This design comes from an exercise in tuning for small area, a short achievable clock period and few clock cycles on the open sky130 flow, not from production work. At most, simulation tests tie the RTL to the original design; equivalence was not proved. The series may have gaps, and a smaller design here may also do less where the tests do not look. The RTL of run 2 was laid out without a check of its function. No activity file was given, so power comes from the tool's default toggle rates.

Run 1, hierarchy map of the flops:
Other sequential cells in the stronger gray, the rest of the logic in the fainter gray.
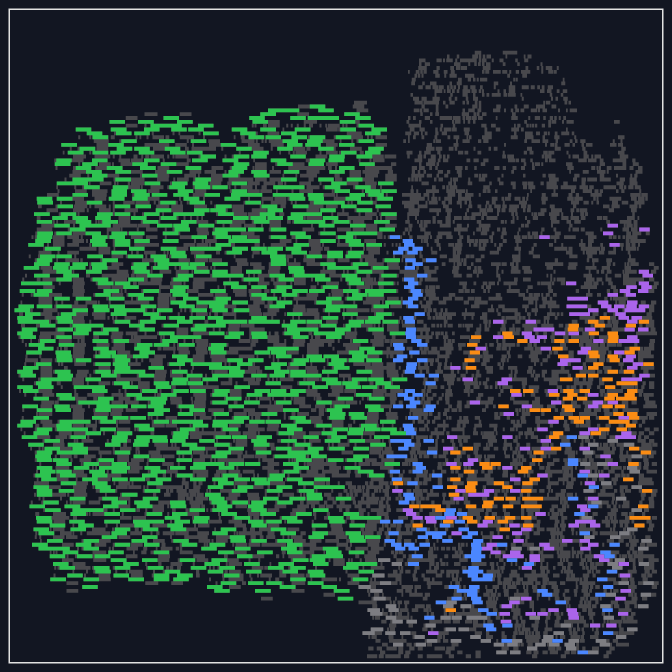
Run 1, metal layers overlaid:
The bar under the picture is 100 µm long. Only two layers are drawn.
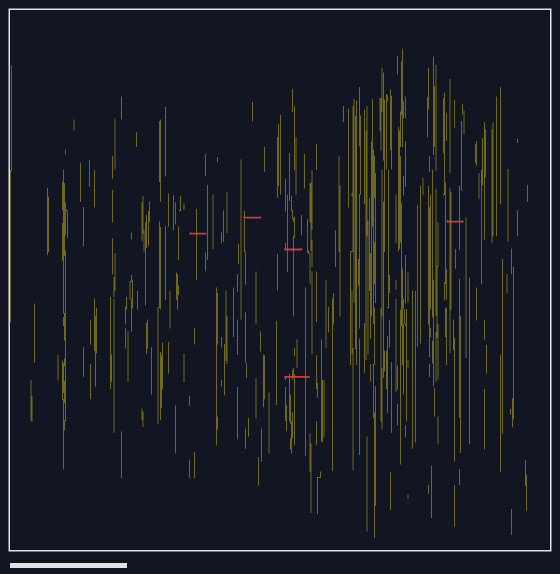
Run 1, cell area per tile:
The die is cut into 23 by 23 equal tiles; white is low, dark blue is high, 0 to 100% covered.
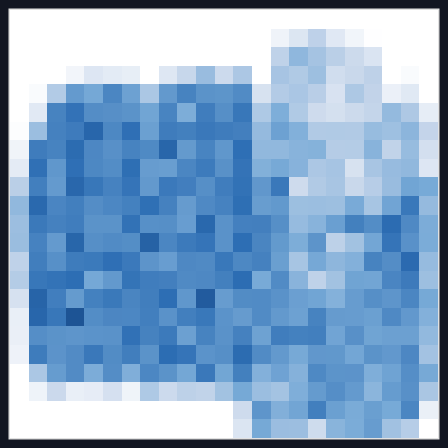
Run 1, full-chip view from the flow's report step:
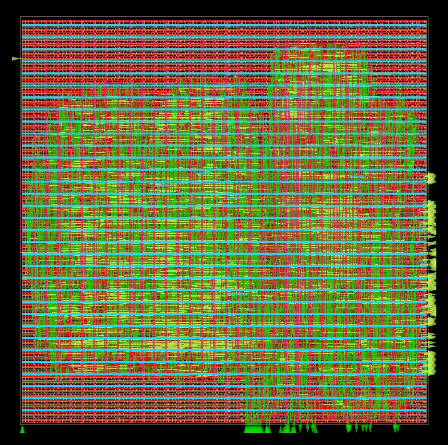
## design/flow/run.sh

```bash
#!/bin/bash
# synth_recipe.tcl (not shown) runs the flow's synth.tcl, then flattens the netlist and writes it again
# the make line also repeats each setting of config.mk as NAME=value (left out here)
make -C /OpenROAD-flow-scripts/flow DESIGN_CONFIG=/design/flow/config.mk WORK_HOME=/design/flow/orfs CLKGATE_MAP_FILE= SYNTH_SCRIPT=/design/flow/synth_recipe.tcl finish
```

## design/flow/config.mk

```make
export PLATFORM = sky130hd
export DESIGN_NAME = SimpleCPU
export DESIGN_NICKNAME = SimpleCPU
export VERILOG_FILES = /design/flow/design.v
export SDC_FILE = /design/flow/constraint.sdc
export NUM_CORES = 4
export LEC_CHECK = 0
export CAP_MARGIN = 20
export CORE_MARGIN = 2
export CORE_UTILIZATION = 40
export PLACE_DENSITY = 0.6
export SLEW_MARGIN = 20
```

## design/flow/constraint.sdc

```tcl
create_clock -name core_clock -period 10.0 [get_ports {clk}]
set_input_delay 2.0000 -clock core_clock [delete_from_list [all_inputs] [get_ports {clk}]]
set_output_delay 2.0000 -clock core_clock [all_outputs]
set_load 0.01 [all_outputs]
```

## design/flow/design.v

```verilog
module ALU(Data1In,Data2In,OperatorIn,LessOut,ZeroOut,ResultOut);
  input[31:0] Data1In;         
  input[31:0] Data2In;         
  input[2:0] OperatorIn;       
  output LessOut;              
  output ZeroOut;              
  output reg[31:0] ResultOut;  
  always @(*) begin
    case (OperatorIn)
      3'b001: ResultOut<=Data1In+Data2In;  
      3'b010: ResultOut<=Data1In-Data2In;  
      3'b011: ResultOut<=Data1In&Data2In;  
      3'b100: ResultOut<=Data1In|Data2In;  
      3'b101: ResultOut<=Data1In^Data2In;  
      3'b110: if (Data2In>31) ResultOut<=32'h00000000;
              else if (Data2In>0) ResultOut<=Data1In<<Data2In;  
              else ResultOut<=Data1In;
      3'b111: if (Data2In>31) ResultOut<=32'h00000000;
              else if (Data2In>0) ResultOut<=Data1In>>Data2In;  
              else ResultOut<=Data1In;
     default: ResultOut<=32'h00000000;  
    endcase
  end  
  assign LessOut=(Data1In<Data2In)?1:0;
  assign ZeroOut=(ResultOut==0)?1:0;
endmodule
module ALUMUX(DataIn,Imm32In,SelectorIn,DataOut);
  input[31:0] DataIn;  
  input[31:0] Imm32In;     
  input SelectorIn;        
  output[31:0] DataOut;    
  assign DataOut=SelectorIn?DataIn:Imm32In;
endmodule
module AddrMUX(LessIn,ZeroIn,RegRelAddrIn,
               PCRelAddrIn,SeqAddrIn,SelectorIn,AddrOut);
  input LessIn;               
  input ZeroIn;               
  input[31:0] RegRelAddrIn;   
  input[31:0] PCRelAddrIn;    
  input[31:0] SeqAddrIn;      
  input[2:0] SelectorIn;      
  output reg[31:0] AddrOut;   
  always @(*) begin
    if (SelectorIn==0) AddrOut<=SeqAddrIn;
    else if (SelectorIn==1) begin              
      if (LessIn==1) AddrOut<=PCRelAddrIn; 
      else AddrOut<=SeqAddrIn;
    end
    else if (SelectorIn==2) begin              
      if (ZeroIn==1) AddrOut<=PCRelAddrIn; 
      else AddrOut<=SeqAddrIn;
    end
    else if (SelectorIn==3) AddrOut<=PCRelAddrIn;     
    else if (SelectorIn==4) AddrOut<=RegRelAddrIn;     
    else AddrOut<=0;   
  end
endmodule
module Controller(opcodeIn,ctrSignalsOut);
  input[4:0] opcodeIn;  
  output reg[11:0] ctrSignalsOut; 
  always @(*) begin
    case (opcodeIn)
      5'b00001: ctrSignalsOut<=12'b100000000011;  
      5'b00010: ctrSignalsOut<=12'b100000000010;  
      5'b00011: ctrSignalsOut<=12'b100000000101;  
      5'b00100: ctrSignalsOut<=12'b100000000111;  
      5'b00101: ctrSignalsOut<=12'b100000000110;  
      5'b00110: ctrSignalsOut<=12'b100000001001;  
      5'b00111: ctrSignalsOut<=12'b100000001000;  
      5'b01000: ctrSignalsOut<=12'b100000001011;  
      5'b01001: ctrSignalsOut<=12'b100000001010;  
      5'b01010: ctrSignalsOut<=12'b100000001101;  
      5'b01011: ctrSignalsOut<=12'b100000001100;  
      5'b01100: ctrSignalsOut<=12'b100000001111;  
      5'b01101: ctrSignalsOut<=12'b100000001110;  
      5'b01110: ctrSignalsOut<=12'b101000000000;  
      5'b01111: ctrSignalsOut<=12'b110100000010;  
      5'b10000: ctrSignalsOut<=12'b000010000010;  
      5'b10001: ctrSignalsOut<=12'b000000010101;  
      5'b10010: ctrSignalsOut<=12'b000000100101;  
      5'b10011: ctrSignalsOut<=12'b111000110000;  
      5'b10100: ctrSignalsOut<=12'b111001000010;  
       default: ctrSignalsOut<=12'b000000000000;  
    endcase
  end
endmodule
module DataMUX(ResultIn,Imm32In,DataIn,AddrIn,SelectorIn,DataOut);
  input[31:0] ResultIn;      
  input[31:0] Imm32In;       
  input[31:0] DataIn;        
  input[31:0] AddrIn;        
  input[1:0] SelectorIn;     
  output reg[31:0] DataOut;  
  always @(*) begin
    if (SelectorIn==0) DataOut<=ResultIn;
    else if (SelectorIn==1) DataOut<=Imm32In;
    else if (SelectorIn==2) DataOut<=DataIn;
    else DataOut<=AddrIn;
  end
endmodule
`timescale 1ns / 1ps
module EXMEMReg(clkIn,resetn,flushIn,rdIn,AddrIn,retAddrIn,ImmIn,Data2In,LessIn,ZeroIn,ResultIn,Ctrl_signalIn,rdOut,AddrOut,retAddrOut,ImmOut,Data2Out,LessOut,ZeroOut,ResultOut,ctrSignalsOut);
input clkIn;
input resetn;
input flushIn;
input[4:0] rdIn;
input[31:0] AddrIn;
input[31:0] retAddrIn;
input[31:0] ImmIn;
input[31:0] Data2In;
input LessIn;
input ZeroIn;
input[31:0] ResultIn;
input[11:0] Ctrl_signalIn;
output reg [4:0] rdOut;
output reg [31:0] AddrOut;
output reg [31:0] retAddrOut;
output reg [31:0] ImmOut;
output reg [31:0] Data2Out;
output reg LessOut;
output reg ZeroOut;
output reg [31:0] ResultOut;
output reg [11:0] ctrSignalsOut;
always @(posedge clkIn) begin
   if(~resetn)begin
      rdOut<=5'b0;
      AddrOut<=32'b0;
      retAddrOut<=32'b0;
      ImmOut<=32'b0;
      Data2Out<=32'b0;
      LessOut<=0;
      ZeroOut<=0;
      ResultOut<=32'b0;
      ctrSignalsOut<=12'b0;
   end
   else if(flushIn)begin
      rdOut<=5'b0;
      AddrOut<=32'b0;
      retAddrOut<=32'b0;
      ImmOut<=32'b0;
      Data2Out<=32'b0;
      LessOut<=0;
      ZeroOut<=0;
      ResultOut<=32'b0;
      ctrSignalsOut<=12'b0;
   end 
   else begin
      rdOut<=rdIn;
      AddrOut<=AddrIn;
      retAddrOut<=retAddrIn;
      ImmOut<=ImmIn;
      Data2Out<=Data2In;
      LessOut<=LessIn;
      ZeroOut<=ZeroIn;
      ResultOut<=ResultIn;
      ctrSignalsOut<=Ctrl_signalIn;
   end
end
endmodule
module FWD(
  input[4:0]      IDEXrs1In,     
  input[4:0]      IDEXrs2In,     
  input           EXMAwriteIn,   
  input[4:0]      EXMArdIn,      
  input[1:0]      EXMADataSelectorIn,      
  input           MAWBwriteIn,   
  input[4:0]      MAWBrdIn,      
  output reg[2:0] forward1Out,      
  output reg[2:0] forward2Out       
);
  always @(*) begin
    if ((EXMAwriteIn)&&(EXMArdIn==IDEXrs1In)) begin
      if      (EXMADataSelectorIn==0) forward1Out<=1;
      else if (EXMADataSelectorIn==1) forward1Out<=2;
      else if (EXMADataSelectorIn==3) forward1Out<=3;
      else                            forward1Out<=5;
    end
    else if ((MAWBwriteIn)&&(MAWBrdIn==IDEXrs1In)) forward1Out<=4;
    else forward1Out<=0;
  end
  always @(*) begin
    if ((EXMAwriteIn)&&(EXMArdIn==IDEXrs2In)) begin
      if      (EXMADataSelectorIn==0) forward2Out<=1;
      else if (EXMADataSelectorIn==1) forward2Out<=2;
      else if (EXMADataSelectorIn==3) forward2Out<=3;
      else                            forward2Out<=5;  
    end
    else if ((MAWBwriteIn)&&(MAWBrdIn==IDEXrs2In)) forward2Out<=4;
    else forward2Out<=0;
  end
endmodule
module FWDMUX(
  input[31:0]      IDEXdata1In,
  input[31:0]      IDEXdata2In,
  input[31:0]      EXMAresultIn,   
  input[31:0]      EXMAimm32In,
  input[31:0]      EXMAaddrIn,
  input[31:0]      MAWBdataIn,
  input[2:0]       forward1In,
  input[2:0]       forward2In,
  output reg[31:0] data1Out,
  output reg[31:0] data2Out
);
  always @(IDEXdata1In,EXMAresultIn,EXMAimm32In,EXMAaddrIn,MAWBdataIn,forward1In) begin
    if      (forward1In==0) data1Out<=IDEXdata1In;
    else if (forward1In==1) data1Out<=EXMAresultIn;
    else if (forward1In==2) data1Out<=EXMAimm32In;
    else if (forward1In==3) data1Out<=EXMAaddrIn;
    else if (forward1In==4) data1Out<=MAWBdataIn;
    else                    data1Out<=0;
  end                         
  always @(IDEXdata2In,EXMAresultIn,EXMAimm32In,EXMAaddrIn,MAWBdataIn,forward2In) begin
    if      (forward2In==0) data2Out<=IDEXdata2In;
    else if (forward2In==1) data2Out<=EXMAresultIn;
    else if (forward2In==2) data2Out<=EXMAimm32In;
    else if (forward2In==3) data2Out<=EXMAaddrIn;
    else if (forward2In==4) data2Out<=MAWBdataIn;
    else                    data2Out<=0;
  end
endmodule
module Flush(
  input lessIn,          
  input zeroIn,          
  input[2:0] AddrSelectorIn,   
  output reg flushOut    
);
  always @(*) begin
    if (AddrSelectorIn==1) begin   
      if (lessIn==1) flushOut<=1; 
      else flushOut<=0; 
    end
    else if (AddrSelectorIn==2) begin   
      if (zeroIn==1) flushOut<=1;
      else flushOut<=0;
    end
    else if (AddrSelectorIn==3) flushOut<=1;   
    else if (AddrSelectorIn==4) flushOut<=1;   
    else flushOut<=0;
  end
endmodule
`timescale 1ns / 1ps
module IDEXReg(clkIn,resetn,flushIn,stallIn,rs1In,rs2In,rdIn,AddrIn,ImmIn,
Data1In,Data2In,rdOut,rs1Out,rs2Out,AddrOut,ImmOut,Data1Out,Data2Out,ctrSignalsIn,ctrSignalsOut);
input clkIn;
input resetn;
input flushIn;       
input stallIn;
input[4:0] rs1In;
input[4:0] rs2In;        
input[4:0] rdIn;
input[31:0] AddrIn;
input[31:0] ImmIn;
input[31:0] Data1In;
input[31:0] Data2In;
input[11:0] ctrSignalsIn;
output reg [4:0] rdOut;
output reg [4:0] rs1Out;
output reg [4:0] rs2Out;
output reg [31:0] AddrOut;
output reg [31:0] ImmOut;
output reg [31:0] Data1Out;
output reg [31:0] Data2Out;
output reg [11:0] ctrSignalsOut;
always @(posedge clkIn) begin
   if(~resetn)begin
      rdOut<=5'b0;
      AddrOut<=32'b0;
      ImmOut<=32'b0;
      Data1Out<=32'b0;
      Data2Out<=32'b0;
      ctrSignalsOut<=12'b0;
      rs1Out<=5'b0;
      rs2Out<=5'b0;
   end
   else if(flushIn)begin
      rdOut<=5'b0;
      AddrOut<=32'b0;
      ImmOut<=32'b0;
      Data1Out<=32'b0;
      Data2Out<=32'b0;
      ctrSignalsOut<=12'b0;
      rs1Out<=5'b0;
      rs2Out<=5'b0;
   end
   else if(stallIn==0)begin
      rdOut<=rdIn;
      AddrOut<=AddrIn;
      ImmOut<=ImmIn;
      Data1Out<=Data1In;
      Data2Out<=Data2In;
      ctrSignalsOut<=ctrSignalsIn;
      rs1Out<=rs1In;
      rs2Out<=rs2In;
   end
   else begin
      rdOut<=5'b0;
      AddrOut<=32'b0;
      ImmOut<=32'b0;
      Data1Out<=32'b0;
      Data2Out<=32'b0;
      ctrSignalsOut<=12'b0;
      rs1Out<=5'b0;
      rs2Out<=5'b0;
   end
end
endmodule
`timescale 1ns / 1ps
module IFIDReg(clkIn,resetn,AddrIn,InsIn,flushIn,stallIn,AddrOut,InsOut);
input clkIn;
input resetn;
input [31:0]AddrIn;
input [31:0]InsIn;
input flushIn;
input stallIn;
output reg [31:0] AddrOut;
output reg [31:0] InsOut;
always @(posedge clkIn) begin
   if(~resetn)begin
      InsOut<=32'b0;
      AddrOut<=32'b0;
   end
   else if(flushIn) begin
       AddrOut<=32'b0;
       InsOut<=32'b0;
   end
   else if(stallIn==0)begin
      InsOut<=InsIn;
      AddrOut<=AddrIn;
   end
end
endmodule
module ImmGen(InsIn,Imm32Out);
  input[31:0] InsIn;          
  output reg[31:0] Imm32Out;  
  wire[4:0] opcode;
  assign opcode=InsIn[4:0];
  wire[4:0] imm5;
  assign imm5=InsIn[11:7];
  wire[5:0] imm6;
  assign imm6=InsIn[25:20];
  wire[6:0] imm7;
  assign imm7=InsIn[31:25];
  wire[11:0] imm12;
  assign imm12=InsIn[31:20];
  wire[19:0] imm20;
  assign imm20=InsIn[31:12];
  always @(InsIn) begin
    case (opcode)
      5'b00010: if (imm12[11]) Imm32Out<={20'hfffff,imm12[11:0]};
                else Imm32Out<={20'h00000,imm12[11:0]};
      5'b00101: Imm32Out<={20'h00000,imm12[11:0]};
      5'b00111: Imm32Out<={20'h00000,imm12[11:0]};
      5'b01001: Imm32Out<={20'h00000,imm12[11:0]};
      5'b01011: Imm32Out<={26'h0000000,imm6[5:0]};
      5'b01101: Imm32Out<={26'h0000000,imm6[5:0]};
      5'b01110: Imm32Out<={imm20,12'h000};
      5'b01111: if (imm12[11]) Imm32Out<={20'hfffff,imm12[11:0]};
                else Imm32Out<={20'h00000,imm12[11:0]};
      5'b10000: if (imm7[6]) Imm32Out<={20'hfffff,imm7[6:0],imm5[4:0]};
                else Imm32Out<={20'h00000,imm7[6:0],imm5[4:0]};
      5'b10001: if (imm7[6]) Imm32Out<={20'hfffff,imm7[6:0],imm5[4:0]};
                else Imm32Out<={20'h00000,imm7[6:0],imm5[4:0]};
      5'b10010: if (imm7[6]) Imm32Out<={20'hfffff,imm7[6:0],imm5[4:0]};
                else Imm32Out<={20'h00000,imm7[6:0],imm5[4:0]};
      5'b10011: if (imm20[19]) Imm32Out<={12'hfff,imm20[19:0]};
                else Imm32Out<={12'h000,imm20[19:0]};
      5'b10100: if (imm12[11]) Imm32Out<={20'hfffff,imm12[11:0]};
                else Imm32Out<={20'h00000,imm12[11:0]};
       default: Imm32Out<=32'h00000000;
    endcase
  end
endmodule
`timescale 1ns / 1ps
module MEMWBReg(clkIn,resetn,rdIn,retAddrIn,ImmIn,Data2In,ResultIn,Ctrl_signalIn,rdOut,retAddrOut,ImmOut,Data2Out,ResultOut,ctrSignalsOut);
input clkIn;
input resetn;
input[4:0] rdIn;
input[31:0] retAddrIn;
input[31:0] ImmIn;
input[31:0] Data2In;
input[31:0] ResultIn;
input[11:0] Ctrl_signalIn;
output reg [4:0] rdOut;
output reg [31:0] retAddrOut;
output reg [31:0] ImmOut;
output reg [31:0] Data2Out;
output reg [31:0] ResultOut;
output reg [11:0] ctrSignalsOut;
always @(posedge clkIn) begin
   if(~resetn)begin
      rdOut<=5'b0;
      retAddrOut<=32'b0;
      ImmOut<=32'b0;
      Data2Out<=32'b0;
      ResultOut<=32'b0;
      ctrSignalsOut<=12'b0;
   end
   else begin
      rdOut<=rdIn;
      retAddrOut<=retAddrIn;
      ImmOut<=ImmIn;
      Data2Out<=Data2In;
      ResultOut<=ResultIn;
      ctrSignalsOut<=Ctrl_signalIn;
   end
end
endmodule
module PC(clkIn,resetIn,AddrIn,flushIn,stallIn,AddrOut);
  input clkIn;
  input resetIn;
  input[31:0] AddrIn;
  input flushIn;
  input stallIn;
  output reg[31:0] AddrOut;
  always @(posedge clkIn) begin
    if (~resetIn) AddrOut<=0;
    else if (flushIn) AddrOut<=AddrIn;
    else if (stallIn==0) AddrOut<=AddrIn;
  end
endmodule
module PCRelAddrAdder(OffsetIn,AddrIn,AddrOut);
  input[31:0] OffsetIn;  
  input[31:0] AddrIn;    
  output[31:0] AddrOut;  
  assign AddrOut=AddrIn+OffsetIn;
endmodule
 module Reg(clkIn,resetIn,rs1In,rs2In,rdIn,DataIn,WriteIn,Data1Out,Data2Out,portOut);
  input clkIn;           
  input resetIn;
  input[4:0] rs1In;       
  input[4:0] rs2In;       
  input[4:0] rdIn;        
  input[31:0] DataIn;     
  input WriteIn;          
  output[31:0] Data1Out;  
  output[31:0] Data2Out;  
  output[15:0] portOut;   
  reg[31:0] RF[31:0];   
  integer k;
  assign Data1Out=RF[rs1In];
  assign Data2Out=RF[rs2In];
  assign portOut=RF[31][31:0];  
  always @(posedge clkIn) begin
    if (~resetIn) begin
      for (k=0;k<32;k=k+1) RF[k]<=0;
    end
    else if (WriteIn) RF[rdIn]<=DataIn;
  end
endmodule
module SeqAddrAdder(AddrIn,AddrOut);
  input[31:0] AddrIn;    
  output[31:0] AddrOut;  
  assign AddrOut=AddrIn+1;
endmodule
module Stall(
  input[4:0] IFIDrs1In,     
  input[4:0] IFIDrs2In,     
  input      IDEXIn,    
  input[4:0] IDEXrdIn,      
  input      MEMWBRegWriteIn,
  input[4:0] MEMWBrdIn,  
  output reg stallOut   
);
  always @(*) begin
    if ((IDEXIn)&&(IDEXrdIn==IFIDrs1In||IDEXrdIn==IFIDrs2In)) stallOut<=1;
    else if ((MEMWBRegWriteIn)&&(MEMWBrdIn==IFIDrs1In||MEMWBrdIn==IFIDrs2In)) stallOut<=1;
    else stallOut<=0;
  end
endmodule
`timescale 1ns / 1ps
module retAddrAdder(AddrIn,AddrOut);
  input[31:0] AddrIn;
  output[31:0] AddrOut;
  assign AddrOut=AddrIn+1;
endmodule
module SimpleCPU(clk,rstn,imem_addr,imem_data,dmem_addr,dmem_wdata,dmem_we,dmem_rdata);
  input clk;  
  input rstn;  
  output [31:0] imem_addr;   
  input  [31:0] imem_data;   
  output [31:0] dmem_addr;   
  output [31:0] dmem_wdata;  
  output        dmem_we;     
  input  [31:0] dmem_rdata;  
  wire clkIn;
  assign clkIn=clk;
  wire flush;
  wire stall;
  wire[31:0] AddrMUX_AddrOut; 
  wire[31:0] PC_AddrOut;
  PC myPC(clkIn,rstn,AddrMUX_AddrOut,flush,stall,PC_AddrOut);
  wire[31:0] IMem_InsOut;
  assign imem_addr=PC_AddrOut;
  assign IMem_InsOut=imem_data;
  wire [31:0] IFID_AddrOut;
  wire [31:0] IFID_InsOut;
  IFIDReg IFIDRegister(clkIn,rstn,PC_AddrOut,IMem_InsOut,flush,stall,IFID_AddrOut,IFID_InsOut);
  wire[31:0] SeqAddrAdder_AddrOut;
  SeqAddrAdder mySeqAddrAdder(PC_AddrOut,SeqAddrAdder_AddrOut);
  wire[11:0] Controller_ctrSignalsOut;
  Controller myController (IFID_InsOut[4:0],Controller_ctrSignalsOut);
  wire [11:0] MEMWB_ctrSignalsOut;
  wire [4:0] MEMWB_rdOut;
  wire [31:0] DataMUX_DataOut;
  wire [31:0] Reg_Data1Out;
  wire [31:0] Reg_Data2Out;
  wire [15:0] portOut;
  Reg myReg(clkIn,rstn,IFID_InsOut[19:15],IFID_InsOut[24:20],MEMWB_rdOut,DataMUX_DataOut,MEMWB_ctrSignalsOut[11],Reg_Data1Out,Reg_Data2Out,portOut);
  wire[31:0] ImmGen_Imm32Out;
  ImmGen myImmGen(IFID_InsOut,ImmGen_Imm32Out);
  wire[4:0] IDEX_rdOut;
  wire[11:0] IDEX_ctrSignalsOut;
  wire [4:0] EXMEM_rdOut;
  wire[11:0] EXMEM_ctrSignalsOut;
  Stall myStall(IFID_InsOut[19:15],IFID_InsOut[24:20],IDEX_ctrSignalsOut[8],IDEX_rdOut,MEMWB_ctrSignalsOut[11],MEMWB_rdOut,stall);
  wire[31:0] IDEX_AddrOut;
  wire[31:0] IDEX_Imm32Out;
  wire[31:0] IDEX_Data1Out;
  wire[31:0] IDEX_Data2Out;
  wire[4:0] IDEX_rs1Out;
  wire[4:0] IDEX_rs2Out;
  IDEXReg IDEXRegister(clkIn,rstn,flush,stall,IFID_InsOut[19:15],IFID_InsOut[24:20],IFID_InsOut[11:7],IFID_AddrOut,ImmGen_Imm32Out,Reg_Data1Out,
  Reg_Data2Out,IDEX_rdOut,IDEX_rs1Out,IDEX_rs2Out,IDEX_AddrOut,IDEX_Imm32Out,IDEX_Data1Out,IDEX_Data2Out,Controller_ctrSignalsOut,IDEX_ctrSignalsOut);
  wire [31:0] EXMEM_ResultOut;
  wire [31:0] EXMEM_Imm32Out;
  wire [31:0] EXMEM_AddrOut;
  wire [31:0] EXMEM_retAddrOut;
  wire[31:0] FWDMUX_Data1Out;
  wire[31:0] FWDMUX_Data2Out;
  wire [2:0]forward1;
  wire [2:0]forward2;
  FWDMUX myFWDMUX(IDEX_Data1Out,IDEX_Data2Out,EXMEM_ResultOut,EXMEM_Imm32Out,EXMEM_retAddrOut,
  DataMUX_DataOut,forward1,forward2,FWDMUX_Data1Out,FWDMUX_Data2Out);
  FWD myFWD(IDEX_rs1Out,IDEX_rs2Out,EXMEM_ctrSignalsOut[11],EXMEM_rdOut
  ,EXMEM_ctrSignalsOut[10:9],MEMWB_ctrSignalsOut[11],MEMWB_rdOut,forward1,forward2);
  wire[31:0] ALUMUX_DataOut; 
  ALUMUX myALUMUX(FWDMUX_Data2Out,IDEX_Imm32Out,IDEX_ctrSignalsOut[0],ALUMUX_DataOut);
  wire ALU_LessOut;
  wire ALU_ZeroOut;
  wire[31:0] ALU_ResultOut;
  ALU myALU(FWDMUX_Data1Out,ALUMUX_DataOut,IDEX_ctrSignalsOut[3:1],ALU_LessOut,ALU_ZeroOut,ALU_ResultOut);
  wire[31:0] PCRelAddrAdder_AddrOut;
  PCRelAddrAdder myPCRelAddrAdder(IDEX_Imm32Out,IDEX_AddrOut,PCRelAddrAdder_AddrOut);
  wire[31:0] retAddrAdder_retAddrOut;
  retAddrAdder myretAddrAdder(IDEX_AddrOut,retAddrAdder_retAddrOut);
  wire EXMEM_LessOut;
  wire EXMEM_ZeroOut;
  wire [31:0] EXMEM_Data2Out;
  EXMEMReg EXMEMRegister(clkIn,rstn,flush,IDEX_rdOut,PCRelAddrAdder_AddrOut,retAddrAdder_retAddrOut,IDEX_Imm32Out,FWDMUX_Data2Out,ALU_LessOut,ALU_ZeroOut,ALU_ResultOut,IDEX_ctrSignalsOut,
  EXMEM_rdOut,EXMEM_AddrOut,EXMEM_retAddrOut,EXMEM_Imm32Out,EXMEM_Data2Out,EXMEM_LessOut,EXMEM_ZeroOut,EXMEM_ResultOut,EXMEM_ctrSignalsOut);
  AddrMUX myAddrMUX(EXMEM_LessOut,EXMEM_ZeroOut,EXMEM_ResultOut,EXMEM_AddrOut,SeqAddrAdder_AddrOut,EXMEM_ctrSignalsOut[6:4],AddrMUX_AddrOut);
  Flush myFlush(EXMEM_LessOut,EXMEM_ZeroOut,EXMEM_ctrSignalsOut[6:4],flush);
  wire[31:0] DMem_DataOut;
  assign dmem_addr=EXMEM_ResultOut;
  assign dmem_wdata=EXMEM_Data2Out;
  assign dmem_we=EXMEM_ctrSignalsOut[7];
  assign DMem_DataOut=dmem_rdata;
  wire [31:0] MEMWB_ResultOut;
  wire [31:0] MEMWB_Data2Out;
  wire [31:0] MEMWB_Imm32Out;
  wire [31:0] MEMWB_retAddrOut;
  MEMWBReg MEMWBRegister(clkIn,rstn,EXMEM_rdOut,EXMEM_retAddrOut,EXMEM_Imm32Out,DMem_DataOut,EXMEM_ResultOut,EXMEM_ctrSignalsOut
  ,MEMWB_rdOut,MEMWB_retAddrOut,MEMWB_Imm32Out,MEMWB_Data2Out,MEMWB_ResultOut,MEMWB_ctrSignalsOut);
  DataMUX myDataMUX(MEMWB_ResultOut,MEMWB_Imm32Out,MEMWB_Data2Out,MEMWB_retAddrOut,MEMWB_ctrSignalsOut[10:9],DataMUX_DataOut);
endmodule
```

==> summary.md, run 1 <==
| Metric | Value |
|---|---|
| Outcome | no timing/DRC/antenna violations |
| Final period util | 86.0% |
| Fin area | 93,600 µm² |
| Pwr dens | 178 nW/µm² |
| DP Wirelength | 212 mm |
| Vias in the first global route | 61,429 |
| Share of layout cells above drive strength 1 | 17.8% |
| Register area share after synthesis | 50.1% |
| Hold Vio Cnt, Final | 0 |
| CP startpoint | MEMWBRegister.rdOut[4]$_SDFF_PN0_ |
| Measured slew at the worst slew-check pin | 1290 ps |
| Req. time, crit path | 10,750 ps |
| R2r startpoint | MEMWBRegister.rdOut[4]$_SDFF_PN0_ |
| Setup TNS | 0 ps |
| Slew headroom | 13.9% |
| PnR worst setup slack | 1400 ps |
| Ys Warns | 15 |
| Placeable Area | 207,000 µm² |
| Pre-CTS setup slack | 1750 ps |
| Avg Cell Area, Syn | 11.7 µm² |
| FF+latch count, synth | 1,583 |
| CP Capture Point | EXMEMRegister.ZeroOut$_SDFF_PP0_ |
| Post-route ant nets | 0 |
| Setup violators final | 0 |
| Number of fill cells | 18,864 |
| Final setup skew | 55.8 ps |
| CP max FO | 13 |
| Mapped Area | 83,700 µm² |
| Setup repair after global routing missed its margin | no |
| Critical path class | flop to flop |
| R2R Setup Slk | 1400 ps |
| Pre-antenna DRT Iters | 7 |
| Final routed DRC violation total | 0 |
| CP Launch Type | flop |
| CTS tree | built |
| Clock sink count | 1,583 |
| Max cap viols | 0 |
| PostCTS Resize Cnt | 0 |
| Grt total ovfl | 0 |
| Iter 0 DRT Violations | 9,151 |
| Detail-routed via count per cell | 6.38 |
| Largest net degree at the start of global routing | 179 |
| Placed insts | 9,645 |
| Asr flop ratio synth | 0% |
| Worst r2r path cells | 21 |
| Synth Flop Type | edfxtp_1 |
| CTS H-Tree Depth | 4 |
| Clock root buffer master | clkbuf_16 |
| Hold_buf cts | 0 |
| Clock latency on the worst-skew pair | 840 ps |
| Clock Path Buffers | 3 |
| Final WL | 322 mm |
| Initial core utilization | 40.3% |
| Final count of pins violating max slew | 0 |
| Die width | 461 µm |
| Fmax | 116 MHz |
| First-pass GRT wire length | 452 mm |
| Final nets | 7,229 |
| Synth top area share | 36.8% |
| Initial antenna violation count | 16 |
| TritonCTS Buffers | 165 |
| Cells after Synth | 7,147 |
| Worst vdd ir | 0.000196 V |
| Fin crit period | 8600 ps |
| Port Buf Inserts | 160 |
| CP Data Arrival Time | 9350 ps |
| Worst r2r dst | EXMEMRegister.ZeroOut$_SDFF_PP0_ |
| Post-synth top area cell | edfxtp_1 |
| Worst hold-check path type | flop to flop |
| Critical Path Sink Type | flop |
| Most common cell after layout, fill and taps aside | nor2_1 |
| Post-synth EDFFs | 1,024 |
| Postcts setup bufs | 0 |
| Worst-path clk slew | 60 ps |
| Pwr Total | 16.6 mW |
| Unique cell type count in the Yosys netlist | 103 |
| DP Area | 88,200 µm² |
| LEAKAGE | 32.0 nW |
| Fin Hold WS | 445 ps |
| Ports | 163 |
| Syn_nets | 7,352 |
| Top post-synthesis cells by area | edfxtp_1 (37%), mux4_2 (17%), dfxtp_1 (13%) |
| GPL Wtd Cong | 1.01 |
| Min-delay src | EXMEMRegister.ImmOut[4]$_SDFF_PP0_ |
| Highest-count cells in the layout ignoring fill and taps | nor2_1 (1,476), edfxtp_1 (1,024), mux4_2 (641) |
| P&R area growth vs syn | 11.9% |
Testbench counts for the RTL of run 1, summed over its fixed seeds: cycles 83,322.
## Picture notes: 'hierarchy map of the flops'
| scope | color | sequential cells |
|---|---|---|
| `EXMEMRegister` | purple | 174 |
| `IDEXRegister` | blue | 155 |
| `myReg` | green | 1,024 |
| `MEMWBRegister` | orange | 136 |
die area: 213,000 µm²
final core area utilization: 45.1%
non-filler cells, final: 9,949

## Picture notes: 'metal layers overlaid'
| layer | color | wire length |
|---|---|---|
| M4 | yellow | 17,700 µm |
| M5 | red | 73.6 µm |
routed length per instance: 32.3 µm
total track usage: 29.7%
via count: 63,427

## Picture notes: 'cell area per tile'
mean over tiles: 42%
emptiest ninth of the die: north-east
fullest tile: 86%
tiles over 75% full: 3.4%

## Picture notes: 'full-chip view from the flow's report step'
DIE HEIGHT: 461 µm
FP Rows: 167

-- run 1: registers in the layout, indices dropped and copies added, names as in the netlist, 30 cells and up --
name and flops:
IFIDRegister.InsOut 30, IFIDRegister.AddrOut 32, IDEXRegister.ImmOut 32, EXMEMRegister.AddrOut 32, myReg.RF 1024, MEMWBRegister.retAddrOut 32, EXMEMRegister.retAddrOut 32, MEMWBRegister.Data2Out 32
IDEXRegister.AddrOut 32, EXMEMRegister.ImmOut 32, EXMEMRegister.ResultOut 32, MEMWBRegister.ResultOut 32, myPC.AddrOut 32, EXMEMRegister.Data2Out 32, MEMWBRegister.ImmOut 32, IDEXRegister.Data1Out 32
IDEXRegister.Data2Out 32
-- run 1: synth_stat cells (12+ instances only) --
| master | instances |
|---|---|
| and3_1 | 126 |
| o22ai_1 | 24 |
| mux2_2 | 36 |
| nor3b_1 | 18 |
| o21ai_0 | 212 |
| xor2_1 | 49 |
| or3_1 | 47 |
| and2_1 | 181 |
| a2111oi_0 | 14 |
| o21ai_1 | 32 |
| edfxtp_1 | 1024 |
| nand4_1 | 15 |
| nor3_1 | 119 |
| nor2_1 | 1483 |
| mux4_2 | 641 |
| a22oi_1 | 42 |
| a21oi_1 | 260 |
| dfxtp_1 | 559 |
| nand2_1 | 258 |
| a211oi_1 | 26 |
| and4_1 | 12 |
| o31ai_1 | 24 |
| ha_1 | 136 |
| o211ai_1 | 49 |
| buf_1 | 70 |
| nand3_1 | 153 |
| clkbuf_1 | 523 |
| nor4_1 | 14 |
| a21o_1 | 27 |
| nand2b_1 | 34 |
| o21bai_1 | 14 |
| buf_2 | 41 |
| a221oi_1 | 42 |
| inv_1 | 109 |
| o21a_1 | 18 |
| a31oi_1 | 74 |
| nor2b_1 | 33 |
| a222oi_1 | 21 |
| xnor2_1 | 56 |
| a221o_1 | 22 |
| o221ai_1 | 19 |
| o2bb2ai_1 | 17 |
| mux2i_1 | 268 |
-- run 1: final cells by class --
| class | instances | area [µm²] | share of cell area, % |
|---|---|---|---|
| sequential | 1583 | 42000 | 44.8 |
| clock inverter | 77 | 945 | 1.01 |
| multi-input combinational | 4803 | 39100 | 41.8 |
| clock buffer | 219 | 4480 | 4.79 |
| timing repair buffer | 356 | 3120 | 3.34 |
| antenna | 8 | 20.0 | 0.0214 |
| inverter | 115 | 432 | 0.461 |
| tap | 2788 | 3490 | 3.73 |
-- run 1: critical path: stages, from the launching register on --
cell	delay, ps
dfxtp_1	730
xnor2_1	230
nand4_1	490
o22ai_1	930
o21ai_0	180
a31oi_1	910
a21oi_1	460
ha_1	560
a221oi_1	500
o211ai_1	300
a311oi_1	510
o41a_1	340
a221oi_1	140
a221oi_1	250
a21oi_1	80
a311o_1	330
a31oi_1	260
nand4_1	160
nor4_1	470
and4b_1	250
and4_1	240
and4_1	190
-- run 1: power by group --
part,internal [mW],switching [mW],leakage (nW)
logic,1.02,1.90,14.3
clock network,3.58,2.72,2.64
registers,7.18,0.236,15.1
total,11.8,4.86,32.0
-- run 1: cells by family (layout without fill, tap and decap cells) --
family                     after synthesis  after routing  synth area share (%)
DFF                                   1583           1583                  50.1
adders and majority gates              139            139                  2.11
and+or+nand+nor                       2532           2532                  13.5
AOI/OAI and AO/OA                     1079           1079                  8.64
muxes                                  948            948                  21.0
buffers and inverters                  761            767                  3.54
other                                    0              8                     0
xor gates and xnor gates               105            105                  1.10
-- run 1: worst min-delay path by stage --
stage                                                to  slack (ps)  depth (start not counted)
floorplan            MEMWBRegister.ImmOut[1]$_SDFF_PN0_         420                          1
global placement     MEMWBRegister.ImmOut[1]$_SDFF_PN0_         430                          1
global route         MEMWBRegister.ImmOut[4]$_SDFF_PN0_         470                          1
finish               MEMWBRegister.ImmOut[4]$_SDFF_PN0_         440                          1
detailed placement  MEMWBRegister.ImmOut[28]$_SDFF_PN0_         440                          1
CTS                 MEMWBRegister.ImmOut[31]$_SDFF_PN0_         450                          1
-- run 1: routing by layer --
layer,wire length [µm],GRT usage [%]
met4,17700,14.5
met3,35500,7.08
met1,120000,38.3
met2,148000,47.0
met5,73,0
Run 1, M1 wires:
Cells faint in the background.
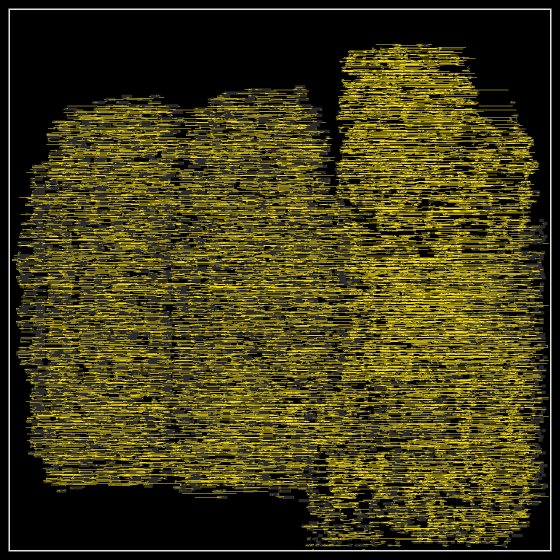

## Run 2: files that changed since run 1, shown whole
removed: design/flow/run.sh
==> design/flow/design.v <==
module SimpleCPU(clk,rstn,imem_addr,imem_data,dmem_addr,dmem_wdata,dmem_we,dmem_rdata);
  input clk;
  input rstn;
  output [31:0] imem_addr;
  input  [31:0] imem_data;
  output [31:0] dmem_addr;
  output [31:0] dmem_wdata;
  output        dmem_we;
  input  [31:0] dmem_rdata;
  reg  [31:0] pc;
  assign imem_addr = pc;
  reg  [31:0] ir;
  reg  [31:0] pcD;
  reg         vD;
  wire [4:0] op  = ir[4:0];
  wire [4:0] rd  = ir[11:7];
  wire [4:0] rs1 = ir[19:15];
  wire [4:0] rs2 = ir[24:20];
  wire opAdd  = op == 5'd1,  opAddi = op == 5'd2,  opSub  = op == 5'd3;
  wire opAnd  = op == 5'd4,  opAndi = op == 5'd5,  opOr   = op == 5'd6;
  wire opOri  = op == 5'd7,  opXor  = op == 5'd8,  opXori = op == 5'd9;
  wire opSll  = op == 5'd10, opSlli = op == 5'd11, opSrl  = op == 5'd12;
  wire opSrli = op == 5'd13, opLui  = op == 5'd14, opLw   = op == 5'd15;
  wire opSw   = op == 5'd16, opBlt  = op == 5'd17, opBeq  = op == 5'd18;
  wire opJal  = op == 5'd19, opJalr = op == 5'd20;
  wire isBr   = opBlt | opBeq;
  wire rType  = opAdd | opSub | opAnd | opOr | opXor | opSll | opSrl;
  wire iType  = opAddi | opAndi | opOri | opXori | opSlli | opSrli | opLw | opJalr;
  wire use1   = rType | iType | opSw | isBr;
  wire use2   = rType | opSw | isBr;
  wire wrD    = rType | iType | opLui | opJal;
  wire [31:0] immI  = {{20{ir[31]}}, ir[31:20]};
  wire [31:0] zimmI = {20'b0, ir[31:20]};
  wire [31:0] immSh = {26'b0, ir[25:20]};
  wire [31:0] immS  = {{20{ir[31]}}, ir[31:25], ir[11:7]};
  wire [31:0] immU  = {ir[31:12], 12'b0};
  wire [31:0] immJ  = {{12{ir[31]}}, ir[31:12]};
  wire predT  = isBr & ((opBeq & (rs1 == rs2)) | ir[31]);
  reg         vX;
  reg  [31:0] aX, bX, tX;
  reg  [4:0]  rdX;
  reg         wrX, ldX, stX, brX, bltX, jalrX, linkX, predX;
  reg  [2:0]  aluX;    
  reg  [31:0] resM, wdM;
  reg  [4:0]  rdM;
  reg         wrM, ldM, weM;
  assign dmem_addr  = resM;
  assign dmem_wdata = wdM;
  assign dmem_we    = weM;
  wire [31:0] wbM = ldM ? dmem_rdata : resM;
  reg  [31:0] RF [0:31];
  wire [31:0] rf1 = RF[rs1];
  wire [31:0] rf2 = RF[rs2];
  wire [31:0] sum   = aX + bX;
  wire [31:0] diff  = aX - bX;
  wire        big   = |bX[31:5];
  wire [31:0] shl   = big ? 32'b0 : aX << bX[4:0];
  wire [31:0] shr   = big ? 32'b0 : aX >> bX[4:0];
  reg  [31:0] alu;
  always @(*) begin
    case (aluX)
      3'd0: alu = sum;
      3'd1: alu = diff;
      3'd2: alu = aX & bX;
      3'd3: alu = aX | bX;
      3'd4: alu = aX ^ bX;
      3'd5: alu = shl;
      default: alu = shr;
    endcase
  end
  wire [31:0] resX  = linkX ? tX : alu;
  wire        taken = bltX ? (aX < bX) : (aX == bX);
  wire redirX = vX & ((brX & (taken != predX)) | jalrX);
  wire [31:0] tgtX = jalrX ? sum : tX;
  wire hitX1 = vX & wrX & (rdX == rs1);
  wire hitX2 = vX & wrX & (rdX == rs2);
  wire hitM1 = wrM & (rdM == rs1);
  wire hitM2 = wrM & (rdM == rs2);
  wire [31:0] r1 = hitX1 ? resX : hitM1 ? wbM : rf1;
  wire [31:0] r2 = hitX2 ? resX : hitM2 ? wbM : rf2;
  wire stall = vD & vX & ldX & ((hitX1 & use1) | (hitX2 & use2));
  wire off1 = opJal ? (ir[31:12] == 20'd1) : ({ir[31:25], ir[11:7]} == 12'd1);
  wire redirD = vD & ~stall & (opJal | predT) & ~off1;
  wire [31:0] brOff = opJal ? immJ : immS;
  wire [31:0] tgtD = pcD + brOff;
  wire [31:0] pcD1 = pcD + 32'd1;
  always @(posedge clk) begin
    if (!rstn) begin
      pc <= 32'b0;
      vD <= 1'b0;
    end else if (redirX) begin
      pc <= tgtX;
      vD <= 1'b0;
    end else if (!stall) begin
      if (redirD) begin
        pc <= tgtD;
        vD <= 1'b0;
      end else begin
        pc <= pc + 32'd1;
        vD <= 1'b1;
      end
    end
    if (!stall) begin
      ir  <= imem_data;
      pcD <= pc;
    end
  end
  always @(posedge clk) begin
    if (!rstn) vX <= 1'b0;
    else vX <= vD & ~stall & ~redirX;
    aX    <= r1;
    bX    <= (rType | isBr) ? r2 :
             (opSlli | opSrli) ? immSh :
             (opAndi | opOri | opXori) ? zimmI :
             opSw ? immS : immI;
    tX    <= opSw ? r2 : opLui ? immU : (opJal | opJalr | predT) ? pcD1 : tgtD;
    rdX   <= rd;
    wrX   <= wrD;
    ldX   <= opLw;
    stX   <= opSw;
    brX   <= isBr & ~off1;
    bltX  <= opBlt;
    jalrX <= opJalr;
    linkX <= opJal | opJalr | opLui;
    predX <= predT;
    aluX  <= (opSub | isBr) ? 3'd1 : (opAnd | opAndi) ? 3'd2 : (opOr | opOri) ? 3'd3 :
             (opXor | opXori) ? 3'd4 : (opSll | opSlli) ? 3'd5 : (opSrl | opSrli) ? 3'd6 : 3'd0;
  end
  always @(posedge clk) begin
    if (!rstn) begin
      wrM <= 1'b0;
      weM <= 1'b0;
    end else begin
      wrM <= vX & wrX;
      weM <= vX & stX;
    end
    ldM  <= ldX;
    rdM  <= rdX;
    resM <= resX;
    wdM  <= tX;
  end
  wire [31:0] wdata = rstn ? wbM : 32'b0;
  genvar g;
  generate for (g = 0; g < 32; g = g + 1) begin : rf
    always @(posedge clk)
      if (!rstn | (wrM & (rdM == g))) RF[g] <= wdata;
  end endgenerate
endmodule
==> design/flow/flow/run.sh <==
#!/bin/bash
# Standard ORFS layout, with repair_timing asked to leave extra setup slack
# (the clock and I/O constraints are the design's own; only the repair target moves).
set -euo pipefail
MARGIN=${MARGIN:-6.5}
bash standard.sh synth > synth.log 2>&1
bash standard.sh SETUP_SLACK_MARGIN=$MARGIN finish > layout.log 2>&1
==> design/flow/standard.sh <==
#!/bin/bash
# synth_recipe.tcl (not shown) runs the flow's synth.tcl, then flattens the netlist and writes it again
# the make line also repeats each setting of config.mk as NAME=value (left out here)
make -C /OpenROAD-flow-scripts/flow DESIGN_CONFIG=/design/flow/config.mk WORK_HOME=/design/flow/orfs CLKGATE_MAP_FILE= SYNTH_SCRIPT=/design/flow/synth_recipe.tcl "${@:-finish}"
Run 2, M1 wires:
Cells faint in the background.
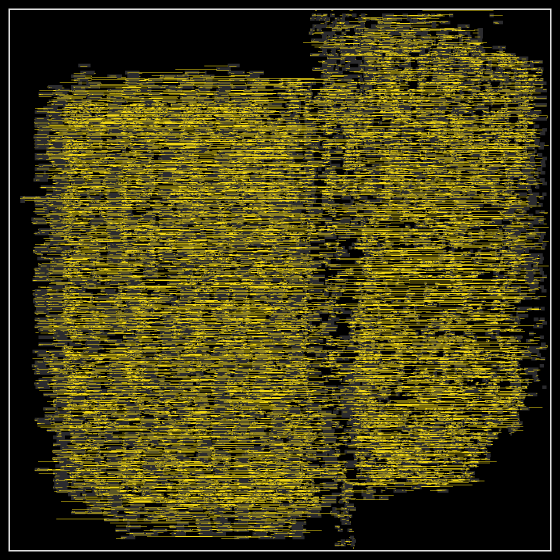
share of all routed wire: 32%
nets with wire on the layer: 6,019
longest straight run: 133 µm
main direction: horizontal
wire length on this layer: 116 mm
via count: 62,533
met1 Resource Use GR: 47.1%

Run 2, metal layers overlaid:
The bar under the picture is 100 µm long. Only two layers are drawn.
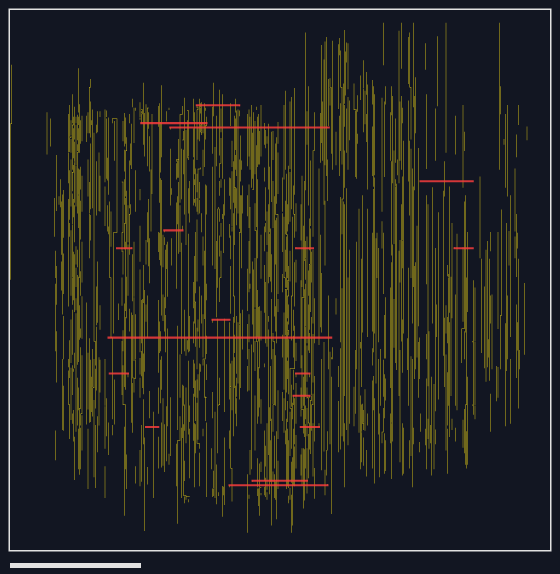
| layer | color | wire length |
|---|---|---|
| M4 | yellow | 37.2 mm |
| M5 | red | 650 µm |

Run 2, cell area per tile:
The die is cut into 21 by 21 equal tiles; white is low, dark blue is high, 0 to 100% covered.
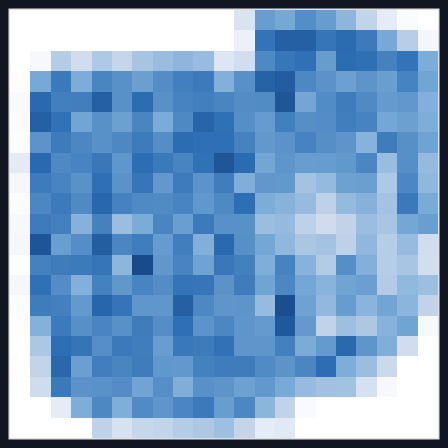
emptiest ninth of the die: south-east
nearly empty tiles: 13%
tiles over 75% full: 6.8%
mean over tiles: 48%
final core area utilization: 50.3%
Placeable Area: 165,000 µm²
initial core utilization: 40.2%

Run 2, cells colored by class:
Fill, decap, tap and diode cells in gray.
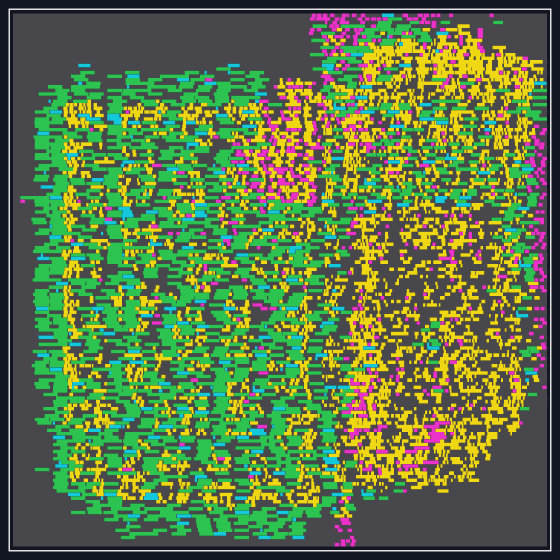
| class | color | cells | share of their area |
|---|---|---|---|
| clock drivers and dummy loads | cyan | 264 | 6.0% |
| registers | green | 1,304 | 46% |
| remaining buffers and delay cells | magenta | 645 | 7.8% |
| remaining logic cells | yellow | 4,116 | 40% |
FP Rows: 149
sequential cell area share: 44.9%

==> summary.md, run 2 <==
| Metric | Value |
|---|---|
| Ys Warns | 2 |
| Top post-synthesis cells by area | edfxtp_1 (49%), a22oi_1 (7.2%), dfxtp_1 (6.6%) |
| Die width | 411 µm |
| CP Data Arrival Time | 4560 ps |
| Final count of pins violating max slew | 0 |
| Min-delay src | ldX$_DFF_P_ |
| Setup violators final | 0 |
| GPL Wtd Cong | 1.02 |
| Cells after Synth | 5,846 |
| DP Wirelength | 210 mm |
| DIE HEIGHT | 411 µm |
| Post-synth top area cell | edfxtp_1 |
| Max reg flops | 1,024 |
| Worst r2r dst | tX[29]$_DFF_P_ |
| FF+latch count, synth | 1,304 |
| Register area share after synthesis | 55.9% |
| Post-synth EDFFs | 1,086 |
| Routed length per instance | 42.0 µm |
| Critical Path Sink Type | flop |
| Slew headroom | 11.9% |
| Clock latency on the worst-skew pair | 850 ps |
| Final WL | 358 mm |
| Synth Flop Type | edfxtp_1 |
| Non-filler cells, final | 8,537 |
| Die area | 169,000 µm² |
| R2R Setup Slk | 6090 ps |
| TritonCTS Buffers | 144 |
| Max cap viols | 0 |
| Hold_buf cts | 0 |
| Fmax | 256 MHz |
| CP max FO | 7 |
| CTS H-Tree Depth | 4 |
| Hold depth | 0 |
| Unique cell type count in the Yosys netlist | 97 |
| Initial antenna violation count | 24 |
| DP Area | 71,200 µm² |
| Detail-routed via count per cell | 7.32 |
| Highest-count cells in the layout ignoring fill and taps | edfxtp_1 (1,086), a22oi_1 (629), nand2_1 (437) |
| Clock sink count | 1,304 |
| CP startpoint | ir[3]$_DFFE_PN_ |
| Post-route ant nets | 0 |
| Most common cell after layout, fill and taps aside | edfxtp_1 |
| WHS Endpoint | ldM$_DFF_P_ |
| Ports | 163 |
| LEAKAGE | 29.9 nW |
| Share of layout cells above drive strength 1 | 23.6% |
| Mapped Area | 66,200 µm² |
| Worst-path clk slew | 60 ps |
| Clock Path Buffers | 3 |
| Req. time, crit path | 10,650 ps |
| Outcome | no timing/DRC/antenna violations |
| Setup repair after global routing missed its margin | yes |
| Clock root buffer master | clkbuf_16 |
| Grt total ovfl | 0 |
| Measured slew at the worst slew-check pin | 1320 ps |
| CP Launch Type | flop |
| Comb power frac | 28.2% |
| Cell with the most instances after synthesis | edfxtp_1 |
| CTS tree | built |
| Final period util | 39.1% |
| Fin Hold WS | 358 ps |
| Multi-input logic area | 31,100 µm² |
| Setup TNS | 0 ps |
| Internal | 12.1 mW |
| Asr flop ratio synth | 0% |
| Final setup skew | 55.8 ps |
| Biggest register | RF |
| Fin crit period | 3910 ps |
| Top cells by count, synth | edfxtp_1 (1,086), a22oi_1 (631), nand2_1 (465), nor2_1 (355), a21oi_1 (347) |
| Pre-antenna DRT Iters | 12 |
| Switching pwr | 6.68 mW |
| Reg power frac | 42.5% |
| Clock share of power | 29.3% |
| Worst r2r path cells | 19 |
| Final routed DRC violation total | 0 |
| Fin area | 82,900 µm² |
| Port Buf Inserts | 160 |
| Number of fill cells | 14,312 |
| First-pass GRT wire length | 478 mm |
| Syn_nets | 6,045 |
| Total track usage | 40.9% |
| Synth top area share | 49.3% |
| Final nets | 6,410 |
| Avg Cell Area, Syn | 11.3 µm² |
| Hold Vio Cnt, Final | 0 |
| Worst vdd ir | 0.000176 V |
| Worst hold-check path type | flop to flop |
| Pwr Total | 18.7 mW |
| Sequential Area | 37,200 µm² |
| R2r startpoint | ir[3]$_DFFE_PN_ |
| Critical path class | flop to flop |
| Largest net degree at the start of global routing | 66 |
| Switching fraction of total power | 35.7% |
| Vias in the first global route | 58,255 |
| Placed insts | 7,955 |
| Iter 0 DRT Violations | 11,988 |
| P&R area growth vs syn | 25.2% |
| Pwr dens | 226 nW/µm² |
==> run 2: how the worst max path moves through the flow <==
| stage | end | slack, ps | cells past startpoint |
|---|---|---|---|
| after floorplan | RF[1][0]$_DFFE_PP_ | 6200 | 3 |
| after global placement | pc[31]$_SDFFE_PN0P_ | 3900 | 15 |
| after detailed placement | pc[31]$_SDFFE_PN0P_ | 3840 | 15 |
| after CTS | tX[25]$_DFF_P_ | 6070 | 19 |
| after global routing | tX[25]$_DFF_P_ | 5970 | 20 |
| final | tX[29]$_DFF_P_ | 6090 | 19 |
==> run 2: through the flow <==
stage	worst slack [ps]	util, %
after detailed placement	3840	43.3
after global placement	3900	43.3
after floorplan	6200	-
after CTS	6070	48.8
final	6090	50.3
after global routing	5970	50.3
==> run 2: worst max-delay path: stages (launching register included) <==
cell and delay [ps]:
edfxtp_1 430, buf_6 160, nor3b_4 190, buf_6 150, nand3_4 180, nand2_2 110
nand2_2 70, ha_4 280, o211ai_1 100, o21a_2 250, a2111oi_4 410, o211ai_1 160
buf_4 180, o31ai_4 170, buf_6 160, a31oi_4 90, a21oi_2 180, xnor2_2 170
a21o_1 230, a22oi_1 80
==> run 2: kinds of logic after synthesis <==
family                   count (synthesis)  share of synthesized area [%]
AND/OR/NAND/NOR                       1413                           10.1
buffers and inverters                  597                           3.69
AO/OA/AOI/OAI                         2080                           22.5
XOR/XNOR                               130                           1.72
adder cells (fa/ha/maj)                133                           2.55
multiplexers                           189                           3.62
flip-flops                            1304                           55.9
==> run 2: power groups by stage <==
stage          Combinational, mW  Clock [mW]  Sequential, mW
5_1_grt                     5.37        5.68            8.01
3_3_place_gp                4.10           0            8.00
6_report                    5.28        5.50            7.95
2_1_floorplan               2.19           0            7.67
3_5_place_dp                4.09           0            8.01
4_1_cts                     4.61        5.48            7.92
==> run 2: metal layers <==
metal / wire length [µm] / global-route usage (%) / up-vias / share of wire, %
met4: 37200 / 32.0 / 34 / 10
met1: 116000 / 47.1 / 30169 / 32
met5: 650 / 1.36 / - / 0.18
met3: 57000 / 18.2 / 2106 / 16
li1: - / - / 23918 / -
met2: 147000 / 59.0 / 6306 / 41
==> run 2: area by class of cell <==
cell class,instances,share of cell area [%]
sequential,1304,44.9
tap,2189,3.31
clock buffer,176,4.54
antenna,19,0.0574
multi-input combinational,3950,37.6
clock inverter,88,1.27
inverter,166,0.802
timing repair buffer,645,7.56
==> run 2: repair_timing <==
item / in CTS / in global routing
pin swaps: 103 / 185
setup endpoints to repair: 1566 / 169
cloned: 12 / 4
gates resized for setup: 759 / 334
buffers inserted: 170 / 112
Run 2, full-chip view from the flow's report step:
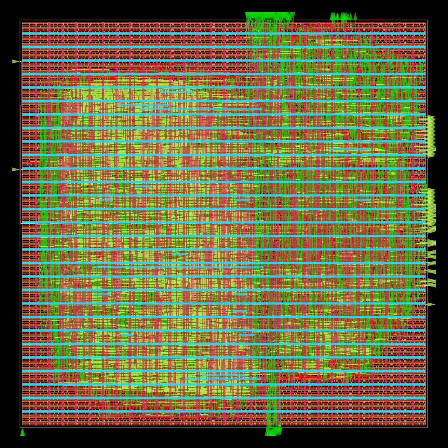

==> run 2 -> run 3 <==
--- a/design/flow/design.v
+++ b/design/flow/design.v
@@ -78,7 +78,13 @@
   wire hitM2 = wrM & (rdM == rs2);
   wire [31:0] r1 = hitX1 ? resX : hitM1 ? wbM : rf1;
   wire [31:0] r2 = hitX2 ? resX : hitM2 ? wbM : rf2;
-  wire stall = vD & vX & ldX & ((hitX1 & use1) | (hitX2 & use2));
+  reg  stall;
+  wire [4:0] fop = imem_data[4:0];
+  wire fUse1 = (fop >= 5'd1 && fop <= 5'd13) || (fop >= 5'd15 && fop <= 5'd18) || fop == 5'd20;
+  wire fUse2 = fop == 5'd1 || fop == 5'd3 || fop == 5'd4 || fop == 5'd6 || fop == 5'd8 ||
+               fop == 5'd10 || fop == 5'd12 || (fop >= 5'd16 && fop <= 5'd18);
+  wire stallN = vD & ~stall & ~redirX & opLw &
+                ((fUse1 & (imem_data[19:15] == rd)) | (fUse2 & (imem_data[24:20] == rd)));
   wire off1 = opJal ? (ir[31:12] == 20'd1) : ({ir[31:25], ir[11:7]} == 12'd1);
   wire redirD = vD & ~stall & (opJal | predT) & ~off1;
   wire [31:0] brOff = opJal ? immJ : immS;
@@ -106,6 +112,8 @@
     end
   end
   always @(posedge clk) begin
+    if (!rstn) stall <= 1'b0;
+    else stall <= stallN;
     if (!rstn) vX <= 1'b0;
     else vX <= vD & ~stall & ~redirX;
     aX    <= r1;
Run 3, full-chip view from the flow's report step:
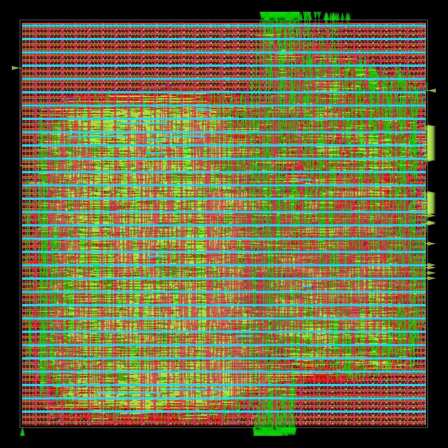
DIE HEIGHT: 417 µm
die width: 417 µm
non-filler cells, final: 8,838

Run 3, metal layers overlaid:
The bar under the picture is 100 µm long. Only two layers are drawn.
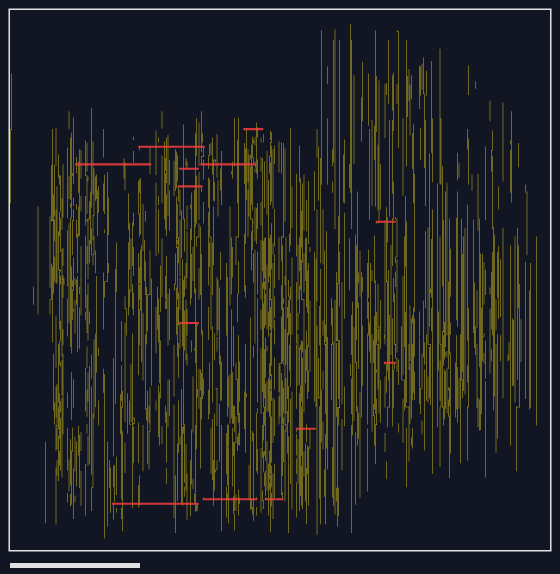
| layer | color | wire length |
|---|---|---|
| M4 | yellow | 38.3 mm |
| M5 | red | 360 µm |
routed length per instance: 42.0 µm
final WL: 372 mm
via count: 65,370
total track usage: 41.2%

==> summary.md, run 3 <==
| Metric | Value |
|---|---|
| Fin crit period | 3850 ps |
| Clock Path Buffers | 3 |
| Largest net degree at the start of global routing | 79 |
| Post-synth EDFFs | 1,086 |
| Outcome | no timing/DRC/antenna violations |
| CTS tree | built |
| Critical path's slowest cell | edfxtp_1 |
| Die area | 174,000 µm² |
| Share of layout cells above drive strength 1 | 22.6% |
| Final nets | 6,702 |
| Final count of pins violating max slew | 0 |
| Worst-path clk slew | 60 ps |
| Mapped Area | 68,100 µm² |
| CP max FO | 3 |
| Worst vdd ir | 0.000187 V |
| Placed insts | 8,301 |
| Setup TNS | 0 ps |
| Worst hold-check path type | flop to flop |
| Asr flop ratio synth | 0% |
| Initial core utilization | 40.2% |
| Hold_buf cts | 0 |
| Post-synth top area cell | edfxtp_1 |
| TritonCTS Buffers | 142 |
| GPL Wtd Cong | 1.03 |
| First-pass GRT wire length | 497 mm |
| Measured slew at the worst slew-check pin | 1290 ps |
| Final period util | 38.5% |
| Most common cell on crit path | nand2_2 |
| Port Buf Inserts | 160 |
| Main combinational cell family by area after synthesis | compound AO/OA/AOI/OAI gates |
| Final setup skew | 90.5 ps |
| CP Data Arrival Time | 4610 ps |
| Highest-count cells in the layout ignoring fill and taps | edfxtp_1 (1,086), a22oi_1 (873), nand2_1 (487) |
| CTS H-Tree Depth | 4 |
| Critical path class | flop to flop |
| Unique cell type count in the Yosys netlist | 107 |
| Post-Synth XOR/XNOR Area | 1.65% |
| Setup repair after global routing missed its margin | yes |
| Synth Area in Simple Gates | 12.6% |
| Syn_nets | 6,379 |
| Ys Warns | 2 |
| Synth Area in Compound Gates | 21.2% |
| Adder-Cell Fraction of Synth Area | 2.69% |
| Mux contribution to synthesized area | 3.98% |
| Cells after Synth | 6,169 |
| Req. time, crit path | 10,770 ps |
| Sequential Area | 37,200 µm² |
| Synth top area share | 47.9% |
| Max reg flops | 1,024 |
| Pwr dens | 226 nW/µm² |
| Most common cell after layout, fill and taps aside | edfxtp_1 |
| Grt total ovfl | 0 |
| FF+latch count, synth | 1,305 |
| Placeable Area | 169,000 µm² |
| Top post-synthesis cells by area | edfxtp_1 (48%), a22oi_1 (9.6%), dfxtp_1 (6.4%) |
| Initial antenna violation count | 27 |
| Multi-input logic area | 33,000 µm² |
| Vias in the first global route | 60,566 |
| Biggest register | RF |
| P&R area growth vs syn | 24.0% |
Testbench counts for the RTL of run 3, summed over its fixed seeds: cycles 68,763.
Run 3, cell area per tile:
The die is cut into 21 by 21 equal tiles; white is low, dark blue is high, 0 to 100% covered.
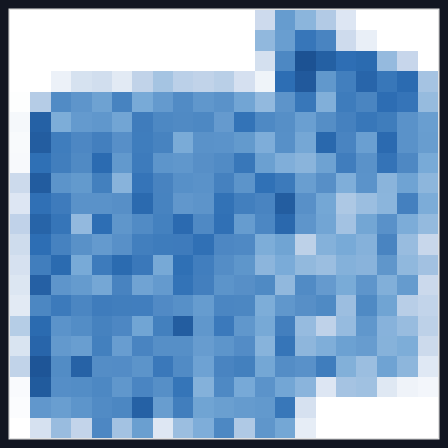
fullest tile: 86%
mean over tiles: 47%
nearly empty tiles: 14%

Run 3, M1 wires:
Cells faint in the background.
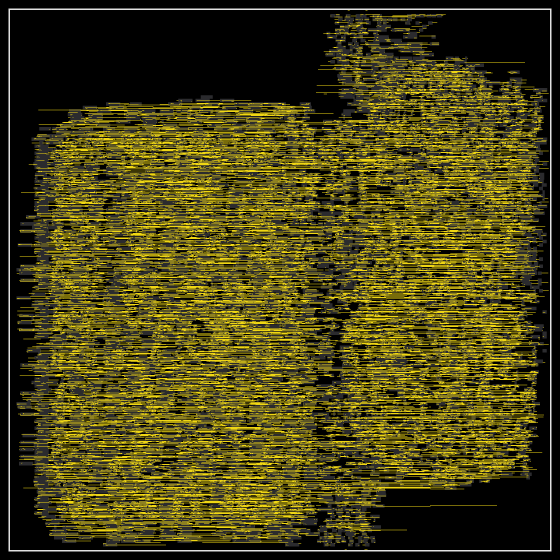
nets with wire on the layer: 6,294
share of all routed wire: 32%
main direction: horizontal
wire length on this layer: 120 mm
met1 Resource Use GR: 47.7%

## run 3: cell count changes after synthesis, moves of 31 or more
cell,before,now
a221oi_1,189,42
a22o_1,182,25
a22oi_1,631,875
and3_1,33,106
clkbuf_1,270,309
nand2_1,465,512
nand3_1,122,153
nor2_1,355,388
nor3_1,78,113
nor4_1,46,93
o21ai_0,227,168
o32ai_1,44,9
## run 3: worst paths after layout
kind                    from             end  slack, ps  depth (start not counted)
min reg2reg      ldX$_DFF_P_     ldM$_DFF_P_        330                          0
max          ir[3]$_DFFE_PN_  tX[26]$_DFF_P_       6150                         18
max reg2reg  ir[3]$_DFFE_PN_  tX[26]$_DFF_P_       6150                         18
min              ldX$_DFF_P_     ldM$_DFF_P_        330                          0
## run 3: final cells by class
class	count	area share (%)
Sequential cell	1305	44.1
Multi-Input combinational cell	4270	39.1
Timing Repair Buffer	632	7.21
Clock buffer	182	4.55
Tap cell	2218	3.29
Clock inverter	74	1.10
Inverter	141	0.655
Antenna cell	16	0.0474
## run 3: timing repair
action,CTS,global route
gates resized for setup,732,345
pin swaps,148,142
setup buffers,166,84
cloned,13,1
setup endpoints to repair,770,242
## run 3: metrics by stage
stage                     util, %  hold slack (ps)  power [mW]  instance area, µm²  setup WS (ps)
final                        49.9              330        19.1               84500           6150
after detailed placement     43.2              315        12.4               73200           4540
after global placement       43.2              313        12.4               73200           4570
after floorplan                 -              310        10.1               68300           6200
after CTS                    48.5              330        18.4               82200           6290
after global routing         49.9              339        19.4               84400           6110
## run 3: layer usage
metal | global-route usage [%] | routed length (µm) | part of all wire (%)
met4 | 31.4 | 38300 | 10
met5 | 0.278 | 359 | 0.097
met1 | 47.7 | 120000 | 32
met3 | 18.1 | 59500 | 16
met2 | 59.7 | 153000 | 41
## run 3: where the power goes
| group | internal, mW | switching (mW) |
|---|---|---|
| Combinational | 1.88 | 3.83 |
| Clock | 3.03 | 2.43 |
| Sequential | 7.19 | 0.725 |
## run 3: kinds of logic (layout without fill, tap and decap cells)
family,Yosys count,in the layout
buf+inv,595,1029
xor+xnor,128,128
fa+ha+maj,145,145
simple gates,1743,1744
mux,202,202
other cells,0,16
flops,1305,1305
compound gates,2051,2051
## run 3: worst max-delay path: cells and delay by family (launching register included)
family | cells | cell delay (ps)
AND/OR/NAND/NOR | 5 | 810
flip-flops | 1 | 440
adder cells (fa/ha/maj) | 2 | 490
XOR/XNOR | 1 | 350
buffers and inverters | 3 | 340
AO/OA/AOI/OAI | 7 | 1380
Run 3, cells colored by class:
Fill, decap, tap and diode cells in gray.
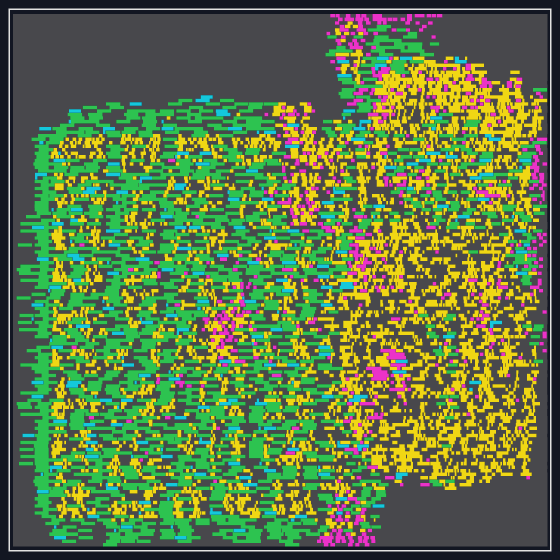

==> run 3 -> run 4 <==
==> design/flow/flow/run.sh (replaced) <==
#!/bin/bash
# Standard ORFS layout with two changes to how it is made (the clock and I/O
# constraints stay the design's own):
#  - repair_timing is asked to leave extra setup slack (SETUP_SLACK_MARGIN),
#  - the port buffers that buffer_ports inserts are buf_4 cells rather than the
#    delay cell it picks by default (every port still gets its own buffer).
set -euo pipefail
MARGIN=${MARGIN:-6.5}
bash standard.sh synth > synth.log 2>&1
bash standard.sh SETUP_SLACK_MARGIN=$MARGIN "BUFFER_PORTS_ARGS=-buffer_cell sky130_fd_sc_hd__buf_4" finish > layout.log 2>&1
--- a/design/flow/config.mk
+++ b/design/flow/config.mk
@@ -7,6 +7,6 @@
 export LEC_CHECK = 0
 export CAP_MARGIN = 20
 export CORE_MARGIN = 2
-export CORE_UTILIZATION = 40
-export PLACE_DENSITY = 0.6
+export CORE_UTILIZATION = 50
+export PLACE_DENSITY = 0.65
 export SLEW_MARGIN = 20
Run 4, cells colored by class:
Fill, decap, tap and diode cells in gray.
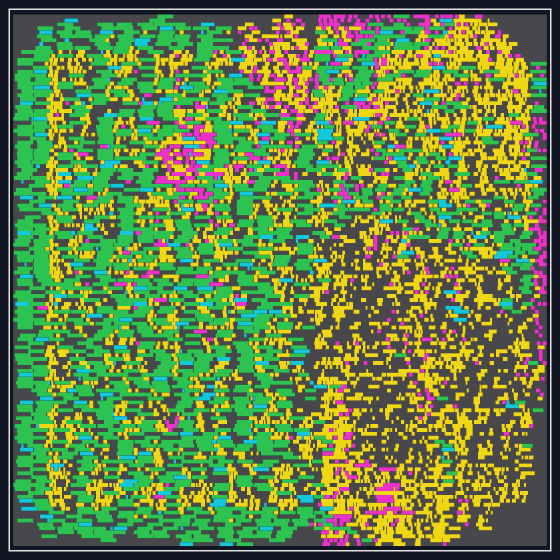
| class | color | cells | share of their area |
|---|---|---|---|
| registers | green | 1,305 | 46% |
| clock drivers and dummy loads | cyan | 254 | 5.8% |
| remaining logic cells | yellow | 4,420 | 41% |
| remaining buffers and delay cells | magenta | 668 | 7.8% |
final core area utilization: 61.9%
fin area: 83,700 µm²
FP Rows: 135
sequential cell area share: 44.4%

Run 4, M1 wires:
Cells faint in the background.
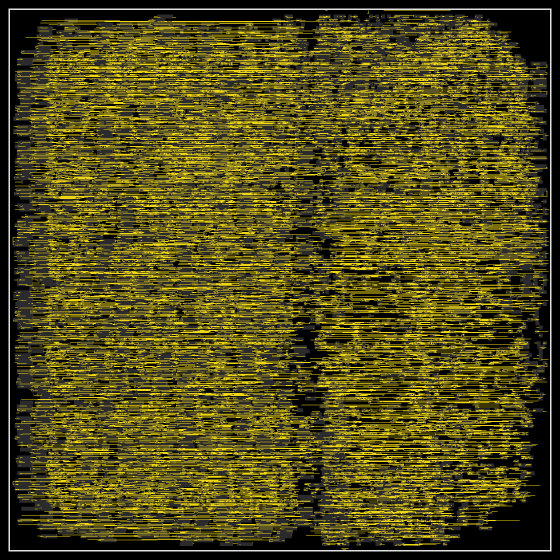
share of all routed wire: 31%
wire length on this layer: 116 mm
longest straight run: 151 µm
nets with wire on the layer: 6,341
main direction: horizontal
via count: 65,901
final WL: 369 mm
met1 Resource Use GR: 58.1%

Run 4, cell area per tile:
The die is cut into 37 by 37 equal tiles; white is low, dark blue is high, 0 to 100% covered.
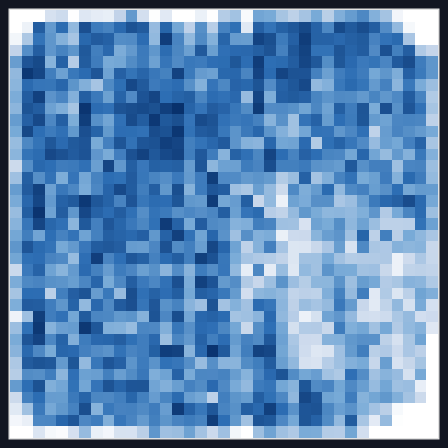
emptiest ninth of the die: south-east
nearly empty tiles: 2.8%
fullest tile: 100%
tiles over 75% full: 27%

Run 4, metal layers overlaid:
The bar under the picture is 100 µm long. Only two layers are drawn.
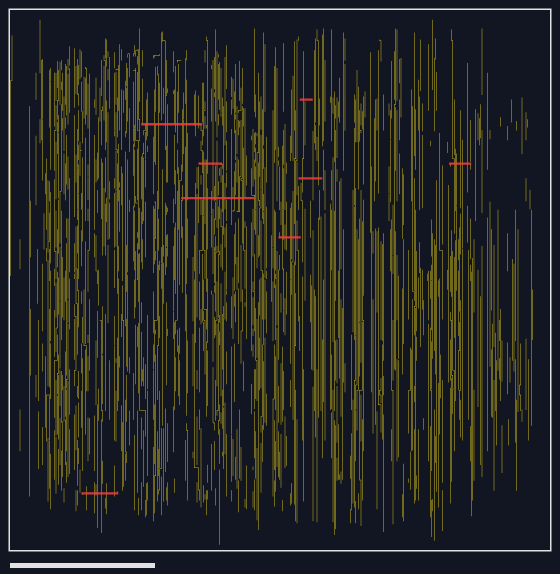
| layer | color | wire length |
|---|---|---|
| M4 | yellow | 43.2 mm |
| M5 | red | 178 µm |
total track usage: 50.1%
routed length per instance: 43.7 µm

==> summary.md, run 4 <==
| Metric | Value |
|---|---|
| Outcome | failed layout checks |
| Layout Check Failures | max-capacitance violations, max-slew violations |
| Critical Path Sink Type | flop |
| P&R area growth vs syn | 23.0% |
| Setup repair after global routing missed its margin | yes |
| Critical path's slowest cell | mux2i_1 |
| TritonCTS Buffers | 140 |
| Max reg flops | 1,024 |
| Fin crit period | 3870 ps |
| Highest-count cells in the layout ignoring fill and taps | edfxtp_1 (1,086), a22oi_1 (863), buf_4 (523) |
| Critical Path Max Stage Delay | 1420 ps |
| Asr flop ratio synth | 0% |
| Worst-path clk slew | 60 ps |
| PnR worst setup slack | 6130 ps |
| Post-route ant nets | 0 |
| Req. time, crit path | 10,640 ps |
| Critical path class | flop to flop |
| Register area share after synthesis | 54.3% |
| Detail-routed via count per cell | 7.81 |
| Post-synth EDFFs | 1,086 |
| Ys Warns | 2 |
| Clock root buffer master | clkbuf_16 |
| CP max FO | 19 |
| Syn_nets | 6,379 |
| Iter 0 DRT Violations | 13,305 |
| Clock Path Buffers | 3 |
| Biggest register | RF |
| Grt total ovfl | 0 |
| Initial antenna violation count | 23 |
| Mapped Area | 68,100 µm² |
| Final count of pins violating max slew | 16 |
| Top cells by count, synth | edfxtp_1 (1,086), a22oi_1 (875), nand2_1 (512), nor2_1 (388), a21oi_1 (341) |
| CTS tree | built |
| Setup TNS | 0 ps |
| FF+latch count, synth | 1,305 |
| Share of layout cells above drive strength 1 | 24.9% |
| Clock latency on the worst-skew pair | 810 ps |
| Avg Cell Area, Syn | 11.0 µm² |
| Post-synth top area cell | edfxtp_1 |
| Die area | 139,000 µm² |
| Critical path, cell by cell | buf_4, mux2i_1, o211ai_1, o21a_1 |
| Measured slew at the worst slew-check pin | 1780 ps |
| Final routed DRC violation total | 0 |
| Pre-CTS setup slack | 4550 ps |
| Cells after Synth | 6,169 |
| LEAKAGE | 31.2 nW |
| Fin Hold WS | 338 ps |
| Synth top area share | 47.9% |
| Most common cell after layout, fill and taps aside | edfxtp_1 |
| DP Wirelength | 212 mm |
| Pwr dens | 227 nW/µm² |
| Final setup skew | 63.8 ps |
| DIE HEIGHT | 373 µm |
| GPL Wtd Cong | 1.04 |
| Die width | 373 µm |
| Pre-antenna DRT Iters | 10 |
| Largest net degree at the start of global routing | 71 |
| Ports | 163 |
| DP Area | 72,000 µm² |
| Clock sink count | 1,305 |
| CP Data Arrival Time | 4510 ps |
| Max cap viols | 4 |
| Final period util | 38.7% |
| Slew headroom | -22.1% |
| Hold_buf cts | 0 |
| Vias in the first global route | 60,324 |
| CP Launch Type | flop |
| Synth Flop Type | edfxtp_1 |
[run 4: changes by cell type in the layout (fill, tap and decap cells not counted), moves of 12 or more]
cell / change
buf_4: +162
buf_6: +12
clkbuf_1: -13
clkdlybuf4s15_1: -32
clkdlybuf4s15_2: -12
clkdlybuf4s50_1: -62
dfxtp_2: +25
dfxtp_4: -28
dlygate4sd2_1: -48
[run 4: power by group]
| group | switching (mW) | internal (mW) |
|---|---|---|
| registers | 0.781 | 7.19 |
| clock network | 2.39 | 3.01 |
| logic | 3.82 | 1.84 |
[run 4: layer usage]
metal / GRT usage [%] / part of all wire [%] / up-vias
met3: 20.8 / 16 / 2406
met4: 42.8 / 12 / 16
met2: 71.8 / 40 / 7100
met1: 58.1 / 31 / 31345
met5: 0 / 0.048 / -
li1: - / - / 25034
[run 4: repair_timing]
item	4_1_cts	5_1_grt
gates cloned	10	20
resized for setup	548	338
endpoints found under the setup margin	803	420
pin swaps	136	132
buffers inserted	175	129
[run 4: critical path: cells and delay by family (launching register included)]
kind            cells  cell delay [ps]
mux                 1             1420
compound gates      2              930
flops               1              900
buf+inv             1              420
[run 4: cell families (layout without fill, tap and decap cells)]
group,after synthesis,after routing,synth area share (%)
AO/OA/AOI/OAI,2051,2051,21.2
AND/OR/NAND/NOR,1743,1753,12.6
flip-flops,1305,1305,54.3
buffers and inverters,595,1063,3.55
multiplexers,202,202,3.98
adder cells (fa/ha/maj),145,145,2.69
XOR/XNOR,128,128,1.65
other,0,12,0
[run 4: cell type report]
| cell class | count | area [µm²] |
|---|---|---|
| Antenna cell | 12 | 30.0 |
| Clock buffer | 163 | 3670 |
| Clock inverter | 91 | 1050 |
| Fill cell | 10709 | 51600 |
| Inverter | 141 | 547 |
| Multi-Input combinational cell | 4279 | 32700 |
| Sequential cell | 1305 | 37100 |
| Tap cell | 1781 | 2230 |
| Timing Repair Buffer | 668 | 6350 |
[run 4: final timing paths]
path / start / slack (ps) / depth (start not counted) / end
worst max-delay path: ldM$_DFF_P_ / 6130 / 4 / aX[30]$_DFF_P_
worst min-delay path: ldX$_DFF_P_ / 340 / 0 / ldM$_DFF_P_
worst max register to register: ldM$_DFF_P_ / 6130 / 4 / aX[30]$_DFF_P_
worst min register to register: ldX$_DFF_P_ / 340 / 0 / ldM$_DFF_P_
[run 4: stage by stage]
stage | power, mW | utilization (%) | cells
3_3_place_gp | 12.4 | 53.2 | 7839
4_1_cts | 18.3 | 59.7 | 8278
5_1_grt | 19.3 | 61.9 | 8429
3_5_place_dp | 12.4 | 53.2 | 7839
6_report | 19.0 | 61.9 | 8440
2_1_floorplan | 10.1 | - | 6169
Run 4, full-chip view from the flow's report step:
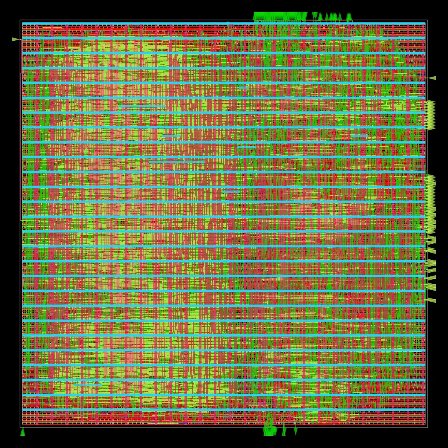

==> run 4 -> run 5 <==
--- a/design/flow/design.v
+++ b/design/flow/design.v
@@ -9,8 +9,15 @@
   input  [31:0] dmem_rdata;
   reg  [31:0] pc;
   assign imem_addr = pc;
+  wire        fJal  = imem_data[4:0] == 5'd19;
+  wire        fBr   = (imem_data[4:0] == 5'd17) | (imem_data[4:0] == 5'd18);
+  wire        fPred = fBr & (imem_data[31] | ((imem_data[4:0] == 5'd18) & (imem_data[19:15] == imem_data[24:20])));
+  wire [31:0] fTgtJ = pc + {{12{imem_data[31]}}, imem_data[31:12]};
+  wire [31:0] fTgtB = pc + {{20{imem_data[31]}}, imem_data[31:25], imem_data[11:7]};
+  wire [31:0] fSeq  = pc + 32'd1;
   reg  [31:0] ir;
-  reg  [31:0] pcD;
+  reg  [31:0] altD;
+  reg         predD;
   reg         vD;
   wire [4:0] op  = ir[4:0];
   wire [4:0] rd  = ir[11:7];
@@ -34,8 +41,7 @@
   wire [31:0] immSh = {26'b0, ir[25:20]};
   wire [31:0] immS  = {{20{ir[31]}}, ir[31:25], ir[11:7]};
   wire [31:0] immU  = {ir[31:12], 12'b0};
-  wire [31:0] immJ  = {{12{ir[31]}}, ir[31:12]};
-  wire predT  = isBr & ((opBeq & (rs1 == rs2)) | ir[31]);
+  wire predT  = predD;
   reg         vX;
   reg  [31:0] aX, bX, tX;
   reg  [4:0]  rdX;
@@ -85,30 +91,24 @@
                fop == 5'd10 || fop == 5'd12 || (fop >= 5'd16 && fop <= 5'd18);
   wire stallN = vD & ~stall & ~redirX & opLw &
                 ((fUse1 & (imem_data[19:15] == rd)) | (fUse2 & (imem_data[24:20] == rd)));
-  wire off1 = opJal ? (ir[31:12] == 20'd1) : ({ir[31:25], ir[11:7]} == 12'd1);
-  wire redirD = vD & ~stall & (opJal | predT) & ~off1;
-  wire [31:0] brOff = opJal ? immJ : immS;
-  wire [31:0] tgtD = pcD + brOff;
-  wire [31:0] pcD1 = pcD + 32'd1;
+  wire off1 = {ir[31:25], ir[11:7]} == 12'd1;
+  wire        goF   = rstn & ~redirX & ~stall;
+  wire        selJ  = goF & fJal;
+  wire        selB  = goF & ~fJal & fPred;
+  wire        selS  = goF & ~fJal & ~fPred;
+  wire        selX  = rstn & redirX;
+  wire        selH  = rstn & ~redirX & stall;
+  wire [31:0] pcN   = ({32{selJ}} & fTgtJ) | ({32{selB}} & fTgtB) | ({32{selS}} & fSeq) |
+                      ({32{selX}} & tgtX) | ({32{selH}} & pc);
   always @(posedge clk) begin
-    if (!rstn) begin
-      pc <= 32'b0;
-      vD <= 1'b0;
-    end else if (redirX) begin
-      pc <= tgtX;
-      vD <= 1'b0;
-    end else if (!stall) begin
-      if (redirD) begin
-        pc <= tgtD;
-        vD <= 1'b0;
-      end else begin
-        pc <= pc + 32'd1;
-        vD <= 1'b1;
-      end
-    end
+    pc <= pcN;
+    if (!rstn) vD <= 1'b0;
+    else if (redirX) vD <= 1'b0;
+    else if (!stall) vD <= 1'b1;
     if (!stall) begin
       ir  <= imem_data;
-      pcD <= pc;
+      altD <= (fBr & ~fPred) ? fTgtB : fSeq;
+      predD <= fPred;
     end
   end
   always @(posedge clk) begin
@@ -121,7 +121,7 @@
              (opSlli | opSrli) ? immSh :
              (opAndi | opOri | opXori) ? zimmI :
              opSw ? immS : immI;
-    tX    <= opSw ? r2 : opLui ? immU : (opJal | opJalr | predT) ? pcD1 : tgtD;
+    tX    <= opSw ? r2 : opLui ? immU : altD;
     rdX   <= rd;
     wrX   <= wrD;
     ldX   <= opLw;
--- a/design/flow/flow/run.sh
+++ b/design/flow/flow/run.sh
@@ -5,6 +5,6 @@
 #  - the port buffers that buffer_ports inserts are buf_4 cells rather than the
 #    delay cell it picks by default (every port still gets its own buffer).
 set -euo pipefail
-MARGIN=${MARGIN:-6.5}
+MARGIN=${MARGIN:-6.0}
 bash standard.sh synth > synth.log 2>&1
 bash standard.sh SETUP_SLACK_MARGIN=$MARGIN "BUFFER_PORTS_ARGS=-buffer_cell sky130_fd_sc_hd__buf_4" finish > layout.log 2>&1
--- a/design/flow/config.mk
+++ b/design/flow/config.mk
@@ -7,6 +7,6 @@
 export LEC_CHECK = 0
 export CAP_MARGIN = 20
 export CORE_MARGIN = 2
-export CORE_UTILIZATION = 50
-export PLACE_DENSITY = 0.65
+export CORE_UTILIZATION = 40
+export PLACE_DENSITY = 0.6
 export SLEW_MARGIN = 20
Run 5, full-chip view from the flow's report step:
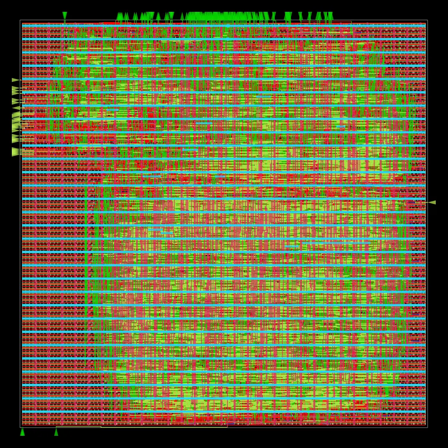
DIE HEIGHT: 417 µm
non-filler cells, final: 8,655

Run 5, cells colored by class:
Fill, decap, tap and diode cells in gray.
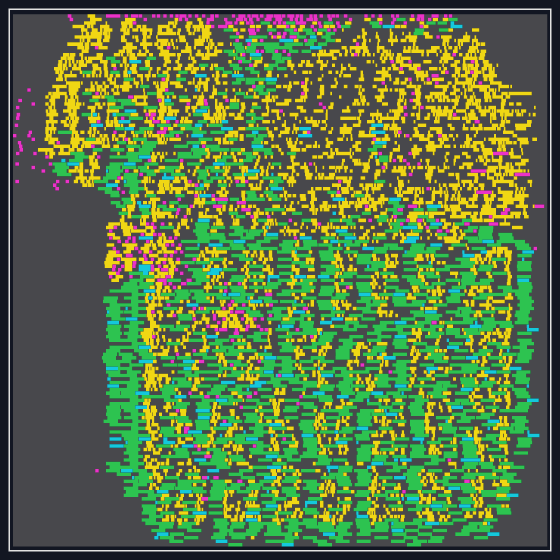
| class | color | cells | share of their area |
|---|---|---|---|
| remaining buffers and delay cells | magenta | 436 | 4.7% |
| clock drivers and dummy loads | cyan | 253 | 6.0% |
| remaining logic cells | yellow | 4,427 | 41% |
| registers | green | 1,306 | 48% |

Run 5, cell area per tile:
The die is cut into 21 by 21 equal tiles; white is low, dark blue is high, 0 to 100% covered.
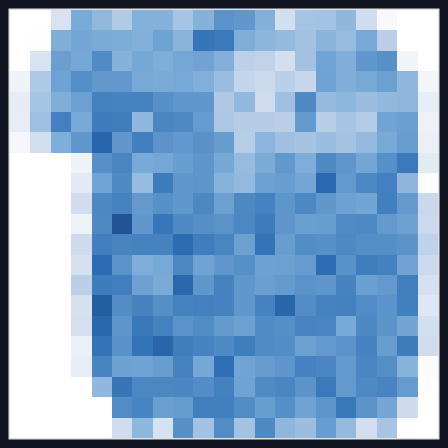
emptiest ninth of the die: south-west
mean over tiles: 44%
tiles over 75% full: 2.5%
fullest tile: 85%
initial core utilization: 40.2%
Placeable Area: 169,000 µm²

Run 5, metal layers overlaid:
The bar under the picture is 100 µm long. Only two layers are drawn.
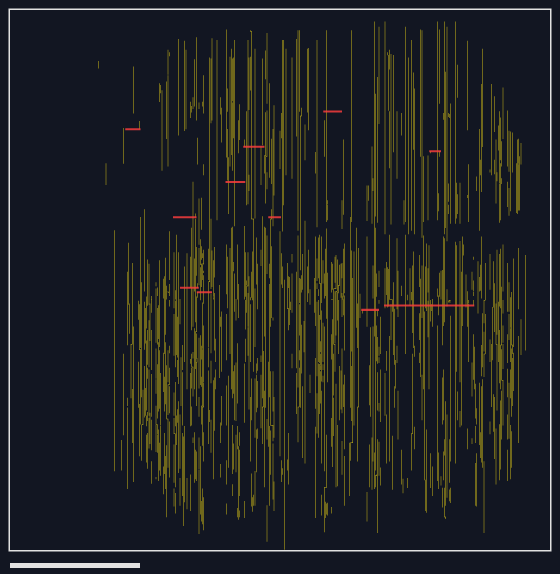
| layer | color | wire length |
|---|---|---|
| M5 | red | 187 µm |
| M4 | yellow | 30.8 mm |
routed length per instance: 41.8 µm
final WL: 362 mm
via count: 63,674
total track usage: 40.1%

==> summary.md, run 5 <==
| Metric | Value |
|---|---|
| Syn_nets | 6,378 |
| CTS tree | built |
| Slew headroom | 20.2% |
| Worst vdd ir | 0.000176 V |
| Post-synth EDFFs | 1,087 |
| Vias in the first global route | 58,123 |
| Setup violators final | 0 |
| First-pass GRT wire length | 483 mm |
| Setup TNS | 0 ps |
| Unique cell type count in the Yosys netlist | 100 |
| Port Buf Inserts | 160 |
| Largest net degree at the start of global routing | 65 |
| Measured slew at the worst slew-check pin | 1200 ps |
| Critical path class | flop to flop |
| Most common cell after layout, fill and taps aside | edfxtp_1 |
| Hold_buf cts | 0 |
| FP Rows | 151 |
| Final period util | 42.8% |
| Max cap viols | 0 |
| CP Capture Point | bX[4]$_DFF_P_ |
| Pwr dens | 229 nW/µm² |
| Clock Path Buffers | 3 |
| TritonCTS Buffers | 141 |
| Reg power frac | 43.2% |
| CTS H-Tree Depth | 4 |
| LEAKAGE | 29.6 nW |
| FF+latch count, synth | 1,306 |
| R2r startpoint | ir[22]$_DFFE_PN_ |
| Outcome | no timing/DRC/antenna violations |
| CP Launch Type | flop |
| Avg Cell Area, Syn | 11.1 µm² |
| Sequential Area | 37,100 µm² |
| Iter 0 DRT Violations | 13,958 |
| Clock share of power | 29.3% |
| Final routed DRC violation total | 0 |
| Mapped Area | 68,100 µm² |
| Switching pwr | 6.62 mW |
| Switching fraction of total power | 36.2% |
| Share of layout cells above drive strength 1 | 17.6% |
| Fmax | 233 MHz |
| Cells after Synth | 6,160 |
| R2R Setup Slk | 5720 ps |
| CP max FO | 26 |
| Grt total ovfl | 0 |
| Internal | 11.7 mW |
| GPL Wtd Cong | 1.03 |
| Final count of pins violating max slew | 0 |
| Die area | 174,000 µm² |
| Post-synth top area cell | edfxtp_1 |
| Initial antenna violation count | 23 |
| Biggest register | RF |
| DP Wirelength | 217 mm |
| Req. time, crit path | 10,610 ps |
| Hold Vio Cnt, Final | 0 |
| Detail-routed via count per cell | 7.36 |
| Synth Flop Type | edfxtp_1 |
| CP startpoint | ir[22]$_DFFE_PN_ |
| Number of fill cells | 15,420 |
| Top post-synthesis cells by area | edfxtp_1 (48%), a22oi_1 (9.7%), dfxtp_1 (6.4%) |
| Worst r2r dst | bX[4]$_DFF_P_ |
| Clock root buffer master | clkbuf_16 |
| Setup repair after global routing missed its margin | yes |
| Die width | 417 µm |
| Final setup skew | 91.1 ps |
| Synth top area share | 47.9% |
| Worst-path clk slew | 60 ps |
| Clock sink count | 1,306 |
| Final nets | 6,530 |
| Register area share after synthesis | 54.4% |
| Post-route ant nets | 0 |
| Fin crit period | 4280 ps |
| Multi-input logic area | 30,900 µm² |
| Highest-count cells in the layout ignoring fill and taps | edfxtp_1 (1,087), a22oi_1 (877), nand2_1 (520) |
| Worst r2r path cells | 11 |
| CP Data Arrival Time | 4890 ps |
| Asr flop ratio synth | 0% |
| P&R area growth vs syn | 17.0% |
| Worst hold-check path type | flop to flop |
| Ports | 163 |
| Pwr Total | 18.3 mW |
| Pre-antenna DRT Iters | 13 |
| Top cells by count, synth | edfxtp_1 (1,087), a22oi_1 (877), nand2_1 (523), nor2_1 (377), a21oi_1 (356) |
| Critical Path Sink Type | flop |
| Clock latency on the worst-skew pair | 850 ps |
Testbench counts for the RTL of run 5, summed over its fixed seeds: cycles 65,348.
run 5: how the worst min path moves through the flow:
stage	slack, ps	from	end	depth (start not counted)
2_1_floorplan	310	ldX$_DFF_P_	ldM$_DFF_P_	0
3_3_place_gp	310	ldX$_DFF_P_	ldM$_DFF_P_	0
3_5_place_dp	320	ldX$_DFF_P_	ldM$_DFF_P_	0
4_1_cts	340	ldX$_DFF_P_	ldM$_DFF_P_	0
5_1_grt	360	ldX$_DFF_P_	ldM$_DFF_P_	0
6_report	340	ldX$_DFF_P_	ldM$_DFF_P_	0
run 5: final cells by class:
| type | instances | share of cell area, % |
|---|---|---|
| multi-input cells | 4262 | 38.8 |
| diodes | 15 | 0.0471 |
| well taps | 2218 | 3.48 |
| flip-flops and latches | 1306 | 46.5 |
| inverters | 165 | 0.782 |
| clock inverters | 78 | 1.14 |
| repair buffers | 436 | 4.55 |
| clock buffers | 175 | 4.67 |
run 5: cells by family (layout without fill, tap and decap cells):
family | count (synthesis) | in the layout | synth area share, %
buffers and inverters | 594 | 854 | 3.42
muxes | 227 | 228 | 4.35
other | 0 | 15 | 0
xor gates and xnor gates | 146 | 146 | 1.88
DFF | 1306 | 1306 | 54.4
adders and majority gates | 153 | 153 | 2.85
and+or+nand+nor | 1669 | 1670 | 11.8
AOI/OAI and AO/OA | 2065 | 2065 | 21.3
run 5: per-stage QoR:
step / instances / cell area [µm²] / setup WS, ps / utilization (%) / hold slack [ps]
after floorplan: 6160 / 68500 / 5610 / - / 310
after global placement: 8308 / 73000 / 4820 / 43.1 / 314
after detailed placement: 8308 / 73000 / 4800 / 43.1 / 316
after CTS: 8604 / 78700 / 5860 / 46.5 / 345
after global routing: 8641 / 79700 / 5740 / 47.1 / 360
final: 8655 / 79700 / 5720 / 47.1 / 341
run 5: repair_timing:
item | in CTS | in global routing
cloned | 6 | 1
gates resized for setup | 146 | 128
buffers inserted | 37 | 34
endpoints found under the setup margin | 146 | 116
pin swaps | 23 | 17
run 5: per-layer routing:
layer	vias up	share of wire (%)	track usage, %
met4	23	8.5	25.4
met3	1670	17	16.1
li1	24485	-	-
met5	-	0.051	0.278
met2	6653	39	54.2
met1	30843	36	53.1
run 5: power by group through the flow:
| stage | clock (mW) | combinational (mW) | sequential, mW |
|---|---|---|---|
| 2_1_floorplan | 0 | 2.32 | 7.68 |
| 3_3_place_gp | 0 | 4.42 | 7.93 |
| 3_5_place_dp | 0 | 4.42 | 7.94 |
| 4_1_cts | 5.31 | 4.59 | 7.84 |
| 5_1_grt | 5.53 | 5.08 | 7.95 |
| 6_report | 5.35 | 5.03 | 7.89 |
run 5: worst max-delay path: stages, from the launching register on:
cell	delay (ps)
edfxtp_1	350
buf_4	240
and3b_2	530
and2_2	390
buf_4	710
a22oi_1	150
nand3_1	150
nor4_1	90
o221ai_2	480
a21boi_0	440
nor2_1	110
a31oi_2	400
Run 5, M1 wires:
Cells faint in the background.
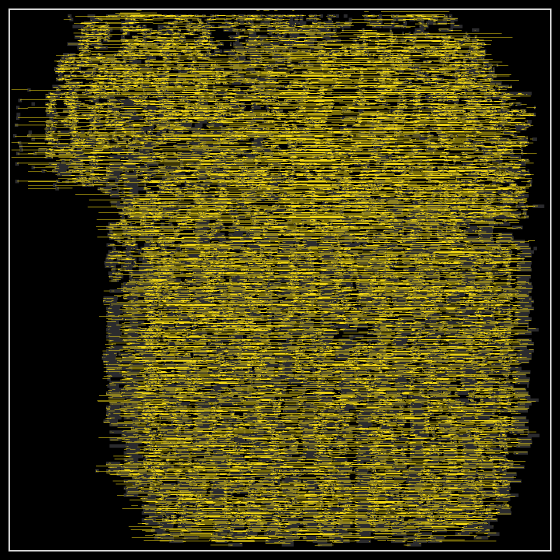

==> run 5 -> run 6 <==
--- a/design/flow/config.mk
+++ b/design/flow/config.mk
@@ -7,6 +7,6 @@
 export LEC_CHECK = 0
 export CAP_MARGIN = 20
 export CORE_MARGIN = 2
-export CORE_UTILIZATION = 40
-export PLACE_DENSITY = 0.6
+export CORE_UTILIZATION = 50
+export PLACE_DENSITY = 0.65
 export SLEW_MARGIN = 20
Run 6, M1 wires:
Cells faint in the background.
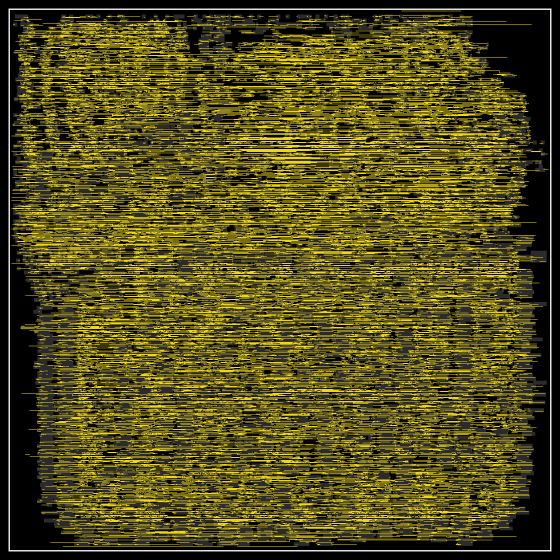
wire length on this layer: 121 mm
share of all routed wire: 34%
met1 Resource Use GR: 64.9%
via count: 64,666
final WL: 352 mm

Run 6, full-chip view from the flow's report step:
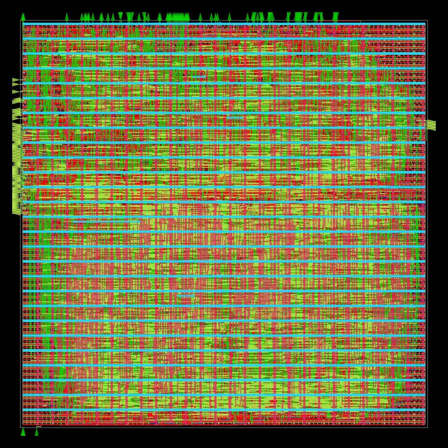
Ports: 163
final core area utilization: 58.4%
die width: 373 µm

Run 6, metal layers overlaid:
The bar under the picture is 100 µm long. Only two layers are drawn.
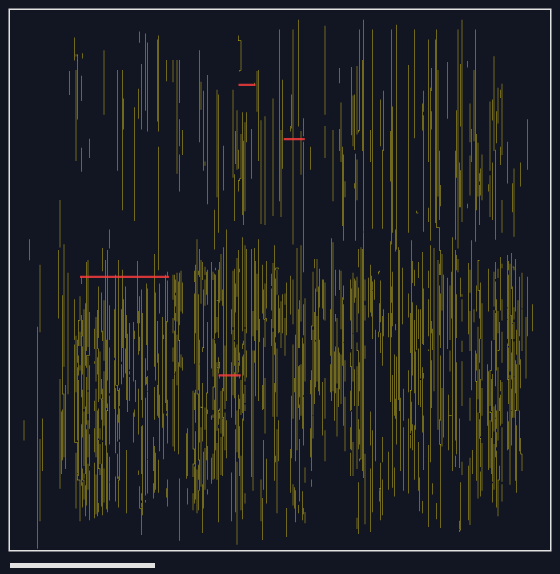
| layer | color | wire length |
|---|---|---|
| M4 | yellow | 29.4 mm |
| M5 | red | 96.6 µm |
routed length per instance: 42.9 µm
total track usage: 48.9%

Run 6, cell area per tile:
The die is cut into 37 by 37 equal tiles; white is low, dark blue is high, 0 to 100% covered.
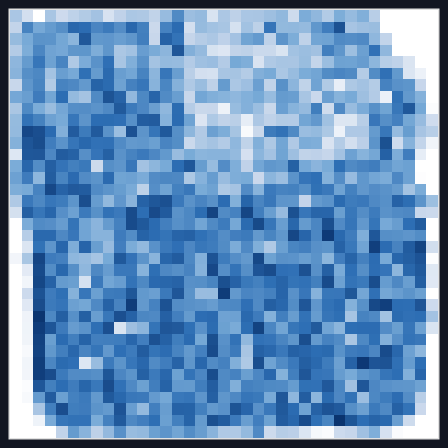
fullest tile: 99%
emptiest ninth of the die: north-east
nearly empty tiles: 5.2%
tiles over 75% full: 19%
mean over tiles: 55%
Placeable Area: 135,000 µm²
initial core utilization: 50.3%

==> summary.md, run 6 <==
| Metric | Value |
|---|---|
| Setup repair after global routing missed its margin | yes |
| Detail-routed via count per cell | 7.87 |
| Clock latency on the worst-skew pair | 840 ps |
| CP Data Arrival Time | 5140 ps |
| Share of layout cells above drive strength 1 | 17.3% |
| DP Wirelength | 209 mm |
| Placed insts | 7,871 |
| Initial antenna violation count | 15 |
| Final nets | 6,525 |
| Synth top area share | 47.9% |
| Max cap viols | 0 |
| P&R area growth vs syn | 16.0% |
| Clock root buffer master | clkbuf_16 |
| Die area | 139,000 µm² |
| Clock Path Buffers | 3 |
| Pre-antenna DRT Iters | 10 |
| PnR worst setup slack | 5560 ps |
| Biggest register | RF |
| Hold Vio Cnt, Final | 0 |
| Pwr dens | 231 nW/µm² |
| Max reg flops | 1,024 |
| Clock sink count | 1,306 |
| Mapped Area | 68,100 µm² |
| CP Launch Type | flop |
| Post-synth top area cell | edfxtp_1 |
| Highest-count cells in the layout ignoring fill and taps | edfxtp_1 (1,087), a22oi_1 (877), nand2_1 (520) |
| Sequential Area | 37,100 µm² |
| TritonCTS Buffers | 140 |
| Top cells by count, synth | edfxtp_1 (1,087), a22oi_1 (877), nand2_1 (523), nor2_1 (377), a21oi_1 (356) |
| GPL Wtd Cong | 1.04 |
| Multi-input logic area | 30,800 µm² |
| Post-route ant nets | 0 |
| Fmax | 225 MHz |
| LEAKAGE | 29.5 nW |
| Ys Warns | 2 |
| Critical Path Sink Type | flop |
| Iter 0 DRT Violations | 14,744 |
| CP max FO | 19 |
| Final setup skew | 51.3 ps |
| Outcome | no timing/DRC/antenna violations |
| Grt total ovfl | 0 |
| Vias in the first global route | 58,947 |
| Fin crit period | 4440 ps |
| Req. time, crit path | 10,700 ps |
| Critical path class | flop to flop |
| Avg Cell Area, Syn | 11.1 µm² |
| Final routed DRC violation total | 0 |
| Hold_buf cts | 0 |
| Cells after Synth | 6,160 |
| Cell with the most instances after synthesis | edfxtp_1 |
| FF+latch count, synth | 1,306 |
| Final period util | 44.4% |
| CTS tree | built |
| Setup TNS | 0 ps |
| FP Rows | 135 |
| Worst-path clk slew | 60 ps |
| Slew headroom | 12.6% |
| DP Area | 72,500 µm² |
| Post-synth EDFFs | 1,087 |
| Unique cell type count in the Yosys netlist | 100 |
| Setup violators final | 0 |
| Worst vdd ir | 0.000168 V |
| Pre-CTS setup slack | 4800 ps |
| Port Buf Inserts | 160 |
| Measured slew at the worst slew-check pin | 1270 ps |
| Final count of pins violating max slew | 0 |
| Synth Flop Type | edfxtp_1 |
| Syn_nets | 6,378 |
| Number of fill cells | 11,136 |
| Most common cell after layout, fill and taps aside | edfxtp_1 |
| Register area share after synthesis | 54.4% |
| Fin Hold WS | 328 ps |
| Fin area | 79,000 µm² |
| CTS H-Tree Depth | 4 |
| Largest net degree at the start of global routing | 62 |
==> run 6: worst paths after layout <==
path | startpoint | endpoint | slack (ps) | depth (start not counted)
worst max register to register | ir[20]$_DFFE_PN_ | bX[2]$_DFF_P_ | 5560 | 12
worst max-delay path | ir[20]$_DFFE_PN_ | bX[2]$_DFF_P_ | 5560 | 12
worst min register to register | ldX$_DFF_P_ | ldM$_DFF_P_ | 330 | 0
worst min-delay path | ldX$_DFF_P_ | ldM$_DFF_P_ | 330 | 0
==> run 6: cells by family (layout without fill, tap and decap cells) <==
group	Yosys count	count (layout)	share of synthesized area, %
AOI/OAI and AO/OA	2065	2065	21.3
xor gates and xnor gates	146	146	1.88
adders and majority gates	153	153	2.85
buffers and inverters	594	853	3.42
DFF	1306	1306	54.4
muxes	227	228	4.35
other	0	14	0
and+or+nand+nor	1669	1671	11.8
==> run 6: repair_timing <==
action	CTS	global route
cloned	3	4
gates resized for setup	150	110
buffers inserted	39	29
endpoints found under the setup margin	176	150
pin swaps	21	26
==> run 6: final cells by class <==
class,instances,area share [%]
repair buffers,431,4.44
well taps,1781,2.82
clock buffers,171,4.71
multi-input cells,4263,39.0
flip-flops and latches,1306,46.9
diodes,14,0.0443
inverters,165,0.789
clock inverters,86,1.26
==> run 6: power breakdown <==
| part | total, mW | switching [mW] | internal [mW] |
|---|---|---|---|
| Sequential | 7.93 | 0.770 | 7.16 |
| Combinational | 4.88 | 3.40 | 1.48 |
| Clock | 5.41 | 2.36 | 3.05 |
==> run 6: metal layers <==
layer	global-route usage, %	up-vias	wire (µm)	part of all wire (%)
met1	64.9	30817	121000	34
met5	0.454	-	96	0.027
met2	64.4	7516	134000	38
met3	21.7	1810	67700	19
met4	30.9	8	29400	8.3
li1	-	24515	-	-
==> run 6: worst max-delay path, cell delays in order (launching register included) <==
cell and delay, ps:
edfxtp_1 370, buf_4 260, nor2_1 250, buf_4 340
and2_4 600, buf_4 610, a22oi_1 180, nand2_1 140
nor3_1 70, nand2_1 70, o211ai_1 370, a31oi_2 660
a21o_1 330

-- separate check: timing with driven ports --
How much do the figures lean on ideal ports? The routed layouts below were timed once more, with nothing changed but the port constraints.
Step 1 (the two cells are an assumption about what drives the block):
set clk [get_ports {clk}]
set_driving_cell -lib_cell sky130_fd_sc_hd__clkbuf_16 $clk
set_driving_cell -lib_cell sky130_fd_sc_hd__buf_2 [delete_from_list [all_inputs] $clk]
Step 2 adds t to the input delays and takes it off the output delays; t is the mean of the earliest and latest rising clock arrival at the registers after step 1. Input paths then give back, and output paths get back, about the clock's delay inside the block.
Slacks: ideal ports / drivers / drivers and shift; pairs: ideal ports / drivers.
run | t, ns | slack for setup (ns) | hold WS [ns] | latest minus earliest clock arrival (ns)
run 1 | 0.895 | 1.400 / 1.400 / 1.400 | 0.445 / 0.445 / 0.445 | 0.060 / 0.059
run 2 | 0.908 | 6.093 / 6.093 / 5.519 | 0.358 / 0.358 / 0.358 | 0.059 / 0.059
run 3 | 0.919 | 6.154 / 6.154 / 5.576 | 0.330 / 0.330 / 0.330 | 0.092 / 0.092
run 4 | 0.866 | 6.133 / 6.133 / 5.449 | 0.338 / 0.338 / 0.338 | 0.065 / 0.066
run 5 | 0.885 | 5.715 / 5.715 / 5.062 | 0.341 / 0.341 / 0.341 | 0.095 / 0.095
run 6 | 0.907 | 5.556 / 5.556 / 5.271 | 0.328 / 0.328 / 0.328 | 0.059 / 0.059
The setup slack of run 4, which loses most, moves by 0.000 ns with the drivers and by -0.684 ns with both steps.
